Context: an optimization exercise on an open-source flow, tuned for small area. The choices shown serve that exercise and are no tape-out recipe. In this exercise RTL edits were held to simulation tests only and were not proved equivalent to the original. The series may have gaps, and a smaller design here may also do less where the tests do not look.

[design/flow/config.mk]
export PLATFORM = sky130hd
export DESIGN_NAME = PKT_Detector
export DESIGN_NICKNAME = PKT_Detector
export VERILOG_FILES = /design/flow/design.v
export SDC_FILE = /design/flow/constraint.sdc
export NUM_CORES = 4
export LEC_CHECK = 0
export CAP_MARGIN = 20
export CORE_MARGIN = 2
export CORE_UTILIZATION = 40
export SLEW_MARGIN = 20
[design/flow/constraint.sdc]
create_clock -name core_clock -period 5.0 [get_ports {clk}]
set_input_delay 1.0000 -clock core_clock [delete_from_list [all_inputs] [get_ports {clk}]]
set_output_delay 1.0000 -clock core_clock [all_outputs]
set_load 0.01 [all_outputs]
[design/flow/design.v]
module PKT_Detector #(
    parameter   DATA_WIDTH    = 8   ,
                PKT_CNT_WIDTH = 4   ,
                OUT_PKT_WIDTH = 160 
) (
    	input   logic                           reset     ,                                                      
    	input   logic                           clk       ,                                                     
    	input   logic   [DATA_WIDTH - 1 : 0]    data_in   ,                                                      
    	input   logic   			dataK     ,                                                      
   	output  logic   [PKT_CNT_WIDTH - 1 : 0] PKT_count ,                                                      
    	output  logic   [OUT_PKT_WIDTH - 1 : 0] PKT       ,                                                      
    	output  logic                           MRd	  , 
	output 	logic 				MWr	  , 
	output 	logic				IORd	  , 
	output	logic				IOWr	  , 
	output	logic				CfgRd0    , 
	output	logic				CfgWr0    , 
	output	logic				CfgRd1    , 
	output	logic				CfgWr1    , 
	output	logic				Cpl	  , 
	output	logic				Cp1D        
);
logic [DATA_WIDTH    - 1 : 0] data_counter ;
logic [OUT_PKT_WIDTH - 1 : 0] PKT_REG;
typedef enum logic {
    	IDLE    ,
	active
} state_t;
state_t current_state , next_state;
always_ff @( posedge clk or negedge reset ) begin : data_count
    if (!reset) 
    begin
        	data_counter <= 'b0;
		PKT_REG <= 'b0;
    end 
    else 
    begin
	if(next_state == IDLE)
	begin
        	data_counter <= 'b0;	
		PKT_REG <= PKT_REG;	
	end
	else
	begin
        	data_counter <= data_counter + 1;	
		PKT_REG <= {data_in, PKT_REG[159:8]};
	end
    end
end
always_ff @(posedge clk or negedge reset) begin : current_State_Logic
    if(!reset)
    begin
        current_state <= IDLE;
    end
    else
    begin
        current_state <= next_state;
    end
end
always_comb begin : Next_State_Logic 
    	case (current_state)
        IDLE   : begin
                    if((data_in == 'hFB) && (dataK == 1'b1))
                    begin
                        next_state = active;
                    end
                    else
                    begin
                        next_state = IDLE;
                    end
                end
        active: begin
			if(data_counter == 20)
			begin
				next_state = IDLE;
			end
			else
			begin
				next_state = active;
			end		
		end
	default: next_state = IDLE;
   endcase 
end
always_ff @(posedge clk or negedge reset) begin : Output
    if(!reset)
    begin
        PKT       <= 'b0;
        PKT_count <= 'b0;
        MRd       <= 'b0;
        MWr       <= 'b0;
        IORd      <= 'b0;     
        IOWr      <= 'b0; 
        CfgRd0    <= 'b0; 
        CfgWr0    <= 'b0; 
        CfgRd1    <= 'b0;   
        CfgWr1    <= 'b0; 
        Cpl       <= 'b0; 
        Cp1D      <= 'b0;
    end
    else
    begin
		if((data_counter == 20) && (PKT_REG[159:152] == 8'hFD))
		begin
			PKT <= PKT_REG;
			PKT_count <= PKT_count + 1;
			case(PKT_REG[31:24])
				8'h00: MRd    <= 1'b1;
				8'h01: MWr    <= 1'b1;
				8'h02: IORd   <= 1'b1; 
				8'h42: IOWr   <= 1'b1;
				8'h04: CfgRd0 <= 1'b1;
				8'h44: CfgWr0 <= 1'b1; 
				8'h05: CfgRd1 <= 1'b1;
				8'h45: CfgWr1 <= 1'b1;
				8'h0a: Cpl    <= 1'b1;
				8'h4a: Cp1D   <= 1'b1;
				default: begin
					MRd    <= 1'b0;
					MWr    <= 1'b0;
					IORd   <= 1'b0; 
					IOWr   <= 1'b0;
					CfgRd0 <= 1'b0;
					CfgWr0 <= 1'b0; 
					CfgRd1 <= 1'b0;
					CfgWr1 <= 1'b0;
					Cpl    <= 1'b0;
					Cp1D   <= 1'b0;
				end
			endcase
		end 
		else
		begin
			PKT 	  <= PKT;
			PKT_count <= PKT_count;
			IORd      <= 1'b0;
			MRd       <= 1'b0;
			MWr       <= 1'b0;
			IORd      <= 1'b0; 
			IOWr      <= 1'b0;
			CfgRd0    <= 1'b0;
			CfgWr0    <= 1'b0; 
			CfgRd1    <= 1'b0;
			CfgWr1    <= 1'b0;
			Cpl       <= 1'b0;
			Cp1D      <= 1'b0;
		end
    end
end
endmodule
[design/flow/run.sh]
#!/bin/bash
# synth_recipe.tcl (not shown) runs the flow's synth.tcl, then flattens the netlist and writes it again
# the make line also repeats each setting of config.mk as NAME=value (left out here)
make -C /OpenROAD-flow-scripts/flow DESIGN_CONFIG=/design/flow/config.mk WORK_HOME=/design/flow/orfs CLKGATE_MAP_FILE= SYNTH_SCRIPT=/design/flow/synth_recipe.tcl finish
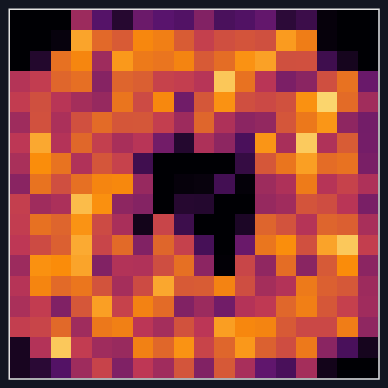
Figure 1: run 1, local utilization.
(2 px per um) 18 x 18 tiles, from black (low) to pale yellow (high), 0 to 100% covered.
mean over tiles: 47%
emptiest ninth of the die: center
nearly empty tiles: 9.0%
fullest tile: 91%

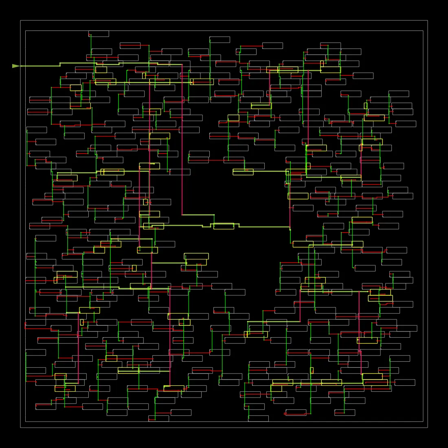
Figure 2: run 1, clock wiring as the flow saved it.
worst-case clock skew: 11.1 ps
clock latency on the worst-skew pair: 510 ps
clock buffers: 62
Num CTS Buffers: 38

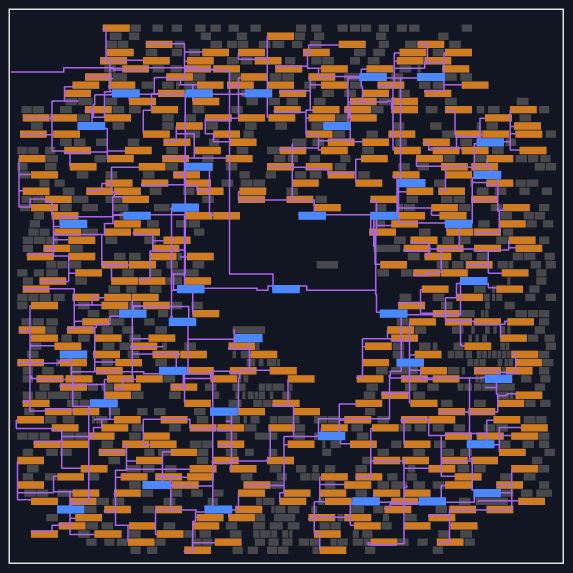
Figure 3: run 1, clock network drawn from the DEF.
(3 px per um)
legend:
  blue:
    item: cells driving clock nets
    count: 38
  orange:
    item: flip-flops
    count: 343
  purple:
    item: clock wires
    length: 4260 um
flops lie: all over the die
routed clock nets: 39

==> summary.md, run 1 <==
| Metric | Value |
|---|---|
| Outcome | finished clean |
| Final nets | 997 |
| DPL Wire Length | 15500 um |
| Cell taking the most area after synthesis | dfrtp_1 |
| PortBufs | 184 |
| Cells on worst reg2reg path | 7 |
| Clock Path Buffers | 3 |
| Storage element area | 0.00858 mm^2 |
| Initial antenna violation count | 0 |
| Fin crit period | 2890 ps |
| Num ports | 185 |
| Delay of the slowest critical-path stage | 690 ps |
| GRT overflow | 0 |
| Area of the multi-input gates | 0.00411 mm^2 |
| Die Y-Extent | 184 um |
| Register area share after synthesis | 66.1% |
| Largest net degree at the start of global routing | 141 |
| Max transition margin | 41.6% |
| Worst Hold Class | reg2reg |
| Worst r2r dst | CfgWr1 |
| Number of synthesized flops with an enable pin | 0 |
| TritonCTS clock tree | yes |
| RePlAce Congestion | 0.740 |
| Synthesized area | 0.0130 mm^2 |
| Reg2reg start | data_counter[0] |
| Largest cells by area after synthesis | dfrtp_1 (66%), mux2_2 (26%), buf_4 (1.6%) |
| Post-layout util | 52.0% |
| ANT nets after route | 0 |
| Layout area overhead | 27.3% |
| Final Hold Viols | 0 |
| Post-route insts no fill | 1446 |
| WL final | 25200 um |
| CP startpoint | data_counter[0] |
| Mapped Cells | 793 |
| Setup tns final | 0 ps |
| Total clock sinks | 343 |
| Routed vias | 6968 |
| H-tree depth | 2 |
| CP top delay family | simple AND/OR/NAND/NOR gates |
| WP data required | 5410 ps |
| R2R Setup Slk | 2110 ps |
| Share of cells above drive strength 1 | 38.2% |
| Ys async rst share | 100% |
| Synth unique cells | 37 |
| Inserted Diodes | 0 |
| Resize count post-CTS | 0 |
| Vias per Instance | 4.82 |
| Fin. max-slew vios | 0 |
| Mean Syn Cell Area | 16.4 um^2 |
| Tightest Pin Transition | 876 ps |
| # Post-CTS Setup Buffers | 0 |
| Clock transition at the registers of the reported paths | 50 ps |
| Startpoint types | register |
| First-pass GRT wire length | 41300 um |
| Maxcap violations | 0 |
| Die width | 184 um |
| GR Util All Layers | 15.2% |
| Levels on crit path | 7 |
| Drt first-iter violations | 280 |
| Final setup violation count | 0 |
| CTS Root Cell | clkbuf_16 |
| WP data arrival | 3310 ps |
| Yosys top cell area share | 66.1% |
| Drc violations | 0 |
| Setup crit end | CfgWr1 |
| Worst path bufs/invs | 2 |
| Filler cells | 2700 |
| RSZ-0062 raised after global routing | false |
| Crit path max fanout | 66 |
| Initial Util | 40.8% |
| DRT Pass-1 Iters | 4 |
| Ys flop type | dfrtp_1 |
| Setup Crit Path Kind | reg2reg |
| Full die area | 0.0339 mm^2 |
| Rows | 65 |
| FF+latch count, synth | 343 |
| # hold bufs at CTS | 0 |
| CP Cell Sequence | inv_1 -> ha_1 -> or3b_1 -> nor4_4 -> buf_4 -> nand3_2 -> nor2_1 |
| Core Area | 0.0318 mm^2 |
| Max Clk Rate | 0.346 GHz |
| Hold_ws | 463 ps |
| Worst Setup End Kind | register |
| Final period utilization | 57.9% |
| CP max-delay cell | buf_4 |
| Vias in the first global route | 7315 |
| Wire per inst | 17.4 um |
| Yosys warning count | 1 |
| Placed Cells | 1378 |
==> run 1: cell usage after synthesis, types with 2 or more instances <==
cell / n
buf_6: 2
mux2_4: 7
nor2_1: 21
xor2_1: 6
and2_1: 4
a21oi_1: 9
clkbuf_1: 5
xnor2_1: 3
inv_1: 5
nor2b_1: 3
buf_2: 6
mux2_1: 4
mux2_2: 301
dfrtp_1: 343
nand3_1: 2
buf_4: 28
o21ai_0: 5
or2_2: 7
nand4_1: 5
nand2_1: 5
nand2b_1: 4
ha_1: 3
==> run 1: kinds of logic (layout without fill, tap and decap cells) <==
kind of cell | after synthesis | in the layout | share of synthesized area [%]
buffers and inverters | 47 | 265 | 2.34
muxes | 312 | 312 | 27.3
xor gates and xnor gates | 9 | 9 | 0.607
adders and majority gates | 3 | 3 | 0.289
and+or+nand+nor | 59 | 59 | 2.48
DFF | 343 | 343 | 66.1
AOI/OAI and AO/OA | 20 | 20 | 0.935
==> run 1: metal layers <==
layer	vias to the layer above	share of wire (%)	global-route usage, %
met1	3610	48	22.2
met5	-	0	0
li1	3169	-	-
met2	156	45	22.9
met3	33	5.7	3.91
met4	0	1.6	3.71
==> run 1: placed cells by master, fill, tap and decap left out, types with 2 or more instances in the layout <==
master,netlist,layout
buf_4,28,3
nor2_1,21,21
nand3_1,2,2
o21ai_0,5,5
nand2_1,5,5
mux2_2,301,301
clkbuf_16,0,41
xnor2_1,3,3
mux2_1,4,4
clkbuf_8,0,11
dfrtp_1,343,343
clkbuf_1,5,10
nor2b_1,3,3
and2_1,4,4
a21oi_1,9,9
nand2b_1,4,4
nand4_1,5,5
bufinv_16,0,3
or2_2,7,7
clkinv_2,0,3
buf_12,0,4
inv_1,5,5
mux2_4,7,7
clkdlybuf4s50_1,0,183
xor2_1,6,6
ha_1,3,3
==> run 1: metrics by stage <==
stage | cell area [um^2] | worst slack [ps]
after CTS | 16500 | 2100
after detailed placement | 15200 | 1750
after global routing | 16500 | 1920
after floorplan | 13000 | 2610
after global placement | 15200 | 1780
final | 16500 | 2110
==> run 1: state kept, by name, indices dropped and copies added, names as in the netlist, 4 cells and up <==
signal	flops
data_counter	8
PKT_count	4
PKT	160
PKT_REG	160
==> run 1: worst min path at each step <==
stage                    startpoint         endpoint  slack, ps  depth (start not counted)
floorplan           data_counter[0]  data_counter[0]        460                          1
global placement           PKT[157]         PKT[157]        450                          1
detailed placement         PKT[158]         PKT[158]        450                          1
CTS                        PKT[155]         PKT[155]        470                          1
global route               PKT[154]         PKT[154]        490                          1
finish                     PKT[155]         PKT[155]        460                          1
==> run 1: area by class of cell <==
type	instances	area share, %
inverter	6	0.136
clock buffer	62	7.35
sequential	343	51.9
tap	435	3.29
multi-input combinational	403	24.9
timing repair buffer	191	11.8
clock inverter	6	0.636
Figure 4. Nets reached from selected ports (run 1).
(3 px per um)
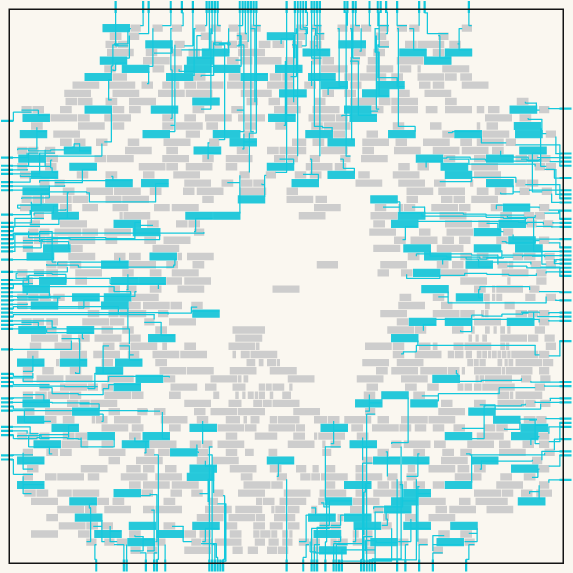

--- run 2 (diff from run 1) ---
==> design/flow/design.v (replaced) <==
module PKT_Detector #(
    parameter   DATA_WIDTH    = 8   ,
                PKT_CNT_WIDTH = 4   ,
                OUT_PKT_WIDTH = 160
) (
    input   logic                           reset     ,
    input   logic                           clk       ,
    input   logic   [DATA_WIDTH - 1 : 0]    data_in   ,
    input   logic                           dataK     ,
    output  logic   [PKT_CNT_WIDTH - 1 : 0] PKT_count ,
    output  logic   [OUT_PKT_WIDTH - 1 : 0] PKT       ,
    output  logic                           MRd       ,
    output  logic                           MWr       ,
    output  logic                           IORd      ,
    output  logic                           IOWr      ,
    output  logic                           CfgRd0    ,
    output  logic                           CfgWr0    ,
    output  logic                           CfgRd1    ,
    output  logic                           CfgWr1    ,
    output  logic                           Cpl       ,
    output  logic                           Cp1D
);
logic [151:0] dl;
logic [4:0]   cnt;
logic [143:0] body;       
logic         valid;      
logic         pulse;      
wire last = (cnt == 5'd20);
wire good = last && (dl[7:0] == 8'hFD);
always_ff @(posedge clk) dl <= {dl[143:0], data_in};
always_ff @(posedge clk or negedge reset) begin
    if (!reset)
        cnt <= 5'd0;
    else if (cnt == 5'd0)
        cnt <= {4'd0, (data_in == 8'hFB) && dataK};
    else if (last)
        cnt <= 5'd0;
    else
        cnt <= cnt + 5'd1;
end
logic [143:0] incoming;
always_comb
    for (int k = 1; k <= 18; k++)
        incoming[8*(k-1) +: 8] = dl[8*(19-k) +: 8];
always_ff @(posedge clk or negedge reset) begin
    if (!reset) begin
        body      <= '0;
        valid     <= 1'b0;
        pulse     <= 1'b0;
        PKT_count <= '0;
    end else begin
        pulse <= good;
        if (good) begin
            body      <= incoming;
            valid     <= 1'b1;
            PKT_count <= PKT_count + 4'd1;
        end
    end
end
assign PKT = {valid ? 8'hFD : 8'h00, body, valid ? 8'hFB : 8'h00};
wire [7:0] ty = body[23:16];    
assign MRd    = pulse && ty == 8'h00;
assign MWr    = pulse && ty == 8'h01;
assign IORd   = pulse && ty == 8'h02;
assign IOWr   = pulse && ty == 8'h42;
assign CfgRd0 = pulse && ty == 8'h04;
assign CfgWr0 = pulse && ty == 8'h44;
assign CfgRd1 = pulse && ty == 8'h05;
assign CfgWr1 = pulse && ty == 8'h45;
assign Cpl    = pulse && ty == 8'h0a;
assign Cp1D   = pulse && ty == 8'h4a;
endmodule
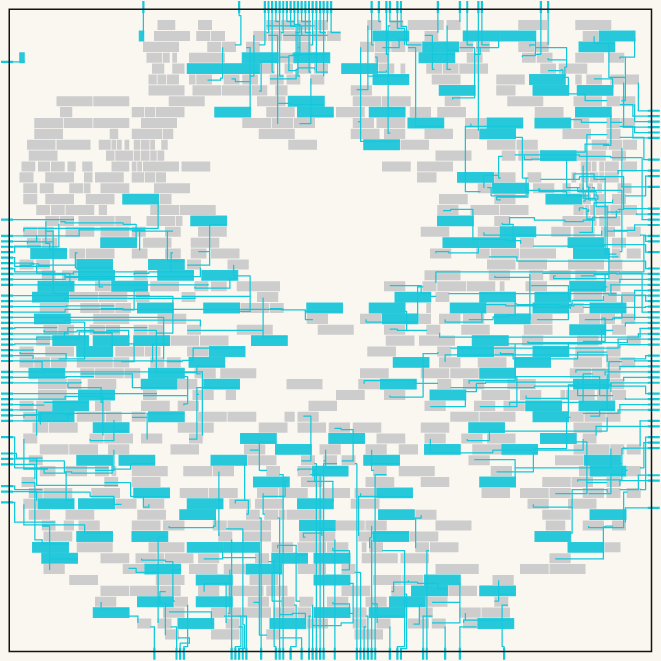
Figure 5: run 2, nets reached from selected ports.
(4 px per um)
legend:
  cyan:
    port: PKT
    bits: 160
    direction: output
    edge: 50 right, 41 left, 35 bottom, 34 top
    end_cells: 147
    buffers: 158
    wire: 6260 um

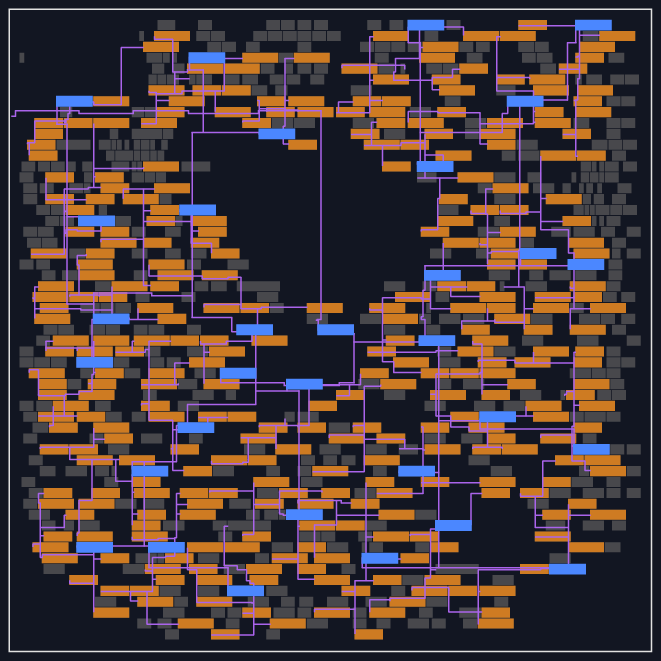
Figure 6: run 2, clock network drawn from the DEF.
(4 px per um)
legend:
  orange:
    item: flip-flops
    count: 307
  purple:
    item: clock wires
    length: 3400 um
  blue:
    item: cells driving clock nets
    count: 31
flops lie: all over the die
routed clock nets: 32

==> summary.md, run 2 <==
| Metric | Value |
|---|---|
| DRT Pass-1 Iters | 4 (unchanged) |
| Fin crit period | 3830 ps (was 2890 ps) |
| Rows | 57 (was 65) |
| Num CTS Buffers | 31 (was 38) |
| CP max-delay cell | clkdlybuf4s50_1 (was buf_4) |
| Yosys top cell area share | 39.8% (was 66.1%) |
| TritonCTS clock tree | yes (unchanged) |
| First-pass GRT wire length | 29300 um (was 41300 um) |
| Hold_ws | 348 ps (was 463 ps) |
| Worst r2r dst | body[7] (was CfgWr1) |
| Maxcap violations | 0 (unchanged) |
| Synth top cells by count | dfrtp_1 (155), dfxtp_1 (152), mux2_4 (100), mux2_1 (28), buf_4 (18) (was dfrtp_1 (343), mux2_2 (301), buf_4 (28), nor2_1 (21), a21oi_1 (9)) |
| CP top delay family | simple AND/OR/NAND/NOR gates (unchanged) |
| Commonest cells after routing, fill and taps aside | clkdlybuf4s50_1 (181), dfrtp_1 (155), dfxtp_1 (152), mux2_4 (100), clkbuf_16 (31) (was dfrtp_1 (343), mux2_2 (301), clkdlybuf4s50_1 (183), clkbuf_16 (41), nor2_1 (21)) |
| Full die area | 0.0257 mm^2 (was 0.0339 mm^2) |
| GR Util All Layers | 14.2% (was 15.2%) |
| Layout area overhead | 30.0% (was 27.3%) |
| Cells on worst reg2reg path | 6 (was 7) |
| Yosys warning count | 1 (unchanged) |
| Top flop regs | dl: 152 flops, body: 144 flops, cnt: 5 flops (was PKT: 160 flops, PKT_REG: 160 flops, data_counter: 8 flops) |
| Drt first-iter violations | 174 (was 280) |
| R2R Setup Slk | 2510 ps (was 2110 ps) |
| Most common cell after layout, fill and taps aside | clkdlybuf4s50_1 (was dfrtp_1) |
| Tightest Pin Transition | 906 ps (was 876 ps) |
| Max transition margin | 39.6% (was 41.6%) |
| Largest cells by area after synthesis | dfrtp_1 (40%), dfxtp_1 (31%), mux2_4 (15%) (was dfrtp_1 (66%), mux2_2 (26%), buf_4 (1.6%)) |
| Reg2reg start | cnt[0] (was data_counter[0]) |
| Inserted Diodes | 0 (unchanged) |
| FF+latch count, synth | 307 (was 343) |
| Final setup violation count | 0 (unchanged) |
| Cell taking the most area after synthesis | dfrtp_1 (unchanged) |
| Ys flop type | dfrtp_1 (unchanged) |
| Clock latency on the worst-skew pair | 550 ps (was 510 ps) |
| CP startpoint | body[21] (was data_counter[0]) |
| Max reg flops | 152 |
| Area share of and/or/nand/nor cells after synthesis | 2.81% (was 2.48%) |
| Setup crit end | MWr (was CfgWr1) |
| Initial antenna violation count | 1 (was 0) |
| Setup Crit Path Kind | reg2out (was reg2reg) |
| Most numerous cell in the Yosys netlist | dfrtp_1 (unchanged) |
| Post-layout util | 52.6% (was 52.0%) |
| Routed vias | 4841 (was 6968) |
| Drc violations | 0 (unchanged) |
| Mux cell area share after synthesis | 20.6% (was 27.3%) |
| Levels on crit path | 4 (was 7) |
| Crit path max fanout | 4 (was 66) |
| Mapped Cells | 548 (was 793) |
| Resize count post-CTS | 0 (unchanged) |
| Largest net degree at the start of global routing | 120 (was 141) |
| Largest family of logic cells by synthesized area | multiplexers (unchanged) |
| Outcome | finished clean (unchanged) |
| Share of cells above drive strength 1 | 23.6% (was 38.2%) |
| Wire per inst | 16.8 um (was 17.4 um) |
| Worst Setup End Kind | output pin (was register) |
| Synth unique cells | 37 (unchanged) |
| RSZ-0062 raised after global routing | false (unchanged) |
| Setup tns final | 0 ps (unchanged) |
| Worst path bufs/invs | 1 (was 2) |
| Most flops, register | dl |
| Area after DPL | 0.0116 mm^2 (was 0.0152 mm^2) |
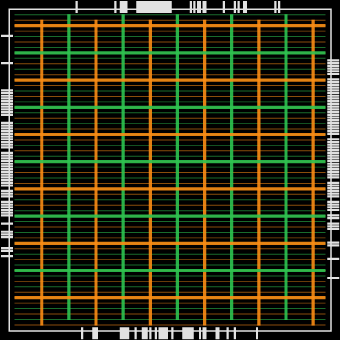
Figure 7: run 2, power grid.
(2 px per um) Pins as bars on the die edge.
legend:
  orange:
    net: VSS
  green:
    net: VDD
signal pins: 185
met5 straps: 11
rows: 57
met1 rails: 58
met4 straps: 11

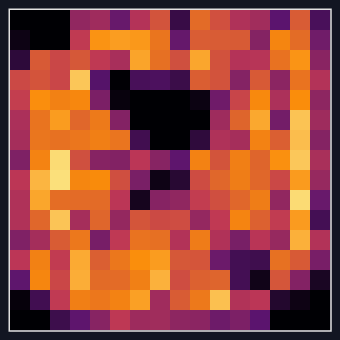
Figure 8: run 2, local utilization.
(2 px per um) 16 x 16 tiles, from black (low) to pale yellow (high), 0 to 100% covered.
fullest tile: 93%
nearly empty tiles: 8.6%
mean over tiles: 48%
tiles over 75% full: 12%

## run 2: worst min path at each step
stage                 start       to  slack (ps)  cells after the start
detailed placement   dl[23]   dl[31]         340                      0
global placement     dl[23]   dl[31]         330                      0
floorplan           dl[136]  dl[144]         330                      0
finish              dl[139]  dl[147]         350                      0
global route        dl[139]  dl[147]         350                      0
CTS                  dl[35]   dl[43]         350                      0
## run 2: layout make-up
cell class / instances / area [um^2]
Timing Repair Buffer: 186 / 1870
Tap cell: 324 / 405
Sequential cell: 307 / 6920
Multi-Input combinational cell: 203 / 2410
Clock buffer: 44 / 895
Fill cell: 2031 / 11400
Inverter: 5 / 18.8
Clock inverter: 14 / 161
## run 2: cells by family (layout without fill, tap and decap cells)
logic type	Yosys count	after routing
compound gates	8	8
xor+xnor	4	4
fa+ha+maj	3	3
buf+inv	39	249
flops	307	307
mux	145	145
other cells	1	2
simple gates	41	41
## run 2: stage by stage
stage / worst slack [ps] / std cells
after floorplan: 2240 / 549
after global placement: 1820 / 1025
after detailed placement: 1730 / 1025
after CTS: 1140 / 1083
after global routing: 1030 / 1083
final: 1170 / 1083
## run 2: per-layer routing
| layer | vias up | global-route usage, % | part of all wire, % |
|---|---|---|---|
| met5 | - | 0 | 0 |
| met4 | 0 | 3.81 | 2.0 |
| met3 | 30 | 4.96 | 8.2 |
| met2 | 154 | 22.0 | 45 |
| met1 | 2437 | 19.0 | 45 |
| li1 | 2220 | - | - |
Figure 9. Clock wiring as the flow saved it (run 2).
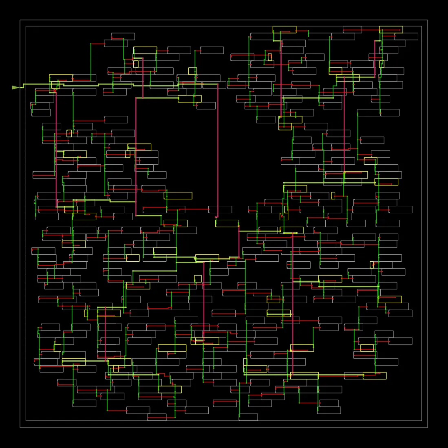

--- run 3 (diff from run 2) ---
--- a/design/flow/design.v
+++ b/design/flow/design.v
@@ -24,9 +24,11 @@
 logic [4:0]   cnt;
 logic [143:0] body;       
-logic         valid;      
+logic         valid_n;    
 logic         pulse;      
 wire last = (cnt == 5'd20);
 wire good = last && (dl[7:0] == 8'hFD);
-always_ff @(posedge clk) dl <= {dl[143:0], data_in};
+logic [151:0] dl_n;
+always_ff @(posedge clk) dl_n <= {dl_n[143:0], ~data_in};
+assign dl = ~dl_n;
 always_ff @(posedge clk or negedge reset) begin
     if (!reset)
@@ -43,8 +45,11 @@
     for (int k = 1; k <= 18; k++)
         incoming[8*(k-1) +: 8] = dl[8*(19-k) +: 8];
+logic [143:0] body_n;     
+always_ff @(posedge clk)
+    if (good) body_n <= ~incoming;    
+assign body = ~body_n;
 always_ff @(posedge clk or negedge reset) begin
     if (!reset) begin
-        body      <= '0;
-        valid     <= 1'b0;
+        valid_n   <= 1'b1;
         pulse     <= 1'b0;
         PKT_count <= '0;
@@ -52,11 +57,10 @@
         pulse <= good;
         if (good) begin
-            body      <= incoming;
-            valid     <= 1'b1;
+            valid_n   <= 1'b0;
             PKT_count <= PKT_count + 4'd1;
         end
     end
 end
-assign PKT = {valid ? 8'hFD : 8'h00, body, valid ? 8'hFB : 8'h00};
+assign PKT = {!valid_n ? 8'hFD : 8'h00, body & ~{144{valid_n}}, !valid_n ? 8'hFB : 8'h00};
 wire [7:0] ty = body[23:16];    
 assign MRd    = pulse && ty == 8'h00;
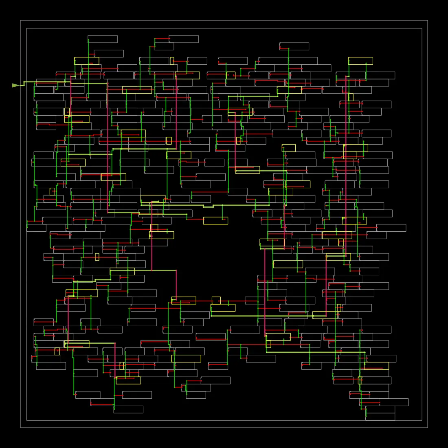
Figure 10: run 3, clock wiring as the flow saved it.
clock buffers: 35
total clock sinks: 307

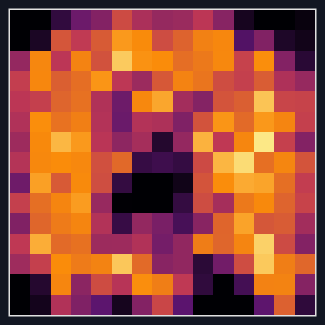
Figure 11: run 3, local utilization.
(2 px per um) 15 x 15 tiles, from black (low) to pale yellow (high), 0 to 100% covered.
fullest tile: 95%
tiles over 75% full: 13%
nearly empty tiles: 7.1%
mean over tiles: 49%
emptiest ninth of the die: center

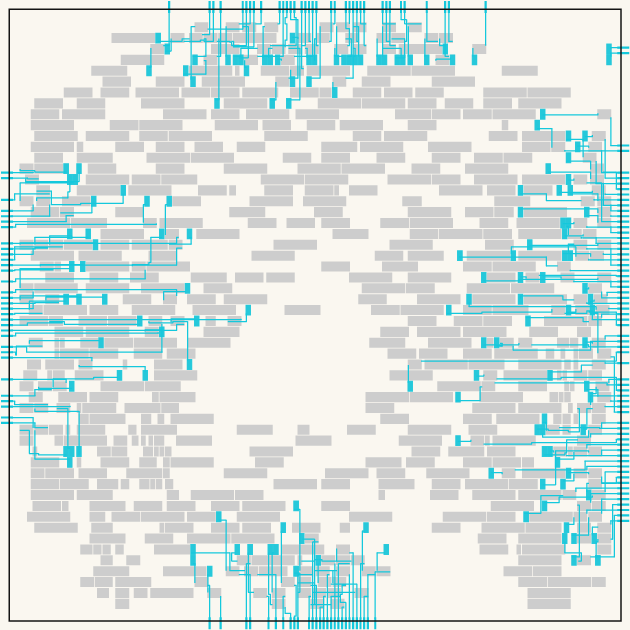
Figure 12: run 3, nets reached from selected ports.
(4 px per um)
legend:
  cyan:
    port: PKT
    bits: 160
    direction: output
    edge: 64 right, 36 top, 32 left, 28 bottom
    end_cells: 147
    buffers: 158
    wire: 3480 um

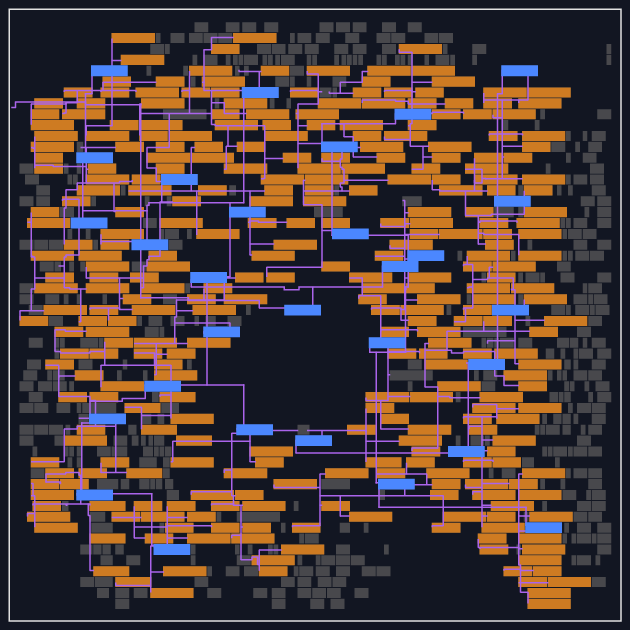
Figure 13: run 3, clock network drawn from the DEF.
(4 px per um)
legend:
  orange:
    item: flip-flops
    count: 307
  blue:
    item: cells driving clock nets
    count: 29
  purple:
    item: clock wires
    length: 3140 um
routed clock nets: 30

==> summary.md, run 3 <==
| Metric | Value |
|---|---|
| Die Y-Extent | 153 um (was 160 um) |
| Cells on worst reg2reg path | 5 (was 6) |
| # hold bufs at CTS | 0 (unchanged) |
| WP data arrival | 2540 ps (was 2830 ps) |
| Initial Util | 40.6% (was 40.5%) |
| Mean Syn Cell Area | 16.0 um^2 (was 17.8 um^2) |
| Outcome | finished clean (unchanged) |
| Wire per inst | 15.0 um (was 16.8 um) |
| Worst-case clock skew | 12.5 ps (was 17.8 ps) |
| Top flop regs | dl_n: 152 flops, body_n: 144 flops, cnt: 5 flops (was dl: 152 flops, body: 144 flops, cnt: 5 flops) |
| Rows | 54 (was 57) |
| Setup tns final | 0 ps (unchanged) |
| Drt first-iter violations | 200 (was 174) |
| FF+latch count, synth | 307 (unchanged) |
| Synth unique cells | 40 (was 37) |
| CTS Root Cell | clkbuf_16 (unchanged) |
| Worst Setup End Kind | output pin (unchanged) |
| Most flops, register | dl_n (was dl) |
| Ys async rst share | 3.58% (was 50.5%) |
| Worst hold stages | 0 (unchanged) |
| Mapped Cells | 553 (was 548) |
| CP top delay family | flip-flops (was simple AND/OR/NAND/NOR gates) |
| ANT nets after route | 0 (unchanged) |
| TritonCTS clock tree | yes (unchanged) |
| Max Clk Rate | 0.282 GHz (was 0.261 GHz) |
| Final setup violation count | 0 (unchanged) |
| Fin. max-slew vios | 0 (unchanged) |
| Final period utilization | 70.9% (was 76.7%) |
| CP startpoint | valid_n (was body[21]) |
| Placed Cells | 987 (was 1025) |
| Worst Hold Class | reg2reg (unchanged) |
| Layout area overhead | 34.0% (was 30.0%) |
| Maxcap violations | 0 (unchanged) |
| Most common cell after layout, fill and taps aside | clkdlybuf4s50_1 (unchanged) |
| Share of cells above drive strength 1 | 7.38% (was 23.6%) |
| Routed vias | 4585 (was 4841) |
| Yosys top cell area share | 49.0% (was 39.8%) |
| Clock latency on the worst-skew pair | 520 ps (was 550 ps) |
| Largest net degree at the start of global routing | 101 (was 120) |
| Vias in the first global route | 4754 (was 5199) |
run 3: cell types whose count changed in the layout (fill, tap and decap cells not counted), sizes merged, moves of 4 or more:
cell | before | now
mux2 | 145 | 1
edfxtp | 0 | 144
inv | 8 | 15
nor2 | 10 | 152
clkinv | 6 | 10
dfrtp | 155 | 10
clkbuf | 44 | 35
run 3: worst max path at each step:
stage | cells after the start | slack, ps | to
2_1_floorplan | 6 | 2660 | PKT_count[1]
3_3_place_gp | 3 | 2030 | PKT[68]
3_5_place_dp | 3 | 2010 | PKT[60]
4_1_cts | 3 | 1430 | PKT[60]
5_1_grt | 3 | 1310 | PKT[60]
6_report | 3 | 1460 | PKT[53]
run 3: final cells by class:
cell class / count / area share (%)
clock buffers: 35 / 6.49
clock inverters: 17 / 1.65
inverters: 14 / 0.444
multi-input cells: 201 / 8.01
flip-flops and latches: 307 / 64.6
well taps: 280 / 2.96
repair buffers: 185 / 15.8
run 3: through the flow:
step / setup WS, ps / hold slack, ps
2_1_floorplan: 2660 / 323
3_3_place_gp: 2030 / 329
3_5_place_dp: 2010 / 333
4_1_cts: 1430 / 337
5_1_grt: 1310 / 342
6_report: 1460 / 336
run 3: metal layers:
metal  GRT usage, %  vias up  part of all wire [%]  routed length [um]
met4           3.92        0                   2.4                 379
met3           4.61       32                   8.5                1320
li1               -     2218                     -                   -
met1           16.1     2163                    42                6510
met2           22.1      172                    47                7420
met5              0        -                     0                   0
run 3: logic make-up (layout without fill, tap and decap cells):
logic type                 count (synthesis)  count (layout)  share of synthesized area, %
and+or+nand+nor                          180             180                          8.82
AOI/OAI and AO/OA                         12              12                         0.879
buffers and inverters                     46             251                          2.76
xor gates and xnor gates                   3               3                         0.298
DFF                                      307             307                          86.6
adders and majority gates                  3               3                         0.425
muxes                                      1               1                         0.170
other                                      1               2                        0.0425
Figure 14. Power grid (run 3).
(2 px per um) Pins as bars on the die edge.
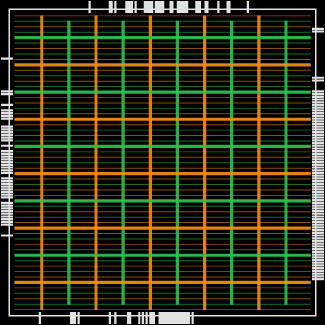

--- run 4 (diff from run 3) ---
--- a/design/flow/design.v
+++ b/design/flow/design.v
@@ -25,5 +25,4 @@
 logic [143:0] body;       
 logic         valid_n;    
-logic         pulse;      
 wire last = (cnt == 5'd20);
 wire good = last && (dl[7:0] == 8'hFD);
@@ -34,8 +33,8 @@
     if (!reset)
         cnt <= 5'd0;
-    else if (cnt == 5'd0)
+    else if (cnt == 5'd0 || cnt == 5'd21)
         cnt <= {4'd0, (data_in == 8'hFB) && dataK};
     else if (last)
-        cnt <= 5'd0;
+        cnt <= good ? 5'd21 : 5'd0;
     else
         cnt <= cnt + 5'd1;
@@ -52,8 +51,6 @@
     if (!reset) begin
         valid_n   <= 1'b1;
-        pulse     <= 1'b0;
         PKT_count <= '0;
     end else begin
-        pulse <= good;
         if (good) begin
             valid_n   <= 1'b0;
@@ -63,4 +60,5 @@
 end
 assign PKT = {!valid_n ? 8'hFD : 8'h00, body & ~{144{valid_n}}, !valid_n ? 8'hFB : 8'h00};
+wire       pulse = (cnt == 5'd21);
 wire [7:0] ty = body[23:16];    
 assign MRd    = pulse && ty == 8'h00;
==> design/flow/flow/run.sh (new file) <==
#!/bin/bash
# The standard ORFS layout (standard.sh), with two changes:
#  - port buffers are the smallest buffer (buf_1) instead of the default clkdlybuf4s50_1;
#  - clock tree: small clock buffers, large sink clusters, no dummy loads.
set -euo pipefail
bash standard.sh \
  "BUFFER_PORTS_ARGS=-buffer_cell sky130_fd_sc_hd__buf_1" \
  "CTS_ARGS=-sink_clustering_enable -repair_clock_nets -dont_use_dummy_load -buf_list sky130_fd_sc_hd__clkbuf_8 -sink_clustering_size 22 -sink_clustering_max_diameter 50" \
  finish > standard_flow.log 2>&1
==> design/flow/standard.sh (new file) <==
#!/bin/bash
# synth_recipe.tcl (not shown) runs the flow's synth.tcl, then flattens the netlist and writes it again
# the make line also repeats each setting of config.mk as NAME=value (left out here)
make -C /OpenROAD-flow-scripts/flow DESIGN_CONFIG=/design/flow/config.mk WORK_HOME=/design/flow/orfs CLKGATE_MAP_FILE= SYNTH_SCRIPT=/design/flow/synth_recipe.tcl "${@:-finish}"
--- a/design/flow/config.mk
+++ b/design/flow/config.mk
@@ -6,6 +6,7 @@
 export NUM_CORES = 4
 export LEC_CHECK = 0
+export ABC_AREA = 1
 export CAP_MARGIN = 20
 export CORE_MARGIN = 2
-export CORE_UTILIZATION = 40
+export CORE_UTILIZATION = 65
 export SLEW_MARGIN = 20
removed: design/flow/run.sh
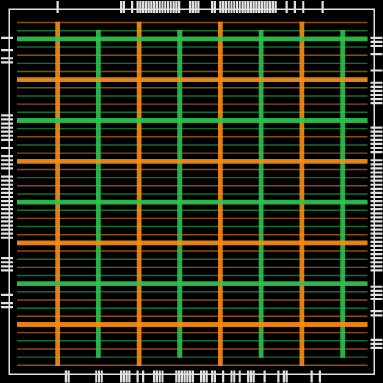
Figure 15: run 4, power grid.
(3 px per um) Pins as bars on the die edge.
legend:
  green:
    net: VDD
  orange:
    net: VSS
met4 straps: 8
rows: 42

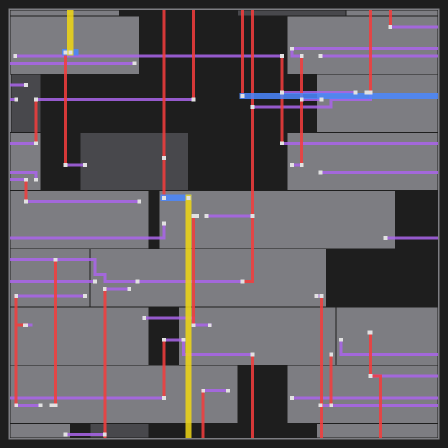
Figure 16: run 4, a small window of the routed layout.
Window x 51 to 71, y 51 to 71 um. Cells in gray, sequential cells in the stronger gray; small squares are vias.
legend:
  purple:
    layer: met1
  yellow:
    layer: met4
  red:
    layer: met2
  blue:
    layer: met3
most frequent: dfxtp_1 (8), edfxtp_1 (5)
netlist names of flops here include: dl_n (8), body_n (5)
sequential cells in the window: 13
cells with their middle in the window: 15

==> summary.md, run 4 <==
| Metric | Value |
|---|---|
| WL final | 13300 um (was 15600 um) |
| Resize count post-CTS | 0 (unchanged) |
| Busiest grt layer | met2 (unchanged) |
| Setup tns final | 0 ps (unchanged) |
| Most common cell after layout, fill and taps aside | buf_1 (was clkdlybuf4s50_1) |
| Ys flop type | dfxtp_1 (unchanged) |
| Num CTS Buffers | 19 (was 29) |
| Most flops, register | dl_n (unchanged) |
| Die width | 121 um (was 153 um) |
| DPL Wire Length | 8720 um (was 10300 um) |
| Largest cells by area after synthesis | edfxtp_1 (48%), dfxtp_1 (34%), nor2_1 (6.9%) (was edfxtp_1 (49%), dfxtp_1 (34%), nor2_1 (6.5%)) |
| Max transition margin | 49.6% (was 47.1%) |
| Final Cell Area | 0.00995 mm^2 (was 0.0118 mm^2) |
| Routed vias | 4590 (was 4585) |
| Synth top cells by count | nor2_1 (164), dfxtp_1 (152), edfxtp_1 (144), nand2_1 (32), inv_1 (29) (was dfxtp_1 (152), nor2_1 (152), edfxtp_1 (144), buf_4 (15), inv_1 (14)) |
| Max reg flops | 152 (unchanged) |
| Area after DPL | 0.00968 mm^2 (was 0.0109 mm^2) |
| Tightest Pin Transition | 757 ps (was 794 ps) |
| Full die area | 0.0147 mm^2 (was 0.0233 mm^2) |
| Vias in the first global route | 4172 (was 4754) |
| Layout area overhead | 11.5% (was 34.0%) |
| Commonest cells after routing, fill and taps aside | buf_1 (182), nor2_1 (164), dfxtp_1 (152), edfxtp_1 (144), nand2_1 (32) (was clkdlybuf4s50_1 (182), nor2_1 (152), dfxtp_1 (152), edfxtp_1 (144), clkbuf_16 (29)) |
| Vias per Instance | 4.84 (was 4.41) |
| Top flop regs | dl_n: 152 flops, body_n: 144 flops, cnt: 5 flops (unchanged) |
| WP data arrival | 2310 ps (was 2540 ps) |
| TritonCTS clock tree | yes (unchanged) |
| Final nets | 789 (was 752) |
| Total clock sinks | 306 (was 307) |
| H-tree depth | 1 (unchanged) |
| Die Y-Extent | 121 um (was 153 um) |
| Register area share after synthesis | 85.4% (was 86.6%) |
| Startpoint types | register (unchanged) |
| Outcome | finished clean (unchanged) |
| R2R Setup Slk | 2670 ps (was 2390 ps) |
| Inserted Diodes | 0 (unchanged) |
| GR Util All Layers | 17.7% (was 13.1%) |
| Post-layout util | 74.5% (was 54.4%) |
| Max Clk Rate | 0.303 GHz (was 0.282 GHz) |
| # hold bufs at CTS | 0 (unchanged) |
| Largest net degree at the start of global routing | 137 (was 101) |
| Worst Hold Class | reg2reg (unchanged) |
| Final Hold Viols | 0 (unchanged) |
| Yosys top cell area share | 48.5% (was 49.0%) |
| GR Layer Usage met2 | 28.1% (was 22.1%) |
| Synthesized area | 0.00892 mm^2 (was 0.00883 mm^2) |
| M3 GR Usage | 4.28% (was 4.61%) |
| Mean Syn Cell Area | 14.9 um^2 (was 16.0 um^2) |
| Initial Util | 66.8% (was 40.6%) |
| GRT overflow | 0 (unchanged) |
| ANT nets after route | 0 (unchanged) |
| Crit path max fanout | 72 (was 100) |
| Fin crit period | 3310 ps (was 3540 ps) |
| Drt first-iter violations | 335 (was 200) |
| Maxcap violations | 0 (unchanged) |
| Yosys warning count | 1 (unchanged) |
| # Post-CTS Setup Buffers | 0 (unchanged) |
| Most numerous cell in the Yosys netlist | nor2_1 |
| Filler cells | 865 (was 1777) |
| Area of the multi-input gates | 0.00100 mm^2 (was 947 um^2) |
| Number of synthesized flops with an enable pin | 144 (unchanged) |
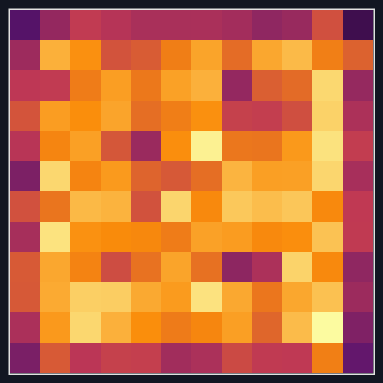
Figure 17: run 4, local utilization.
(3 px per um) 12 x 12 tiles, from black (low) to pale yellow (high), 0 to 100% covered.
tiles over 75% full: 39%
fullest tile: 99%
mean over tiles: 66%

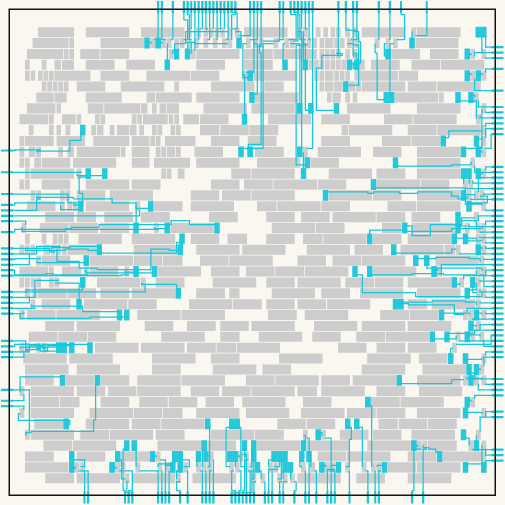
Figure 18: run 4, nets reached from selected ports.
(4 px per um)
legend:
  cyan:
    port: PKT
    bits: 160
    direction: output
    edge: 55 right, 40 bottom, 39 top, 26 left
    end_cells: 147
    buffers: 158
    wire: 2750 um

run 4: cell types whose count changed in the layout (fill, tap and decap cells not counted), moves of 4 or more:
cell	change
clkdlybuf4s50_1	-182
nand2_1	+28
clkbuf_16	-29
clkinv_2	-7
inv_1	+15
clkbuf_1	-4
nand3_1	+6
clkbuf_8	+17
nand2b_1	-4
bufinv_16	-4
o21ai_0	-4
buf_1	+182
nor2_1	+12
run 4: cells by family after synthesis:
| family | count (synthesis) | synth area share [%] |
|---|---|---|
| fa+ha+maj | 4 | 0.561 |
| simple gates | 219 | 10.2 |
| xor+xnor | 4 | 0.393 |
| other cells | 1 | 0.0420 |
| buf+inv | 63 | 3.38 |
| flops | 306 | 85.4 |
| compound gates | 1 | 0.0561 |
run 4: final cells by class:
type | instances | share of cell area [%]
timing repair buffer | 185 | 7.22
clock buffer | 19 | 2.63
inverter | 32 | 1.21
tap | 176 | 2.21
sequential | 306 | 76.6
multi-input combinational | 230 | 10.1
run 4: per-stage QoR:
stage                     hold WS [ps]  setup WS [ps]  std cells
after floorplan                    327           1520        599
after global placement             329           2270        929
after detailed placement           333           2190        929
after CTS                          333           1630        948
after global routing               331           1520        948
final                              330           1690        948
run 4: critical path, cell delays in order (launching register included):
cell	delay (ps)
dfstp_4	1050
buf_4	460
nor2_1	120
buf_1	150
run 4: worst paths after layout:
check	depth (start not counted)	end	start
worst max-delay path	3	PKT[130]	valid_n
worst max register to register	5	body_n[23]	cnt[0]
max in group asynchronous	1	cnt[0]	reset
min in group asynchronous	1	cnt[3]	reset
worst min register to register	0	dl_n[56]	dl_n[48]
worst min-delay path	0	dl_n[56]	dl_n[48]
run 4: routing by layer:
layer | share of wire (%) | up-vias
li1 | - | 2275
met1 | 44 | 2131
met2 | 47 | 157
met3 | 6.6 | 27
met4 | 2.1 | 0
met5 | 0 | -
Figure 19. Clock wiring as the flow saved it (run 4).
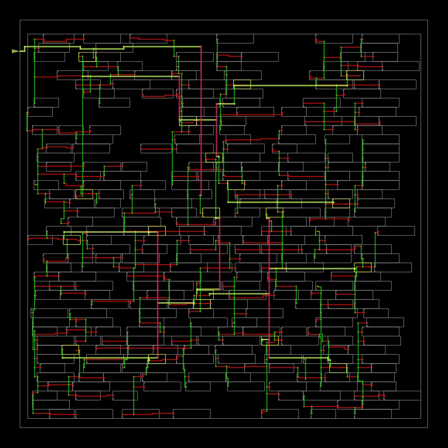

--- run 5 (diff from run 4) ---
--- a/design/flow/config.mk
+++ b/design/flow/config.mk
@@ -10,3 +10,4 @@
 export CORE_MARGIN = 2
 export CORE_UTILIZATION = 65
+export PLACE_DENSITY = 0.85
 export SLEW_MARGIN = 20
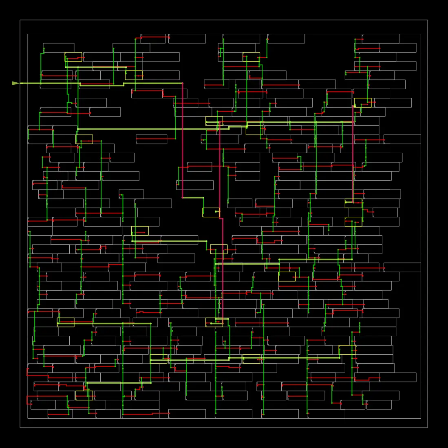
Figure 20: run 5, clock wiring as the flow saved it.
total clock sinks: 306
clock latency on the worst-skew pair: 530 ps
Num CTS Buffers: 19
worst-case clock skew: 70.3 ps

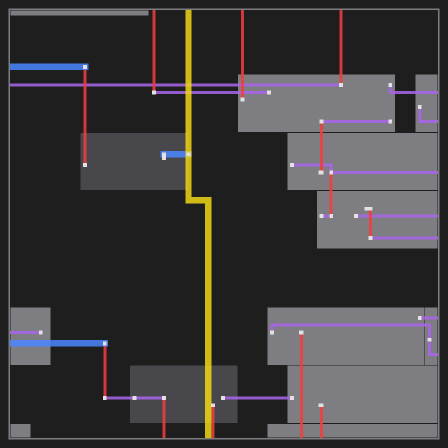
Figure 21: run 5, a small window of the routed layout.
Window x 51 to 71, y 51 to 71 um. Cells in gray, sequential cells in the stronger gray; small squares are vias.
legend:
  red:
    layer: met2
  purple:
    layer: met1
  blue:
    layer: met3
  yellow:
    layer: met4
netlist names of flops here include: dl_n (4), body_n (1)
sequential cells in the window: 5
cells with their middle in the window: 7
most frequent: dfxtp_1 (4), clkbuf_8 (2), edfxtp_1 (1)

==> summary.md, run 5 <==
| Metric | Value |
|---|---|
| Outcome | finished clean (unchanged) |
| R2R Setup Slk | 2900 ps (was 2670 ps) |
| TritonCTS clock tree | yes (unchanged) |
| Largest net degree at the start of global routing | 89 (was 137) |
| CTS Root Cell | clkbuf_8 (unchanged) |
| Worst r2r dst | body_n[23] (unchanged) |
| Post-route insts no fill | 948 (unchanged) |
| Wire per inst | 15.3 um (was 14.0 um) |
| WP data arrival | 2560 ps (was 2310 ps) |
| Tightest Pin Transition | 813 ps (was 757 ps) |
| ANT nets after route | 0 (unchanged) |
| Levels on crit path | 3 (unchanged) |
| Number of synthesized flops with an enable pin | 144 (unchanged) |
| Delay of the slowest critical-path stage | 1050 ps (about the same) |
| GRT overflow | 0 (unchanged) |
| WP data required | 4000 ps (about the same) |
| Full die area | 0.0147 mm^2 (unchanged) |
| Post-layout util | 74.4% (was 74.5%) |
| Final Hold Viols | 0 (unchanged) |
| Ys flop type | dfxtp_1 (unchanged) |
| H-tree depth | 1 (unchanged) |
| Most common cell after layout, fill and taps aside | buf_1 (unchanged) |
| Setup tns final | 0 ps (unchanged) |
| Max reg flops | 152 (unchanged) |
| Min-delay src | dl_n[19] (was dl_n[48]) |
| Maxcap violations | 0 (unchanged) |
| CP startpoint | valid_n (unchanged) |
| Final nets | 789 (unchanged) |
| First-pass GRT wire length | 22100 um (was 20200 um) |
| Worst Hold Class | reg2reg (unchanged) |
| FF+latch count, synth | 306 (unchanged) |
| Worst hold stages | 0 (unchanged) |
| Max Clk Rate | 0.281 GHz (was 0.303 GHz) |
| Vias in the first global route | 4422 (was 4172) |
| Register area share after synthesis | 85.4% (unchanged) |
| Synth top cells by count | nor2_1 (164), dfxtp_1 (152), edfxtp_1 (144), nand2_1 (32), inv_1 (29) (unchanged) |
| Core Area | 0.0133 mm^2 (unchanged) |
| Worst path bufs/invs | 2 (unchanged) |
| Setup Crit Path Kind | reg2out (unchanged) |
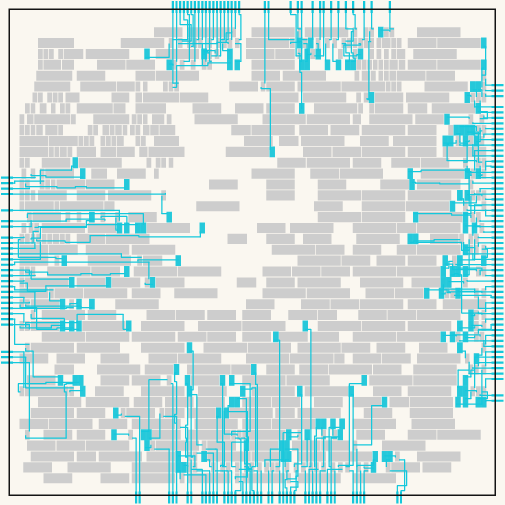
Figure 22: run 5, nets reached from selected ports.
(4 px per um)
legend:
  cyan:
    port: PKT
    bits: 160
    direction: output
    edge: 56 right, 43 bottom, 34 top, 27 left
    end_cells: 147
    buffers: 158
    wire: 3010 um

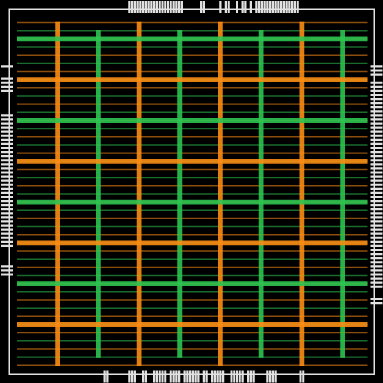
Figure 23: run 5, power grid.
(3 px per um) Pins as bars on the die edge.
legend:
  orange:
    net: VSS
  green:
    net: VDD
signal pins: 185
met4 straps: 8
met5 straps: 8
met1 rails: 43

-- run 5: changes by cell type in the layout (fill, tap and decap cells not counted) --
| cell | before | now |
|---|---|---|
| buf_6 | 0 | 1 |
| buf_12 | 1 | 0 |
-- run 5: kinds of logic after synthesis --
kind of cell | share of synthesized area (%)
simple gates | 10.2
other cells | 0.0420
buf+inv | 3.38
flops | 85.4
compound gates | 0.0561
xor+xnor | 0.393
fa+ha+maj | 0.561
-- run 5: cell type report --
class,count,area (um^2)
Clock buffer,19,262
Fill cell,852,3410
Inverter,32,120
Multi-Input combinational cell,230,1000
Sequential cell,306,7620
Tap cell,176,220
Timing Repair Buffer,185,709
-- run 5: worst max-delay path by stage --
stage / slack (ps) / end
5_1_grt: 1270 / PKT[49]
4_1_cts: 1440 / PKT[47]
2_1_floorplan: 1520 / body_n[0]
6_report: 1440 / PKT[26]
3_3_place_gp: 2030 / PKT[32]
3_5_place_dp: 1980 / PKT[47]
-- run 5: per-stage QoR --
stage | hold WS [ps] | cell area [um^2]
floorplan | 327 | 8920
global placement | 328 | 9670
detailed placement | 333 | 9670
CTS | 319 | 9930
global route | 319 | 9940
finish | 316 | 9940
-- run 5: metal layers --
metal | track usage, % | vias up | share of wire (%)
met4 | 4.89 | 0 | 1.6
met2 | 33.9 | 174 | 51
met1 | 25.0 | 2193 | 41
met3 | 4.61 | 22 | 6.8
met5 | 0 | - | 0
li1 | - | 2268 | -
Figure 24. Local utilization (run 5).
(3 px per um) 12 x 12 tiles, from black (low) to pale yellow (high), 0 to 100% covered.
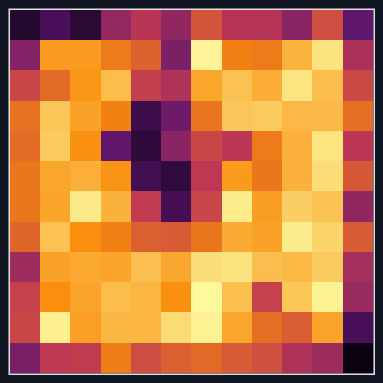

--- run 6 (diff from run 5) ---
--- a/design/flow/flow/run.sh
+++ b/design/flow/flow/run.sh
@@ -6,4 +6,4 @@
 bash standard.sh \
   "BUFFER_PORTS_ARGS=-buffer_cell sky130_fd_sc_hd__buf_1" \
-  "CTS_ARGS=-sink_clustering_enable -repair_clock_nets -dont_use_dummy_load -buf_list sky130_fd_sc_hd__clkbuf_8 -sink_clustering_size 22 -sink_clustering_max_diameter 50" \
+  "CTS_ARGS=-sink_clustering_enable -repair_clock_nets -dont_use_dummy_load -buf_list sky130_fd_sc_hd__clkbuf_8" \
   finish > standard_flow.log 2>&1
--- a/design/flow/config.mk
+++ b/design/flow/config.mk
@@ -10,4 +10,3 @@
 export CORE_MARGIN = 2
 export CORE_UTILIZATION = 65
-export PLACE_DENSITY = 0.85
 export SLEW_MARGIN = 20
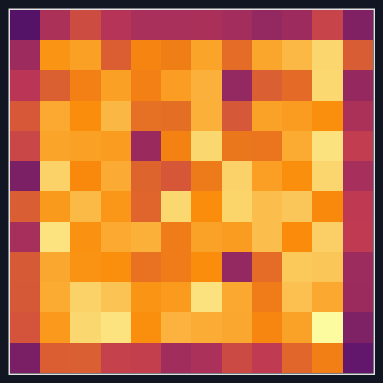
Figure 25: run 6, local utilization.
(3 px per um) 12 x 12 tiles, from black (low) to pale yellow (high), 0 to 100% covered.
tiles over 75% full: 48%
mean over tiles: 69%
fullest tile: 99%

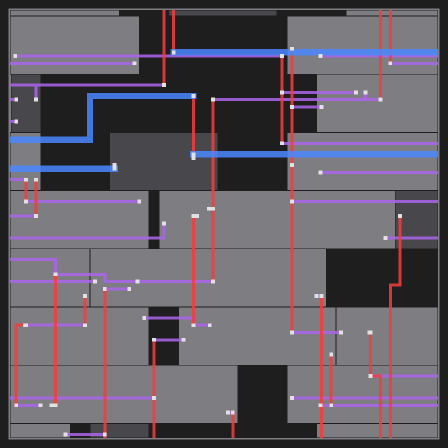
Figure 26: run 6, a small window of the routed layout.
Window x 51 to 71, y 51 to 71 um. Cells in gray, sequential cells in the stronger gray; small squares are vias.
legend:
  red:
    layer: met2
  blue:
    layer: met3
  purple:
    layer: met1
netlist names of flops here include: dl_n (8), body_n (5)
most frequent: dfxtp_1 (8), edfxtp_1 (5)
cells with their middle in the window: 15
sequential cells in the window: 13

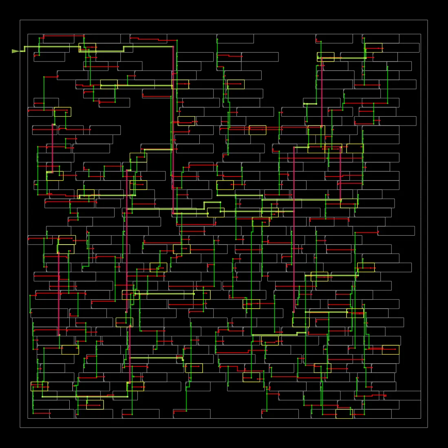
Figure 27: run 6, clock wiring as the flow saved it.
sequential cells: 306
worst-case clock skew: 48.6 ps
clock buffers: 44

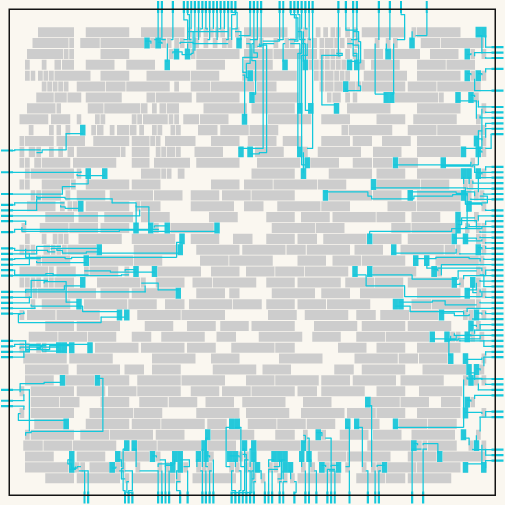
Figure 28: run 6, nets reached from selected ports.
(4 px per um)
legend:
  cyan:
    port: PKT
    bits: 160
    direction: output
    edge: 55 right, 40 bottom, 39 top, 26 left
    end_cells: 147
    buffers: 158
    wire: 2760 um

==> summary.md, run 6 <==
| Metric | Value |
|---|---|
| Clock transition at the registers of the reported paths | 60 ps (was 120 ps) |
| Grt met1 use | 24.3% (was 25.0%) |
| GR Layer Usage met2 | 29.2% (was 33.9%) |
| Layout area overhead | 15.4% (was 11.4%) |
| Clock latency on the worst-skew pair | 530 ps (about the same) |
| Die width | 121 um (unchanged) |
| Mapped Cells | 598 (unchanged) |
| WP data arrival | 2290 ps (was 2560 ps) |
| TritonCTS clock tree | yes (unchanged) |
| Total clock sinks | 306 (unchanged) |
| Maxcap violations | 0 (unchanged) |
| Final Cell Area | 0.0103 mm^2 (was 0.00994 mm^2) |
| Outcome | finished clean (unchanged) |
| Synth top cells by count | nor2_1 (164), dfxtp_1 (152), edfxtp_1 (144), nand2_1 (32), inv_1 (29) (unchanged) |
| Final setup violation count | 0 (unchanged) |
| Routed vias | 4725 (was 4657) |
| Worst Setup End Kind | output pin (unchanged) |
| Setup tns final | 0 ps (unchanged) |
| Register area share after synthesis | 85.4% (unchanged) |
| Cell taking the most area after synthesis | edfxtp_1 (unchanged) |
| Filler cells | 847 (was 852) |
| RSZ-0062 raised after global routing | false (unchanged) |
| GRT overflow | 0 (unchanged) |
| Max Clk Rate | 0.304 GHz (was 0.281 GHz) |
| First-pass GRT wire length | 21000 um (was 22100 um) |
| ANT nets after route | 0 (unchanged) |
| CP top delay family | flip-flops (unchanged) |
| Die Y-Extent | 121 um (unchanged) |
| DPL Wire Length | 8720 um (was 9820 um) |
| RePlAce Congestion | 0.790 (was 0.800) |
| Most flops, register | dl_n (unchanged) |
| Synth unique cells | 24 (unchanged) |
| Drt first-iter violations | 291 (was 328) |
| WL final | 13700 um (was 14500 um) |
| DRT Pass-1 Iters | 5 (unchanged) |
| Area after DPL | 0.00968 mm^2 (was 0.00967 mm^2) |
| Resize count post-CTS | 0 (unchanged) |
| Final Hold Viols | 0 (unchanged) |
| Ys flop type | dfxtp_1 (unchanged) |
| CP Cell Sequence | buf_4 -> nor2_1 -> buf_1 (unchanged) |
| Worst path bufs/invs | 2 (unchanged) |
| Drc violations | 0 (unchanged) |
| # hold bufs at CTS | 0 (unchanged) |
| Reg2reg start | cnt[0] (unchanged) |
| CTS Root Cell | clkbuf_8 (unchanged) |
| Largest cells by area after synthesis | edfxtp_1 (48%), dfxtp_1 (34%), nor2_1 (6.9%) (unchanged) |
| Tightest Pin Transition | 757 ps (was 813 ps) |
| Largest net degree at the start of global routing | 137 (was 89) |
| Fin. max-slew vios | 0 (unchanged) |
| Yosys warning count | 1 (unchanged) |
| Initial Util | 66.8% (unchanged) |
| Final period utilization | 65.8% (was 71.2%) |
| Most numerous cell in the Yosys netlist | nor2_1 (unchanged) |
| Synthesized area | 0.00892 mm^2 (unchanged) |
| Mean Syn Cell Area | 14.9 um^2 (unchanged) |
| M3 GR Usage | 5.26% (was 4.61%) |
| R2R Setup Slk | 2680 ps (was 2900 ps) |
| Rows | 42 (unchanged) |
| Busiest grt layer | met2 (unchanged) |
| Number of synthesized flops with an enable pin | 144 (unchanged) |
| # Post-CTS Setup Buffers | 0 (unchanged) |
| Core Area | 0.0133 mm^2 (unchanged) |
| Startpoint types | register (unchanged) |
| Setup Crit Path Kind | reg2out (unchanged) |
| Most common cell after layout, fill and taps aside | buf_1 (unchanged) |
| GR Util All Layers | 18.8% (was 19.5%) |
| Wire per inst | 14.0 um (was 15.3 um) |
| Commonest cells after routing, fill and taps aside | buf_1 (182), nor2_1 (164), dfxtp_1 (152), edfxtp_1 (144), clkbuf_8 (44) (was buf_1 (182), nor2_1 (164), dfxtp_1 (152), edfxtp_1 (144), nand2_1 (32)) |
| Post-layout util | 77.1% (was 74.4%) |
| Share of cells above drive strength 1 | 7.03% (was 4.02%) |
| Yosys top cell area share | 48.5% (unchanged) |
| Crit path max fanout | 72 (was 78) |
| Max reg flops | 152 (unchanged) |
| Worst Hold Class | reg2reg (unchanged) |
| Num CTS Buffers | 44 (was 19) |
| Min-delay src | dl_n[46] (was dl_n[19]) |
| Inserted Diodes | 0 (unchanged) |
| Fin crit period | 3290 ps (was 3560 ps) |
| FF+latch count, synth | 306 (unchanged) |
| Vias per Instance | 4.86 (was 4.91) |
| WP data required | 4000 ps (about the same) |
| Final nets | 814 (was 789) |
| Full die area | 0.0147 mm^2 (unchanged) |
| Ys async rst share | 3.27% (unchanged) |
| CP startpoint | valid_n (unchanged) |
| Delay of the slowest critical-path stage | 1020 ps (was 1050 ps) |
| PortBufs | 182 (unchanged) |
| Clock Path Buffers | 3 (unchanged) |
| Num ports | 185 (unchanged) |
| CP max-delay cell | dfstp_4 (unchanged) |
| Vias in the first global route | 4471 (was 4422) |
[run 6: cell counts after synthesis]
No cell type changed its count.
[run 6: layer usage]
metal  vias up  wire, um
li1       2325         -
met1      2186      5820
met2       183      6570
met3        31       898
met4         0       369
met5         -         0
[run 6: final cells by class]
class	instances	area, um^2	area share (%)
inverter	32	120	1.17
clock buffer	44	606	5.89
multi-input combinational	230	1000	9.75
timing repair buffer	185	718	6.98
tap	176	220	2.14
sequential	306	7620	74.1
[run 6: worst paths after layout]
path                         endpoint  cells after the start
setup / recovery             PKT[130]                      3
hold / removal               dl_n[54]                      0
setup reg to reg           body_n[69]                      5
hold reg to reg              dl_n[54]                      0
max in group asynchronous      cnt[0]                      1
min in group asynchronous      cnt[4]                      1
[run 6: worst reg2reg max path: cells and delay by family, from the launching register on]
kind,cells,cell delay (ps)
buffers and inverters,2,620
and+or+nand+nor,2,550
DFF,1,410
adders and majority gates,1,240
[run 6: kinds of logic after synthesis]
group / count (synthesis) / share of synthesized area, %
compound gates: 1 / 0.0561
xor+xnor: 4 / 0.393
fa+ha+maj: 4 / 0.561
buf+inv: 63 / 3.38
flops: 306 / 85.4
other cells: 1 / 0.0420
simple gates: 219 / 10.2
[run 6: through the flow]
step	setup slack, ps	cells	hold slack (ps)
after floorplan	1520	599	327
after CTS	1650	973	299
final	1710	973	310
after detailed placement	2190	929	333
after global routing	1540	973	305
after global placement	2270	929	329
--- run 7 (diff from run 6) ---
--- a/design/flow/flow/run.sh
+++ b/design/flow/flow/run.sh
@@ -6,4 +6,4 @@
 bash standard.sh \
   "BUFFER_PORTS_ARGS=-buffer_cell sky130_fd_sc_hd__buf_1" \
-  "CTS_ARGS=-sink_clustering_enable -repair_clock_nets -dont_use_dummy_load -buf_list sky130_fd_sc_hd__clkbuf_8" \
+  "CTS_ARGS=-sink_clustering_enable -repair_clock_nets -dont_use_dummy_load -buf_list sky130_fd_sc_hd__clkbuf_8 -sink_clustering_size 20 -sink_clustering_max_diameter 60" \
   finish > standard_flow.log 2>&1
--- a/design/flow/config.mk
+++ b/design/flow/config.mk
@@ -7,6 +7,6 @@
 export LEC_CHECK = 0
 export ABC_AREA = 1
-export CAP_MARGIN = 20
+export CAP_MARGIN = 0
 export CORE_MARGIN = 2
-export CORE_UTILIZATION = 65
-export SLEW_MARGIN = 20
+export CORE_UTILIZATION = 68
+export SLEW_MARGIN = 0
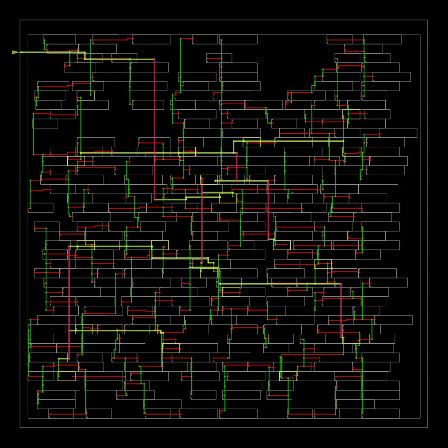
Figure 29: run 7, clock wiring as the flow saved it.
clock latency on the worst-skew pair: 510 ps
worst-case clock skew: 47.4 ps

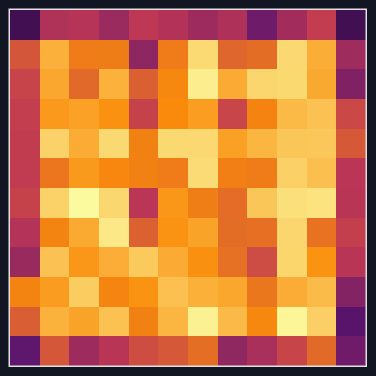
Figure 30: run 7, local utilization.
(3 px per um) 12 x 12 tiles, from black (low) to pale yellow (high), 0 to 100% covered.
fullest tile: 99%
tiles over 75% full: 46%
mean over tiles: 69%

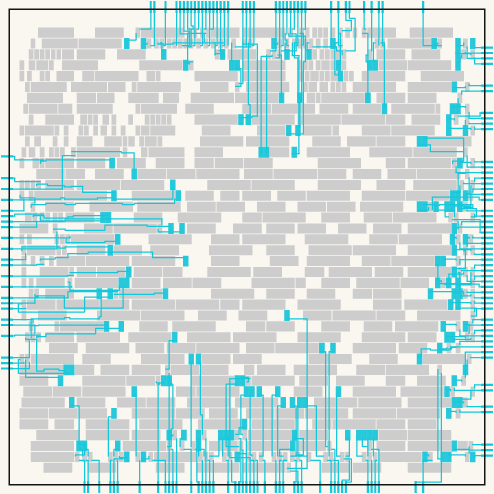
Figure 31: run 7, nets reached from selected ports.
(4 px per um)
legend:
  cyan:
    port: PKT
    bits: 160
    direction: output
    edge: 52 right, 45 bottom, 40 top, 23 left
    end_cells: 147
    buffers: 158
    wire: 2950 um

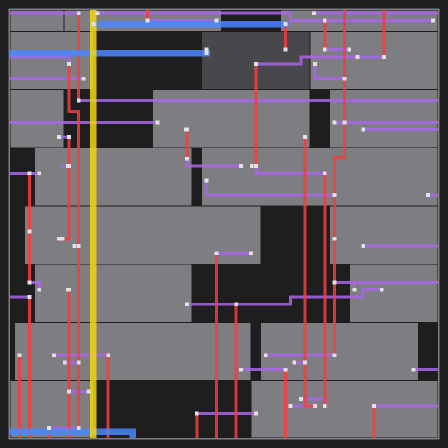
Figure 32: run 7, a small window of the routed layout.
Window x 49 to 69, y 49 to 69 um. Cells in gray, sequential cells in the stronger gray; small squares are vias.
legend:
  blue:
    layer: met3
  yellow:
    layer: met4
  red:
    layer: met2
  purple:
    layer: met1
most frequent: dfxtp_1 (8), edfxtp_1 (5), clkbuf_8 (1)
netlist names of flops here include: dl_n (8), body_n (5)
cells with their middle in the window: 14
sequential cells in the window: 13

==> summary.md, run 7 <==
| Metric | Value |
|---|---|
| Core Area | 0.0127 mm^2 (was 0.0133 mm^2) |
| Startpoint types | register (unchanged) |
| Largest family of logic cells by synthesized area | simple AND/OR/NAND/NOR gates (unchanged) |
| XOR/XNOR share of the synthesized area | 0.393% (unchanged) |
| Min-delay src | dl_n[40] (was dl_n[46]) |
| Yosys warning count | 1 (unchanged) |
| First-pass GRT wire length | 20700 um (was 21000 um) |
| Setup Crit Path Kind | reg2out (unchanged) |
| ANT nets after route | 0 (unchanged) |
| Commonest cells after routing, fill and taps aside | buf_1 (182), nor2_1 (164), dfxtp_1 (152), edfxtp_1 (144), nand2_1 (32) (was buf_1 (182), nor2_1 (164), dfxtp_1 (152), edfxtp_1 (144), clkbuf_8 (44)) |
| Fin crit period | 3290 ps (about the same) |
| DRT Pass-1 Iters | 4 (was 5) |
| Ys async rst share | 3.27% (unchanged) |
| Most common cell after layout, fill and taps aside | buf_1 (unchanged) |
| Setup tns final | 0 ps (unchanged) |
| WP data required | 4000 ps (about the same) |
| Worst hold stages | 0 (unchanged) |
| CP Cell Sequence | buf_4 -> nor2_1 -> buf_1 (unchanged) |
| Final Hold Viols | 0 (unchanged) |
| Final nets | 790 (was 814) |
| # Post-CTS Setup Buffers | 0 (unchanged) |
| Largest net degree at the start of global routing | 83 (was 137) |
| Vias in the first global route | 4230 (was 4471) |
| Reg2reg start | cnt[0] (unchanged) |
| # hold bufs at CTS | 0 (unchanged) |
| Placed Cells | 926 (was 929) |
| Share of cells above drive strength 1 | 4.14% (was 7.03%) |
| Vias per Instance | 4.83 (was 4.86) |
| CP max-delay cell | dfstp_4 (unchanged) |
| Mapped Cells | 598 (unchanged) |
| Maxcap violations | 0 (unchanged) |
| Num ports | 185 (unchanged) |
| DPL Wire Length | 9320 um (was 8720 um) |
| Area share of and/or/nand/nor cells after synthesis | 10.2% (unchanged) |
| Storage element area | 0.00762 mm^2 (unchanged) |
| Clock transition at the registers of the reported paths | 100 ps (was 60 ps) |
| Routed vias | 4562 (was 4725) |
| Levels on crit path | 3 (unchanged) |
| CTS Root Cell | clkbuf_8 (unchanged) |
| Worst Hold Class | reg2reg (unchanged) |
| Outcome | finished clean (unchanged) |
| Post-layout util | 78.2% (was 77.1%) |
| Final period utilization | 65.7% (was 65.8%) |
| Mean Syn Cell Area | 14.9 um^2 (unchanged) |
| Synthesized area | 0.00892 mm^2 (unchanged) |
| RSZ-0062 raised after global routing | false (unchanged) |
| Cell taking the most area after synthesis | edfxtp_1 (unchanged) |
| FF+latch count, synth | 306 (unchanged) |
| Tightest Pin Transition | 707 ps (was 757 ps) |
| Fin. max-slew vios | 0 (unchanged) |
| Inserted Diodes | 0 (unchanged) |
| Crit path max fanout | 82 (was 72) |
-- run 7: per-stage QoR --
stage	area (um^2)	hold slack, ps	setup WS [ps]
2_1_floorplan	8920	327	1520
3_3_place_gp	9690	328	2240
3_5_place_dp	9690	333	2170
4_1_cts	9950	318	1640
5_1_grt	9950	313	1500
6_report	9950	316	1710
-- run 7: worst max-delay path by stage --
stage,from,endpoint,slack [ps]
after CTS,valid_n,PKT[83],1640
final,valid_n,PKT[83],1710
after global routing,valid_n,PKT[83],1500
after global placement,valid_n,PKT[37],2240
after detailed placement,valid_n,PKT[83],2170
after floorplan,cnt[0],body_n[0],1520
-- run 7: layer usage --
layer / part of all wire [%] / global-route usage (%) / vias up
met3: 6.2 / 3.52 / 22
met4: 1.4 / 4.54 / 0
met2: 50 / 31.5 / 147
li1: - / - / 2270
met5: 0 / 0 / -
met1: 42 / 25.2 / 2123
-- run 7: worst reg2reg max path: stages (launching register included) --
cell     delay, ps
dfrtp_1        440
inv_1           80
ha_1           240
nand4_4        170
nor2_4         560
buf_4          640
-- run 7: layout make-up --
type	count	area share, %
inverter	32	1.21
multi-input combinational	230	10.1
tap	172	2.16
clock buffer	19	2.63
sequential	306	76.6
timing repair buffer	186	7.29
-- run 7: kinds of logic (layout without fill, tap and decap cells) --
logic type      count (synthesis)  in the layout
compound gates                  1              1
simple gates                  219            219
xor+xnor                        4              4
fa+ha+maj                       4              4
flops                         306            306
other cells                     1              2
buf+inv                        63            237
Figure 33. Power grid (run 7).
(3 px per um) Pins as bars on the die edge.
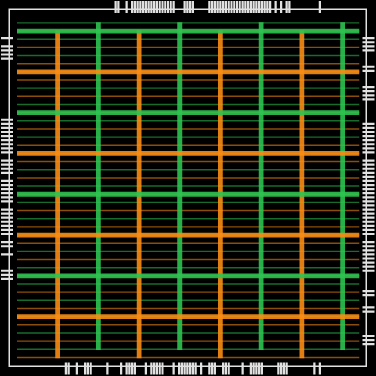

--- run 8 (diff from run 7) ---
--- a/design/flow/design.v
+++ b/design/flow/design.v
@@ -25,4 +25,5 @@
 logic [143:0] body;       
 logic         valid_n;    
+logic         pulse;      
 wire last = (cnt == 5'd20);
 wire good = last && (dl[7:0] == 8'hFD);
@@ -33,8 +34,8 @@
     if (!reset)
         cnt <= 5'd0;
-    else if (cnt == 5'd0 || cnt == 5'd21)
+    else if (cnt == 5'd0)
         cnt <= {4'd0, (data_in == 8'hFB) && dataK};
     else if (last)
-        cnt <= good ? 5'd21 : 5'd0;
+        cnt <= 5'd0;
     else
         cnt <= cnt + 5'd1;
@@ -51,6 +52,8 @@
     if (!reset) begin
         valid_n   <= 1'b1;
+        pulse     <= 1'b0;
         PKT_count <= '0;
     end else begin
+        pulse <= good;
         if (good) begin
             valid_n   <= 1'b0;
@@ -60,5 +63,4 @@
 end
 assign PKT = {!valid_n ? 8'hFD : 8'h00, body & ~{144{valid_n}}, !valid_n ? 8'hFB : 8'h00};
-wire       pulse = (cnt == 5'd21);
 wire [7:0] ty = body[23:16];    
 assign MRd    = pulse && ty == 8'h00;
--- a/design/flow/config.mk
+++ b/design/flow/config.mk
@@ -7,6 +7,6 @@
 export LEC_CHECK = 0
 export ABC_AREA = 1
-export CAP_MARGIN = 0
+export CAP_MARGIN = 20
 export CORE_MARGIN = 2
-export CORE_UTILIZATION = 68
-export SLEW_MARGIN = 0
+export CORE_UTILIZATION = 65
+export SLEW_MARGIN = 20
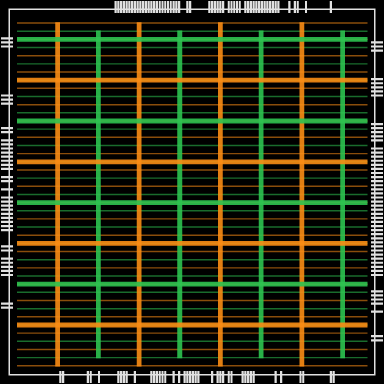
Figure 34: run 8, power grid.
(3 px per um) Pins as bars on the die edge.
legend:
  green:
    net: VDD
  orange:
    net: VSS
met5 straps: 8
rows: 42

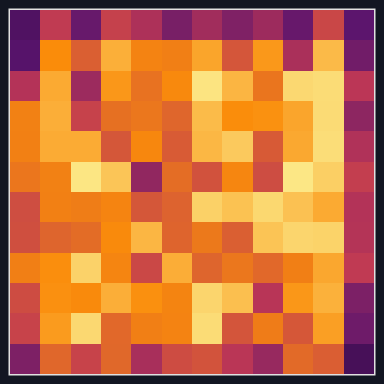
Figure 35: run 8, local utilization.
(3 px per um) 12 x 12 tiles, from black (low) to pale yellow (high), 0 to 100% covered.
tiles over 75% full: 35%
mean over tiles: 66%
fullest tile: 95%

==> summary.md, run 8 <==
| Metric | Value |
|---|---|
| Outcome | finished clean (unchanged) |
| WL final | 13900 um (was 13500 um) |
| Num ports | 185 (unchanged) |
| Final setup violation count | 0 (unchanged) |
| H-tree depth | 1 (unchanged) |
| Routed vias | 4585 (was 4562) |
| Setup Crit Path Kind | reg2out (unchanged) |
| First-pass GRT wire length | 21400 um (was 20700 um) |
| Fin crit period | 3230 ps (was 3290 ps) |
| Clock latency on the worst-skew pair | 510 ps (about the same) |
| Largest net degree at the start of global routing | 121 (was 83) |
| DPL Wire Length | 9240 um (was 9320 um) |
| Layout area overhead | 11.5% (about the same) |
| Synth top cells by count | nor2_1 (174), dfxtp_1 (152), edfxtp_1 (144), inv_1 (29), nand2_1 (29) (was nor2_1 (164), dfxtp_1 (152), edfxtp_1 (144), nand2_1 (32), inv_1 (29)) |
| Maxcap violations | 0 (unchanged) |
| Max Clk Rate | 0.310 GHz (was 0.304 GHz) |
| Most flops, register | dl_n (unchanged) |
| Crit path max fanout | 85 (was 82) |
| Final period utilization | 64.6% (was 65.7%) |
| Yosys warning count | 1 (unchanged) |
| TritonCTS clock tree | yes (unchanged) |
| Most numerous cell in the Yosys netlist | nor2_1 (unchanged) |
| # Post-CTS Setup Buffers | 0 (unchanged) |
| Num CTS Buffers | 19 (unchanged) |
| Mean Syn Cell Area | 14.8 um^2 (was 14.9 um^2) |
| Setup tns final | 0 ps (unchanged) |
| Ys async rst share | 3.58% (was 3.27%) |
| Commonest cells after routing, fill and taps aside | buf_1 (182), nor2_1 (174), dfxtp_1 (152), edfxtp_1 (144) (was buf_1 (182), nor2_1 (164), dfxtp_1 (152), edfxtp_1 (144), nand2_1 (32)) |
| Full die area | 0.0147 mm^2 (was 0.0140 mm^2) |
| PortBufs | 182 (unchanged) |
| Worst Setup End Kind | output pin (unchanged) |
| Worst Hold Class | reg2reg (unchanged) |
| Core Area | 0.0133 mm^2 (was 0.0127 mm^2) |
| Vias in the first global route | 4388 (was 4230) |
| Max reg flops | 152 (unchanged) |
| GR Util All Layers | 18.6% (about the same) |
| Ys flop type | dfxtp_1 (unchanged) |
| Yosys top cell area share | 48.3% (was 48.5%) |
| Vias per Instance | 4.81 (was 4.83) |
| Initial Util | 67.0% (was 70.1%) |
| Mapped Cells | 603 (was 598) |
| Clock Path Buffers | 3 (unchanged) |
| FF+latch count, synth | 307 (was 306) |
| WP data required | 4000 ps (about the same) |
| Die width | 121 um (was 119 um) |
| Max transition margin | 49.8% (was 52.9%) |
| Tightest Pin Transition | 753 ps (was 707 ps) |
| Final nets | 794 (was 790) |
| Top flop regs | dl_n: 152 flops, body_n: 144 flops, cnt: 5 flops (unchanged) |
| Register area share after synthesis | 85.4% (about the same) |
| CTS Root Cell | clkbuf_8 (unchanged) |
| Drt first-iter violations | 293 (was 285) |
| Resize count post-CTS | 0 (unchanged) |
| Drc violations | 0 (unchanged) |
| Most common cell after layout, fill and taps aside | buf_1 (unchanged) |
| Rows | 42 (was 41) |
| Largest cells by area after synthesis | edfxtp_1 (48%), dfxtp_1 (34%), nor2_1 (7.3%) (was edfxtp_1 (48%), dfxtp_1 (34%), nor2_1 (6.9%)) |
| Synth unique cells | 21 (was 24) |
| RePlAce Congestion | 0.810 (was 0.799) |
| DRT Pass-1 Iters | 5 (was 4) |
| # hold bufs at CTS | 0 (unchanged) |
| WP data arrival | 2230 ps (was 2290 ps) |
| Number of synthesized flops with an enable pin | 144 (unchanged) |
| Cell taking the most area after synthesis | edfxtp_1 (unchanged) |
| Fin. max-slew vios | 0 (unchanged) |
| Wire per inst | 14.5 um (was 14.2 um) |
| Initial antenna violation count | 0 (unchanged) |
| Die Y-Extent | 121 um (was 119 um) |
| Share of cells above drive strength 1 | 3.86% (was 4.14%) |
| ANT nets after route | 0 (unchanged) |
| Inserted Diodes | 0 (unchanged) |
| RSZ-0062 raised after global routing | false (unchanged) |
| Final Hold Viols | 0 (unchanged) |
| Synthesized area | 0.00895 mm^2 (was 0.00892 mm^2) |
| GRT overflow | 0 (unchanged) |
| Clock transition at the registers of the reported paths | 110 ps (was 100 ps) |
| Startpoint types | register (unchanged) |
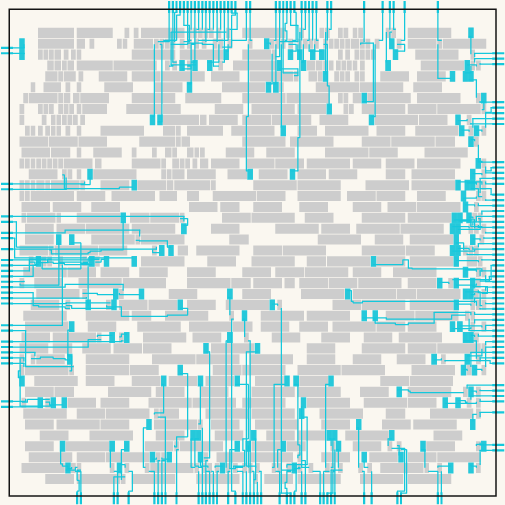
Figure 36: run 8, nets reached from selected ports.
(4 px per um)
legend:
  cyan:
    port: PKT
    bits: 160
    direction: output
    edge: 52 right, 41 bottom, 40 top, 27 left
    end_cells: 147
    buffers: 158
    wire: 2910 um

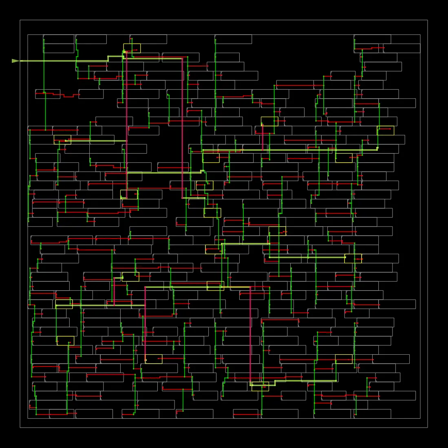
Figure 37: run 8, clock wiring as the flow saved it.
total clock sinks: 307
sequential cells: 307
worst-case clock skew: 44.5 ps
clock buffers: 19

-- run 8: stage by stage --
step	utilization (%)	hold slack (ps)	std cells	area, um^2	setup slack (ps)
finish	74.8	315	954	9980	1770
CTS	74.6	322	953	9950	1460
global route	74.8	320	954	9980	1610
floorplan	-	327	604	8950	2010
global placement	72.6	330	934	9690	2060
detailed placement	72.6	334	934	9690	1990
-- run 8: layout make-up --
cell class                      instances  area (um^2)
Inverter                               31          121
Timing Repair Buffer                  186          733
Fill cell                             893         3370
Tap cell                              176          220
Sequential cell                       307         7650
Multi-Input combinational cell        235          995
Clock buffer                           19          262
-- run 8: cell families after synthesis --
group	Yosys count	share of synthesized area, %
flip-flops	307	85.4
AND/OR/NAND/NOR	225	10.2
adder cells (fa/ha/maj)	3	0.420
AO/OA/AOI/OAI	1	0.0559
XOR/XNOR	4	0.392
other	1	0.0419
buffers and inverters	62	3.48
-- run 8: per-layer routing --
layer	part of all wire, %	GRT usage, %	vias to the layer above
met4	1.3	4.24	0
met1	42	25.2	2144
met2	50	31.1	134
li1	-	-	2290
met5	0	0	-
met3	6.5	4.46	17
-- run 8: path summary, 6_finish.rpt --
path	from	endpoint	slack, ps	cells after the start
min reg2reg	dl_n[49]	dl_n[57]	310	0
min	dl_n[49]	dl_n[57]	310	0
max	valid_n	PKT[32]	1770	4
max in group asynchronous	reset	cnt[0]	4070	1
max reg2reg	cnt[0]	body_n[81]	2420	7
min in group asynchronous	reset	pulse	500	1
-- run 8: worst max-delay path: stages (launching register included) --
cell and delay, ps:
dfstp_4 850, buf_16 340, buf_4 320, nor2_1 80, buf_1 130
--- run 9 (diff from run 8) ---
--- a/design/flow/design.v
+++ b/design/flow/design.v
@@ -25,5 +25,4 @@
 logic [143:0] body;       
 logic         valid_n;    
-logic         pulse;      
 wire last = (cnt == 5'd20);
 wire good = last && (dl[7:0] == 8'hFD);
@@ -34,8 +33,8 @@
     if (!reset)
         cnt <= 5'd0;
-    else if (cnt == 5'd0)
+    else if (cnt == 5'd0 || cnt == 5'd21)
         cnt <= {4'd0, (data_in == 8'hFB) && dataK};
     else if (last)
-        cnt <= 5'd0;
+        cnt <= good ? 5'd21 : 5'd0;
     else
         cnt <= cnt + 5'd1;
@@ -52,8 +51,6 @@
     if (!reset) begin
         valid_n   <= 1'b1;
-        pulse     <= 1'b0;
         PKT_count <= '0;
     end else begin
-        pulse <= good;
         if (good) begin
             valid_n   <= 1'b0;
@@ -63,4 +60,5 @@
 end
 assign PKT = {!valid_n ? 8'hFD : 8'h00, body & ~{144{valid_n}}, !valid_n ? 8'hFB : 8'h00};
+wire       pulse = (cnt == 5'd21);
 wire [7:0] ty = body[23:16];    
 assign MRd    = pulse && ty == 8'h00;
==> design/flow/flow/run.sh (replaced) <==
#!/bin/bash
# The standard ORFS layout (standard.sh), with these changes:
#  - synthesis maps the logic with a plain area-oriented ABC script (no buffering or
#    upsizing, which the later repair steps redo where needed) and no half/full-adder
#    cells; the registers and their names are those of the standard synthesis;
#  - port buffers are the smallest buffer (buf_1) instead of clkdlybuf4s50_1;
#  - clock tree: clkbuf_8 buffers, sink clusters of up to 22, no dummy loads.
# Each tool's full output stays in orfs/logs/; make's output goes to standard_flow.log.
set -euo pipefail
rm -rf scripts_area
cp -r "$FLOW_HOME/scripts" scripts_area
printf 'strash\ndch\nmap -a\ntopo\n' > scripts_area/abc_area.script
bash standard.sh \
  "SCRIPTS_DIR=$PWD/scripts_area" \
  "ADDER_MAP_FILE=" \
  "BUFFER_PORTS_ARGS=-buffer_cell sky130_fd_sc_hd__buf_1" \
  "CTS_ARGS=-sink_clustering_enable -repair_clock_nets -dont_use_dummy_load -buf_list sky130_fd_sc_hd__clkbuf_8 -sink_clustering_size 22 -sink_clustering_max_diameter 50" \
  finish > standard_flow.log 2>&1
--- a/design/flow/config.mk
+++ b/design/flow/config.mk
@@ -7,6 +7,8 @@
 export LEC_CHECK = 0
 export ABC_AREA = 1
-export CAP_MARGIN = 20
+export CAP_MARGIN = 5
 export CORE_MARGIN = 2
 export CORE_UTILIZATION = 65
-export SLEW_MARGIN = 20
+export GPL_TIMING_DRIVEN = 0
+export PLACE_DENSITY = 0.85
+export SLEW_MARGIN = 5
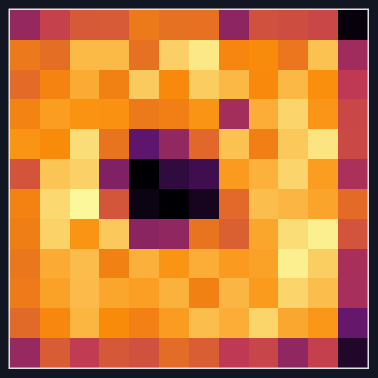
Figure 38: run 9, local utilization.
(3 px per um) 12 x 12 tiles, from black (low) to pale yellow (high), 0 to 100% covered.
nearly empty tiles: 2.1%
tiles over 75% full: 45%
emptiest ninth of the die: center
mean over tiles: 68%
fullest tile: 98%

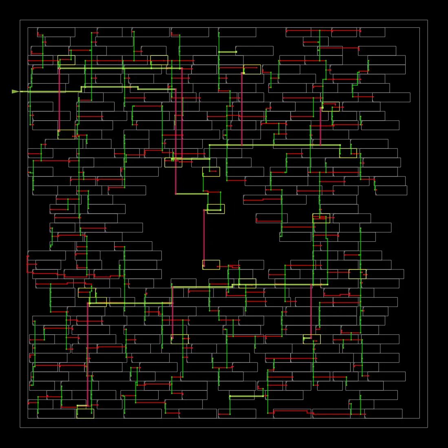
Figure 39: run 9, clock wiring as the flow saved it.
Num CTS Buffers: 18
worst-case clock skew: 56.9 ps
clock latency on the worst-skew pair: 500 ps
clock buffers: 18

==> summary.md, run 9 <==
| Metric | Value |
|---|---|
| Outcome | finished clean (unchanged) |
| Max reg flops | 152 (unchanged) |
| Worst path bufs/invs | 3 (unchanged) |
| ANT nets after route | 0 (unchanged) |
| Largest net degree at the start of global routing | 92 (was 121) |
| Filler cells | 788 (was 893) |
| Core Area | 0.0131 mm^2 (was 0.0133 mm^2) |
| Layout area overhead | 14.1% (was 11.5%) |
| Cell taking the most area after synthesis | edfxtp_1 (unchanged) |
| Full die area | 0.0142 mm^2 (was 0.0147 mm^2) |
| Most flops, register | dl_n (unchanged) |
| Synth unique cells | 20 (was 21) |
| # hold bufs at CTS | 0 (unchanged) |
| First-pass GRT wire length | 20000 um (was 21400 um) |
| Routed vias | 4558 (was 4585) |
| Max transition margin | 45.7% (was 49.8%) |
| Yosys top cell area share | 50.1% (was 48.3%) |
| Inserted Diodes | 0 (unchanged) |
| RePlAce Congestion | 0.788 (was 0.810) |
| Final Cell Area | 0.00984 mm^2 (was 0.00998 mm^2) |
| Worst Hold Class | reg2reg (unchanged) |
| Most common cell after layout, fill and taps aside | buf_1 (unchanged) |
| Synthesized area | 0.00862 mm^2 (was 0.00895 mm^2) |
| Vias per Instance | 4.99 (was 4.81) |
| Yosys warning count | 1 (unchanged) |
| Drt first-iter violations | 231 (was 293) |
| Clock Path Buffers | 3 (unchanged) |
| Initial Util | 65.9% (was 67.0%) |
| Post-layout util | 75.2% (was 74.8%) |
| Mean Syn Cell Area | 16.1 um^2 (was 14.8 um^2) |
| Die Y-Extent | 119 um (was 121 um) |
| Crit path max fanout | 55 (was 85) |
| Drc violations | 0 (unchanged) |
| # Post-CTS Setup Buffers | 0 (unchanged) |
| Fin. max-slew vios | 0 (unchanged) |
| Die width | 119 um (was 121 um) |
| Synth top cells by count | nor2_1 (154), dfxtp_1 (152), edfxtp_1 (144), clkinv_1 (16), buf_4 (15) (was nor2_1 (174), dfxtp_1 (152), edfxtp_1 (144), inv_1 (29), nand2_1 (29)) |
| Total clock sinks | 306 (was 307) |
| DRT Pass-1 Iters | 6 (was 5) |
| Initial antenna violation count | 0 (unchanged) |
| Mapped Cells | 535 (was 603) |
| Reg2reg start | dl_n[0] (was cnt[0]) |
| Ys async rst share | 3.27% (was 3.58%) |
| Fin crit period | 3450 ps (was 3230 ps) |
| Area after DPL | 0.00959 mm^2 (was 0.00969 mm^2) |
| Fin worst setup slack | 1550 ps (was 1770 ps) |
| Final nets | 751 (was 794) |
| Final Hold Viols | 0 (unchanged) |
| CP max-delay cell | dfstp_4 (unchanged) |
| Rows | 42 (unchanged) |
| Place WS | 2100 ps (was 1990 ps) |
| Worst Setup End Kind | output pin (unchanged) |
| Clock transition at the registers of the reported paths | 120 ps (was 110 ps) |
| WP data required | 4000 ps (about the same) |
| WP data arrival | 2450 ps (was 2230 ps) |
| Setup Crit Path Kind | reg2out (unchanged) |
| Num ports | 185 (unchanged) |
| H-tree depth | 1 (unchanged) |
| Number of synthesized flops with an enable pin | 144 (unchanged) |
| R2R Setup Slk | 2160 ps (was 2420 ps) |
| Share of cells above drive strength 1 | 5.15% (was 3.86%) |
| Vias in the first global route | 4346 (was 4388) |
| Register area share after synthesis | 88.3% (was 85.4%) |
| Maxcap violations | 0 (unchanged) |
| Final period utilization | 69.0% (was 64.6%) |
| Worst r2r dst | body_n[139] (was body_n[81]) |
| WL final | 13200 um (was 13900 um) |
| GRT overflow | 0 (unchanged) |
| PortBufs | 182 (unchanged) |
| Most numerous cell in the Yosys netlist | nor2_1 (unchanged) |
| FF+latch count, synth | 306 (was 307) |
| Ys flop type | dfxtp_1 (unchanged) |
| Delay of the slowest critical-path stage | 960 ps (was 850 ps) |
| Max Clk Rate | 0.290 GHz (was 0.310 GHz) |
| Cells on worst reg2reg path | 4 (was 7) |
| Min-delay src | dl_n[61] (was dl_n[49]) |
| Resize count post-CTS | 0 (unchanged) |
| GR Util All Layers | 17.6% (was 18.6%) |
| CP top delay family | flip-flops (unchanged) |
| Final setup violation count | 0 (unchanged) |
| Hold path endpoint | dl_n[69] (was dl_n[57]) |
| Startpoint types | register (unchanged) |
| CTS Root Cell | clkbuf_8 (unchanged) |
| RSZ-0062 raised after global routing | false (unchanged) |
| CP Cell Sequence | clkinv_1 -> buf_4 -> buf_1 (was buf_16 -> buf_4 -> nor2_1 -> buf_1) |
| Commonest cells after routing, fill and taps aside | buf_1 (182), nor2_1 (154), dfxtp_1 (152), edfxtp_1 (144), clkbuf_8 (18) (was buf_1 (182), nor2_1 (174), dfxtp_1 (152), edfxtp_1 (144)) |
| Tightest Pin Transition | 804 ps (was 753 ps) |
| Largest cells by area after synthesis | edfxtp_1 (50%), dfxtp_1 (35%), nor2_1 (6.7%) (was edfxtp_1 (48%), dfxtp_1 (34%), nor2_1 (7.3%)) |
| DPL Wire Length | 8910 um (was 9240 um) |
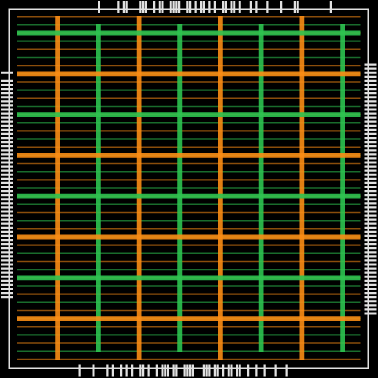
Figure 40: run 9, power grid.
(3 px per um) Pins as bars on the die edge.
legend:
  green:
    net: VDD
  orange:
    net: VSS
met5 straps: 8
met1 rails: 43
signal pins: 185
met4 straps: 8

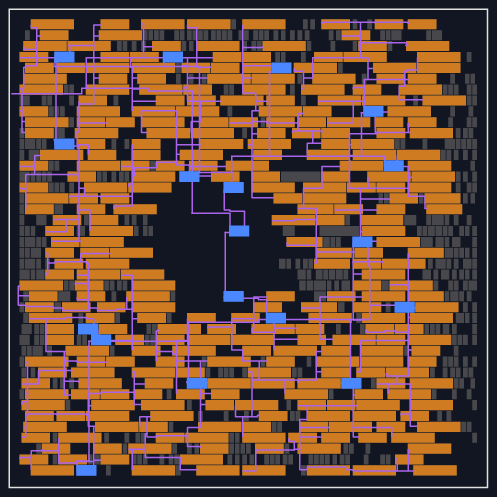
Figure 41: run 9, clock network drawn from the DEF.
(4 px per um)
legend:
  blue:
    item: cells driving clock nets
    count: 18
  purple:
    item: clock wires
    length: 2300 um
  orange:
    item: flip-flops
    count: 306
routed clock nets: 19

-- run 9: cell count changes after synthesis, sizes merged, moves of 3 or more --
cell,before,now
nor2,175,154
nor4,0,12
nor3,2,7
clkinv,0,16
nand3,11,5
inv,31,0
buf,31,15
nand2,31,8
nand4,6,0
ha,3,0
-- run 9: cell families after synthesis --
| group | after synthesis | synth area share, % |
|---|---|---|
| DFF | 306 | 88.3 |
| other | 1 | 0.0435 |
| AOI/OAI and AO/OA | 3 | 0.203 |
| buffers and inverters | 31 | 2.00 |
| xor gates and xnor gates | 5 | 0.508 |
| and+or+nand+nor | 189 | 8.89 |
-- run 9: per-stage QoR --
step	hold WS (ps)	std cells	TNS, ps
6_report	304	914	0
2_1_floorplan	323	536	0
3_3_place_gp	326	894	-175940
4_1_cts	307	914	0
3_5_place_dp	334	896	0
5_1_grt	305	914	0
-- run 9: how the worst max path moves through the flow --
stage	from	to	slack (ps)	depth (start not counted)
after detailed placement	valid_n	PKT[1]	2100	3
final	valid_n	PKT[1]	1550	3
after global routing	valid_n	PKT[7]	1420	3
after global placement	cnt[2]	body_n[106]	-1210	6
after CTS	valid_n	PKT[1]	1530	3
after floorplan	cnt[2]	body_n[0]	260	6
-- run 9: cell type report --
| class | count | area, um^2 | area share (%) |
|---|---|---|---|
| buffer | 15 | 113 | 1.14 |
| clock buffer | 18 | 248 | 2.52 |
| inverter | 16 | 65.1 | 0.661 |
| multi-input combinational | 199 | 836 | 8.49 |
| sequential | 306 | 7620 | 77.4 |
| tap | 176 | 220 | 2.24 |
| timing repair buffer | 184 | 738 | 7.50 |
-- run 9: routing by layer --
| metal | track usage (%) | vias up | routed length (um) |
|---|---|---|---|
| met1 | 21.5 | 2174 | 5250 |
| li1 | - | 2184 | - |
| met4 | 4.84 | 0 | 249 |
| met3 | 5.27 | 25 | 1160 |
| met5 | 0 | - | 0 |
| met2 | 30.7 | 175 | 6560 |
Figure 42. Nets reached from selected ports (run 9).
(4 px per um)
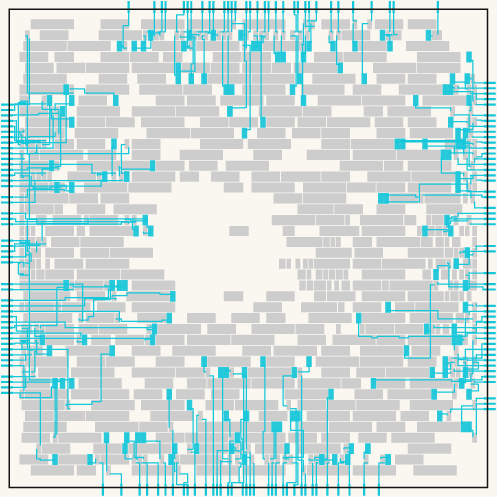

--- run 10 (diff from run 9) ---
--- a/design/flow/config.mk
+++ b/design/flow/config.mk
@@ -7,8 +7,7 @@
 export LEC_CHECK = 0
 export ABC_AREA = 1
-export CAP_MARGIN = 5
+export CAP_MARGIN = 20
 export CORE_MARGIN = 2
-export CORE_UTILIZATION = 65
-export GPL_TIMING_DRIVEN = 0
+export CORE_UTILIZATION = 70
 export PLACE_DENSITY = 0.85
-export SLEW_MARGIN = 5
+export SLEW_MARGIN = 20
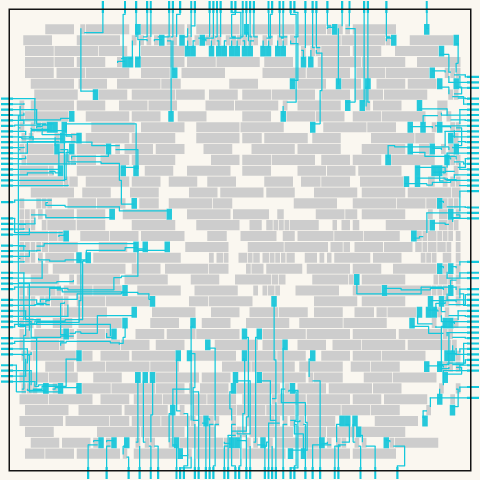
Figure 43: run 10, nets reached from selected ports.
(4 px per um)
legend:
  cyan:
    port: PKT
    bits: 160
    direction: output
    edge: 45 right, 44 left, 36 top, 35 bottom
    end_cells: 147
    buffers: 158
    wire: 2930 um

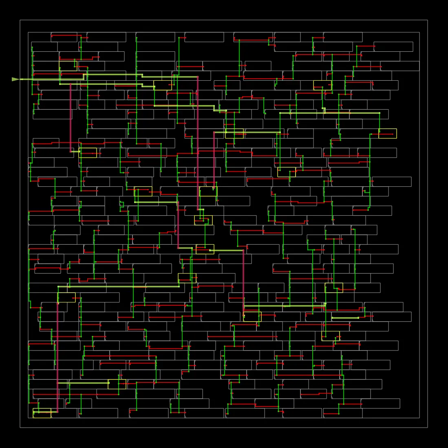
Figure 44: run 10, clock wiring as the flow saved it.
total clock sinks: 306
worst-case clock skew: 67.1 ps
sequential cells: 306

==> summary.md, run 10 <==
| Metric | Value |
|---|---|
| Outcome | finished clean (unchanged) |
| # hold bufs at CTS | 0 (unchanged) |
| WP data required | 4000 ps (about the same) |
| Initial Util | 71.8% (was 65.9%) |
| Core Area | 0.0120 mm^2 (was 0.0131 mm^2) |
| Resize count post-CTS | 0 (unchanged) |
| Worst Hold Class | reg2reg (unchanged) |
| Num CTS Buffers | 18 (unchanged) |
| Yosys top cell area share | 50.1% (unchanged) |
| Full die area | 0.0132 mm^2 (was 0.0142 mm^2) |
| Commonest cells after routing, fill and taps aside | buf_1 (182), nor2_1 (154), dfxtp_1 (152), edfxtp_1 (144), clkbuf_8 (18) (unchanged) |
| Fin crit period | 3570 ps (was 3450 ps) |
| GRT overflow | 0 (unchanged) |
| Grt met1 use | 25.8% (was 21.5%) |
| Maxcap violations | 0 (unchanged) |
| Post-layout util | 80.4% (was 75.2%) |
| Synth unique cells | 20 (unchanged) |
| M3 GR Usage | 3.80% (was 5.27%) |
| GR Layer Usage met2 | 35.0% (was 30.7%) |
| Storage element area | 0.00762 mm^2 (unchanged) |
| RSZ-0062 raised after global routing | false (unchanged) |
| First-pass GRT wire length | 20300 um (was 20000 um) |
| Area after DPL | 0.00941 mm^2 (was 0.00959 mm^2) |
| Share of cells above drive strength 1 | 3.31% (was 5.15%) |
| Worst Setup End Kind | output pin (unchanged) |
| Ys flop type | dfxtp_1 (unchanged) |
| Yosys warning count | 1 (unchanged) |
| Max Clk Rate | 0.280 GHz (was 0.290 GHz) |
| DRT Pass-1 Iters | 4 (was 6) |
| RePlAce Congestion | 0.745 (was 0.788) |
| PortBufs | 182 (unchanged) |
| Clock Path Buffers | 3 (unchanged) |
| Final setup violation count | 0 (unchanged) |
| Register area share after synthesis | 88.3% (unchanged) |
| Mapped Cells | 535 (unchanged) |
| Vias in the first global route | 4234 (was 4346) |
| Tightest Pin Transition | 877 ps (was 804 ps) |
| H-tree depth | 1 (unchanged) |
| Routed vias | 4477 (was 4558) |
| Cell taking the most area after synthesis | edfxtp_1 (unchanged) |
| Max reg flops | 152 (unchanged) |
| CTS Root Cell | clkbuf_8 (unchanged) |
| Final period utilization | 71.5% (was 69.0%) |
| Clock latency on the worst-skew pair | 500 ps (about the same) |
| Wire per inst | 15.4 um (was 14.5 um) |
| Most flops, register | dl_n (unchanged) |
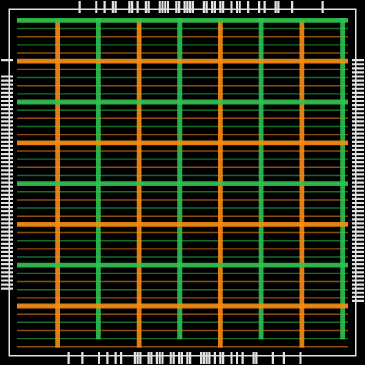
Figure 45: run 10, power grid.
(3 px per um) Pins as bars on the die edge.
legend:
  green:
    net: VDD
  orange:
    net: VSS
met4 straps: 8
signal pins: 185

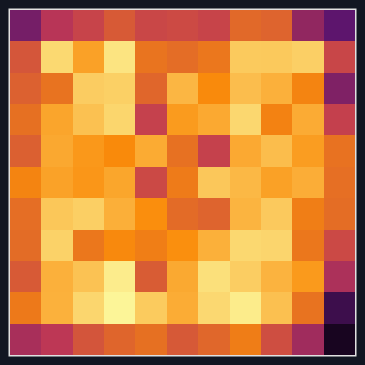
Figure 46: run 10, local utilization.
(3 px per um) 11 x 11 tiles, from black (low) to pale yellow (high), 0 to 100% covered.
fullest tile: 98%
mean over tiles: 72%
tiles over 75% full: 48%

==> run 10: cell families (layout without fill, tap and decap cells) <==
| kind of cell | count (synthesis) | in the layout | share of synthesized area (%) |
|---|---|---|---|
| flip-flops | 306 | 306 | 88.3 |
| AO/OA/AOI/OAI | 3 | 3 | 0.203 |
| XOR/XNOR | 5 | 5 | 0.508 |
| buffers and inverters | 31 | 219 | 2.00 |
| AND/OR/NAND/NOR | 189 | 189 | 8.89 |
| other | 1 | 2 | 0.0435 |
==> run 10: layout make-up <==
class                   count  share of cell area, %
well taps                 147                   1.90
inverters                  16                  0.673
repair buffers            185                   7.30
multi-input cells         199                   8.65
clock buffers              18                   2.56
flip-flops and latches    306                   78.9
==> run 10: critical path: stages (launching register included) <==
cell and delay [ps]:
dfstp_4 1210, buf_4 530, nor2_1 120, buf_1 150
==> run 10: worst paths after layout <==
check,start,end,slack (ps),depth (start not counted)
max in group asynchronous,reset,cnt[3],4130,1
max,valid_n,PKT[96],1430,3
min,dl_n[58],dl_n[66],260,0
min in group asynchronous,reset,PKT_count[1],470,1
min reg2reg,dl_n[58],dl_n[66],260,0
max reg2reg,dl_n[0],body_n[42],2070,4
==> run 10: layer usage <==
layer	part of all wire [%]	vias to the layer above
met4	1.1	0
met1	42	2129
met5	0	-
met3	6.6	18
li1	-	2161
met2	50	169
==> run 10: per-stage QoR <==
stage	hold WS, ps	setup slack, ps
finish	259	1430
global route	263	1230
global placement	326	2020
floorplan	323	257
detailed placement	333	1950
CTS	262	1370
Figure 47. A small window of the routed layout (run 10).
Window x 47 to 67, y 47 to 67 um. Cells in gray, sequential cells in the stronger gray; small squares are vias.
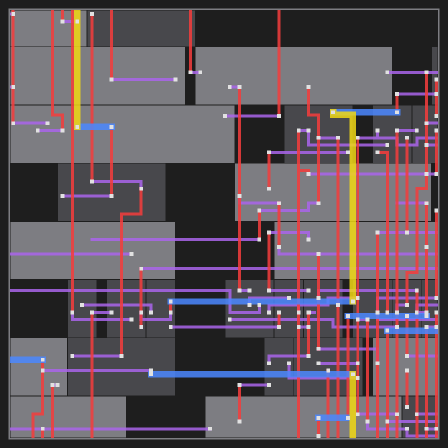

--- run 11 (diff from run 10) ---
--- a/design/flow/config.mk
+++ b/design/flow/config.mk
@@ -9,5 +9,5 @@
 export CAP_MARGIN = 20
 export CORE_MARGIN = 2
-export CORE_UTILIZATION = 70
+export CORE_UTILIZATION = 55
 export PLACE_DENSITY = 0.85
 export SLEW_MARGIN = 20
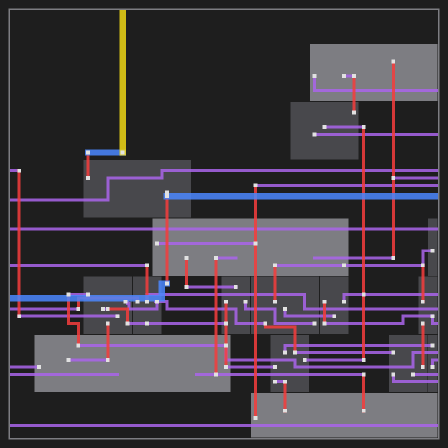
Figure 48: run 11, a small window of the routed layout.
Window x 55 to 75, y 55 to 75 um. Cells in gray, sequential cells in the stronger gray; small squares are vias.
legend:
  purple:
    layer: met1
  yellow:
    layer: met4
  red:
    layer: met2
  blue:
    layer: met3
cells with their middle in the window: 14
sequential cells in the window: 4
netlist names of flops here include: cnt (4)
most frequent: dfrtp_1 (4)

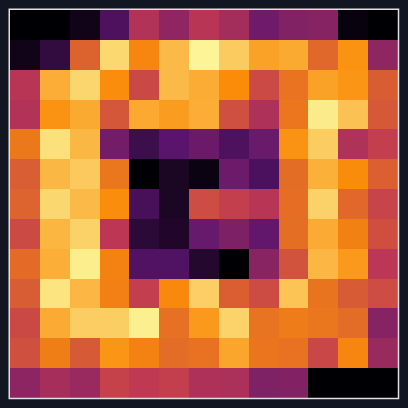
Figure 49: run 11, local utilization.
(3 px per um) 13 x 13 tiles, from black (low) to pale yellow (high), 0 to 100% covered.
emptiest ninth of the die: center
tiles over 75% full: 31%
fullest tile: 98%
nearly empty tiles: 4.7%
mean over tiles: 57%

==> summary.md, run 11 <==
| Metric | Value |
|---|---|
| Cell taking the most area after synthesis | edfxtp_1 (unchanged) |
| Fin worst setup slack | 1740 ps (was 1430 ps) |
| Max transition margin | 34.7% (was 41.5%) |
| R2R Setup Slk | 2140 ps (was 2070 ps) |
| Setup tns final | 0 ps (unchanged) |
| FF+latch count, synth | 306 (unchanged) |
| WP data required | 4000 ps (about the same) |
| Fin. max-slew vios | 0 (unchanged) |
| Initial antenna violation count | 0 (unchanged) |
| Rows | 45 (was 40) |
| Core Area | 0.0153 mm^2 (was 0.0120 mm^2) |
| Reg2reg start | cnt[3] (was dl_n[0]) |
| Commonest cells after routing, fill and taps aside | buf_1 (182), nor2_1 (154), dfxtp_1 (152), edfxtp_1 (144), clkbuf_8 (19) (was buf_1 (182), nor2_1 (154), dfxtp_1 (152), edfxtp_1 (144), clkbuf_8 (18)) |
| Hold_ws | 302 ps (was 259 ps) |
| Tightest Pin Transition | 980 ps (was 877 ps) |
| CTS Root Cell | clkbuf_8 (unchanged) |
| # hold bufs at CTS | 0 (unchanged) |
| GRT overflow | 0 (unchanged) |
| Crit path max fanout | 56 (was 100) |
| Resize count post-CTS | 0 (unchanged) |
| Filler cells | 1114 (was 674) |
| Vias in the first global route | 4081 (was 4234) |
| Mapped Cells | 535 (unchanged) |
| DPL Wire Length | 8770 um (was 9050 um) |
| Clock transition at the registers of the reported paths | 110 ps (was 120 ps) |
| Largest cells by area after synthesis | edfxtp_1 (50%), dfxtp_1 (35%), nor2_1 (6.7%) (unchanged) |
| Total clock sinks | 306 (unchanged) |
| Max reg flops | 152 (unchanged) |
| Top flop regs | dl_n: 152 flops, body_n: 144 flops, cnt: 5 flops (unchanged) |
| Most flops, register | dl_n (unchanged) |
| Startpoint types | register (unchanged) |
| Post-Synth Adder-Cell Area | 0% (unchanged) |
| Most numerous cell in the Yosys netlist | nor2_1 (unchanged) |
| Most common cell after layout, fill and taps aside | buf_1 (unchanged) |
| Outcome | finished clean (unchanged) |
| Synth top cells by count | nor2_1 (154), dfxtp_1 (152), edfxtp_1 (144), clkinv_1 (16), buf_4 (15) (unchanged) |
| DRT Pass-1 Iters | 6 (was 4) |
| Die Y-Extent | 129 um (was 115 um) |
| Synth unique cells | 20 (unchanged) |
| Area share of and/or/nand/nor cells after synthesis | 8.89% (unchanged) |
| Number of synthesized flops with an enable pin | 144 (unchanged) |
| Wire per inst | 14.0 um (was 15.4 um) |
| Drc violations | 0 (unchanged) |
| Worst Setup End Kind | output pin (unchanged) |
| Num ports | 185 (unchanged) |
| Drt first-iter violations | 255 (was 316) |
| Die width | 129 um (was 115 um) |
| Final setup violation count | 0 (unchanged) |
| Max Clk Rate | 0.307 GHz (was 0.280 GHz) |
| Setup Crit Path Kind | reg2out (unchanged) |
| Register area share after synthesis | 88.3% (unchanged) |
| Post-layout util | 64.0% (was 80.4%) |
| RePlAce Congestion | 0.756 (was 0.745) |
| Worst hold stages | 0 (unchanged) |
| XOR/XNOR share of the synthesized area | 0.508% (unchanged) |
| Final Hold Viols | 0 (unchanged) |
| Synthesized area | 0.00862 mm^2 (unchanged) |
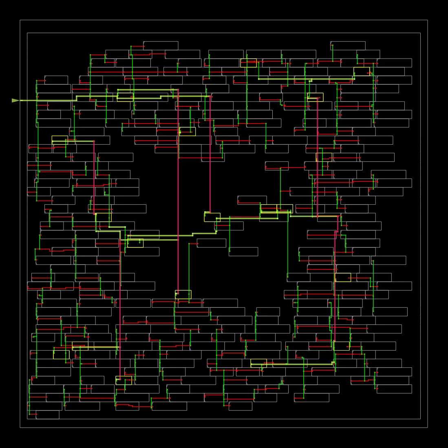
Figure 50: run 11, clock wiring as the flow saved it.
worst-case clock skew: 58.0 ps
clock latency on the worst-skew pair: 520 ps

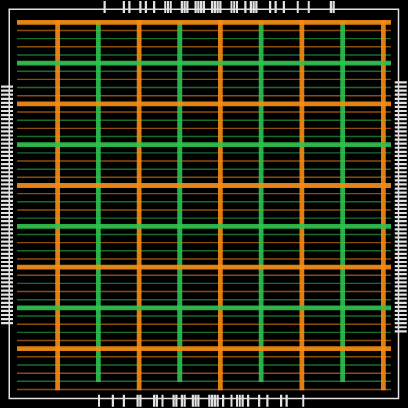
Figure 51: run 11, power grid.
(3 px per um) Pins as bars on the die edge.
legend:
  orange:
    net: VSS
  green:
    net: VDD
met4 straps: 9
met1 rails: 46
signal pins: 185
rows: 45
met5 straps: 9

## run 11: cell counts after synthesis
No cell type changed its count.
## run 11: cell families (layout without fill, tap and decap cells)
group,Yosys count,in the layout
and+or+nand+nor,189,189
AOI/OAI and AO/OA,3,3
DFF,306,306
xor gates and xnor gates,5,5
other,1,2
buffers and inverters,31,221
## run 11: critical path, stage by stage (launching register included)
cell and delay, ps:
dfstp_4 970, clkinv_1 510, buf_1 250
## run 11: worst max path at each step
stage / start / endpoint / slack [ps] / cells past startpoint
2_1_floorplan: cnt[2] / body_n[0] / 260 / 6
3_3_place_gp: cnt[3] / body_n[105] / 2200 / 6
3_5_place_dp: cnt[3] / body_n[130] / 2180 / 6
4_1_cts: valid_n / PKT[1] / 1690 / 2
5_1_grt: cnt[2] / CfgRd0 / 1560 / 7
6_report: valid_n / PKT[1] / 1740 / 2
## run 11: layer usage
layer	vias to the layer above	routed length, um	global-route usage [%]
met1	2077	5680	19.6
met2	163	6040	24.6
li1	2164	-	-
met3	19	1140	5.24
met5	-	0	0
met4	0	268	3.77
## run 11: final cells by class
type	instances	area [um^2]	share of cell area, %
clock buffers	19	262	2.68
inverters	16	65.1	0.666
multi-input cells	199	836	8.56
flip-flops and latches	306	7620	78.1
well taps	211	264	2.70
repair buffers	186	713	7.31
## run 11: metrics by stage
| step | area [um^2] | instances |
|---|---|---|
| after floorplan | 8630 | 536 |
| after global placement | 9500 | 918 |
| after detailed placement | 9500 | 918 |
| after CTS | 9760 | 937 |
| after global routing | 9760 | 937 |
| final | 9760 | 937 |

## separate check: timing with driven ports
No port has a modelled driver above. Below, the same layouts with a new extraction and two added sets of constraints.
Step 1 sets driving cells, clkbuf_16 on the clock port and buf_2 on the other inputs (assumed; they add their load-dependent delay and slew).
Step 2 adds t to the input delays and takes it off the output delays; t is the mean of the earliest and latest rising clock arrival at the registers after step 1. Input paths then give back, and output paths get back, about the clock's delay inside the block.
Slacks: ideal / step 1 / step 2; pairs: ideal / step 1.
| run | t, ns | slack for setup (ns) | worst setup path at the end | worst data-port slew with drivers (ns) | pins driven straight from the clock port |
|---|---|---|---|---|---|
| run 1 | 0.550 | 2.107 / 2.107 / 1.782 | input to register | 0.05 | 1 |
| run 2 | 0.585 | 1.167 / 1.125 / 1.710 | register to output | 0.04 | 1 |
| run 3 | 0.559 | 1.457 / 1.415 / 1.974 | register to output | 0.04 | 1 |
| run 4 | 0.528 | 1.695 / 1.661 / 2.188 | register to output | 0.03 | 1 |
| run 5 | 0.530 | 1.442 / 1.410 / 1.940 | register to output | 0.04 | 1 |
| run 6 | 0.539 | 1.709 / 1.672 / 2.212 | register to output | 0.03 | 1 |
| run 7 | 0.520 | 1.713 / 1.678 / 2.198 | register to output | 0.03 | 1 |
| run 8 | 0.526 | 1.770 / 1.735 / 2.260 | register to output | 0.03 | 1 |
| run 9 | 0.508 | 1.552 / 1.519 / 2.027 | register to output | 0.04 | 1 |
| run 10 | 0.500 | 1.426 / 1.393 / 1.892 | register to output | 0.03 | 1 |
| run 11 | 0.526 | 1.737 / 1.704 / 2.136 | register to register | 0.05 | 1 |
After both steps setup and hold are still met in every run listed. For run 1, which loses most, drivers alone change the setup slack by 0.000 ns; drivers and shift together by -0.325 ns.
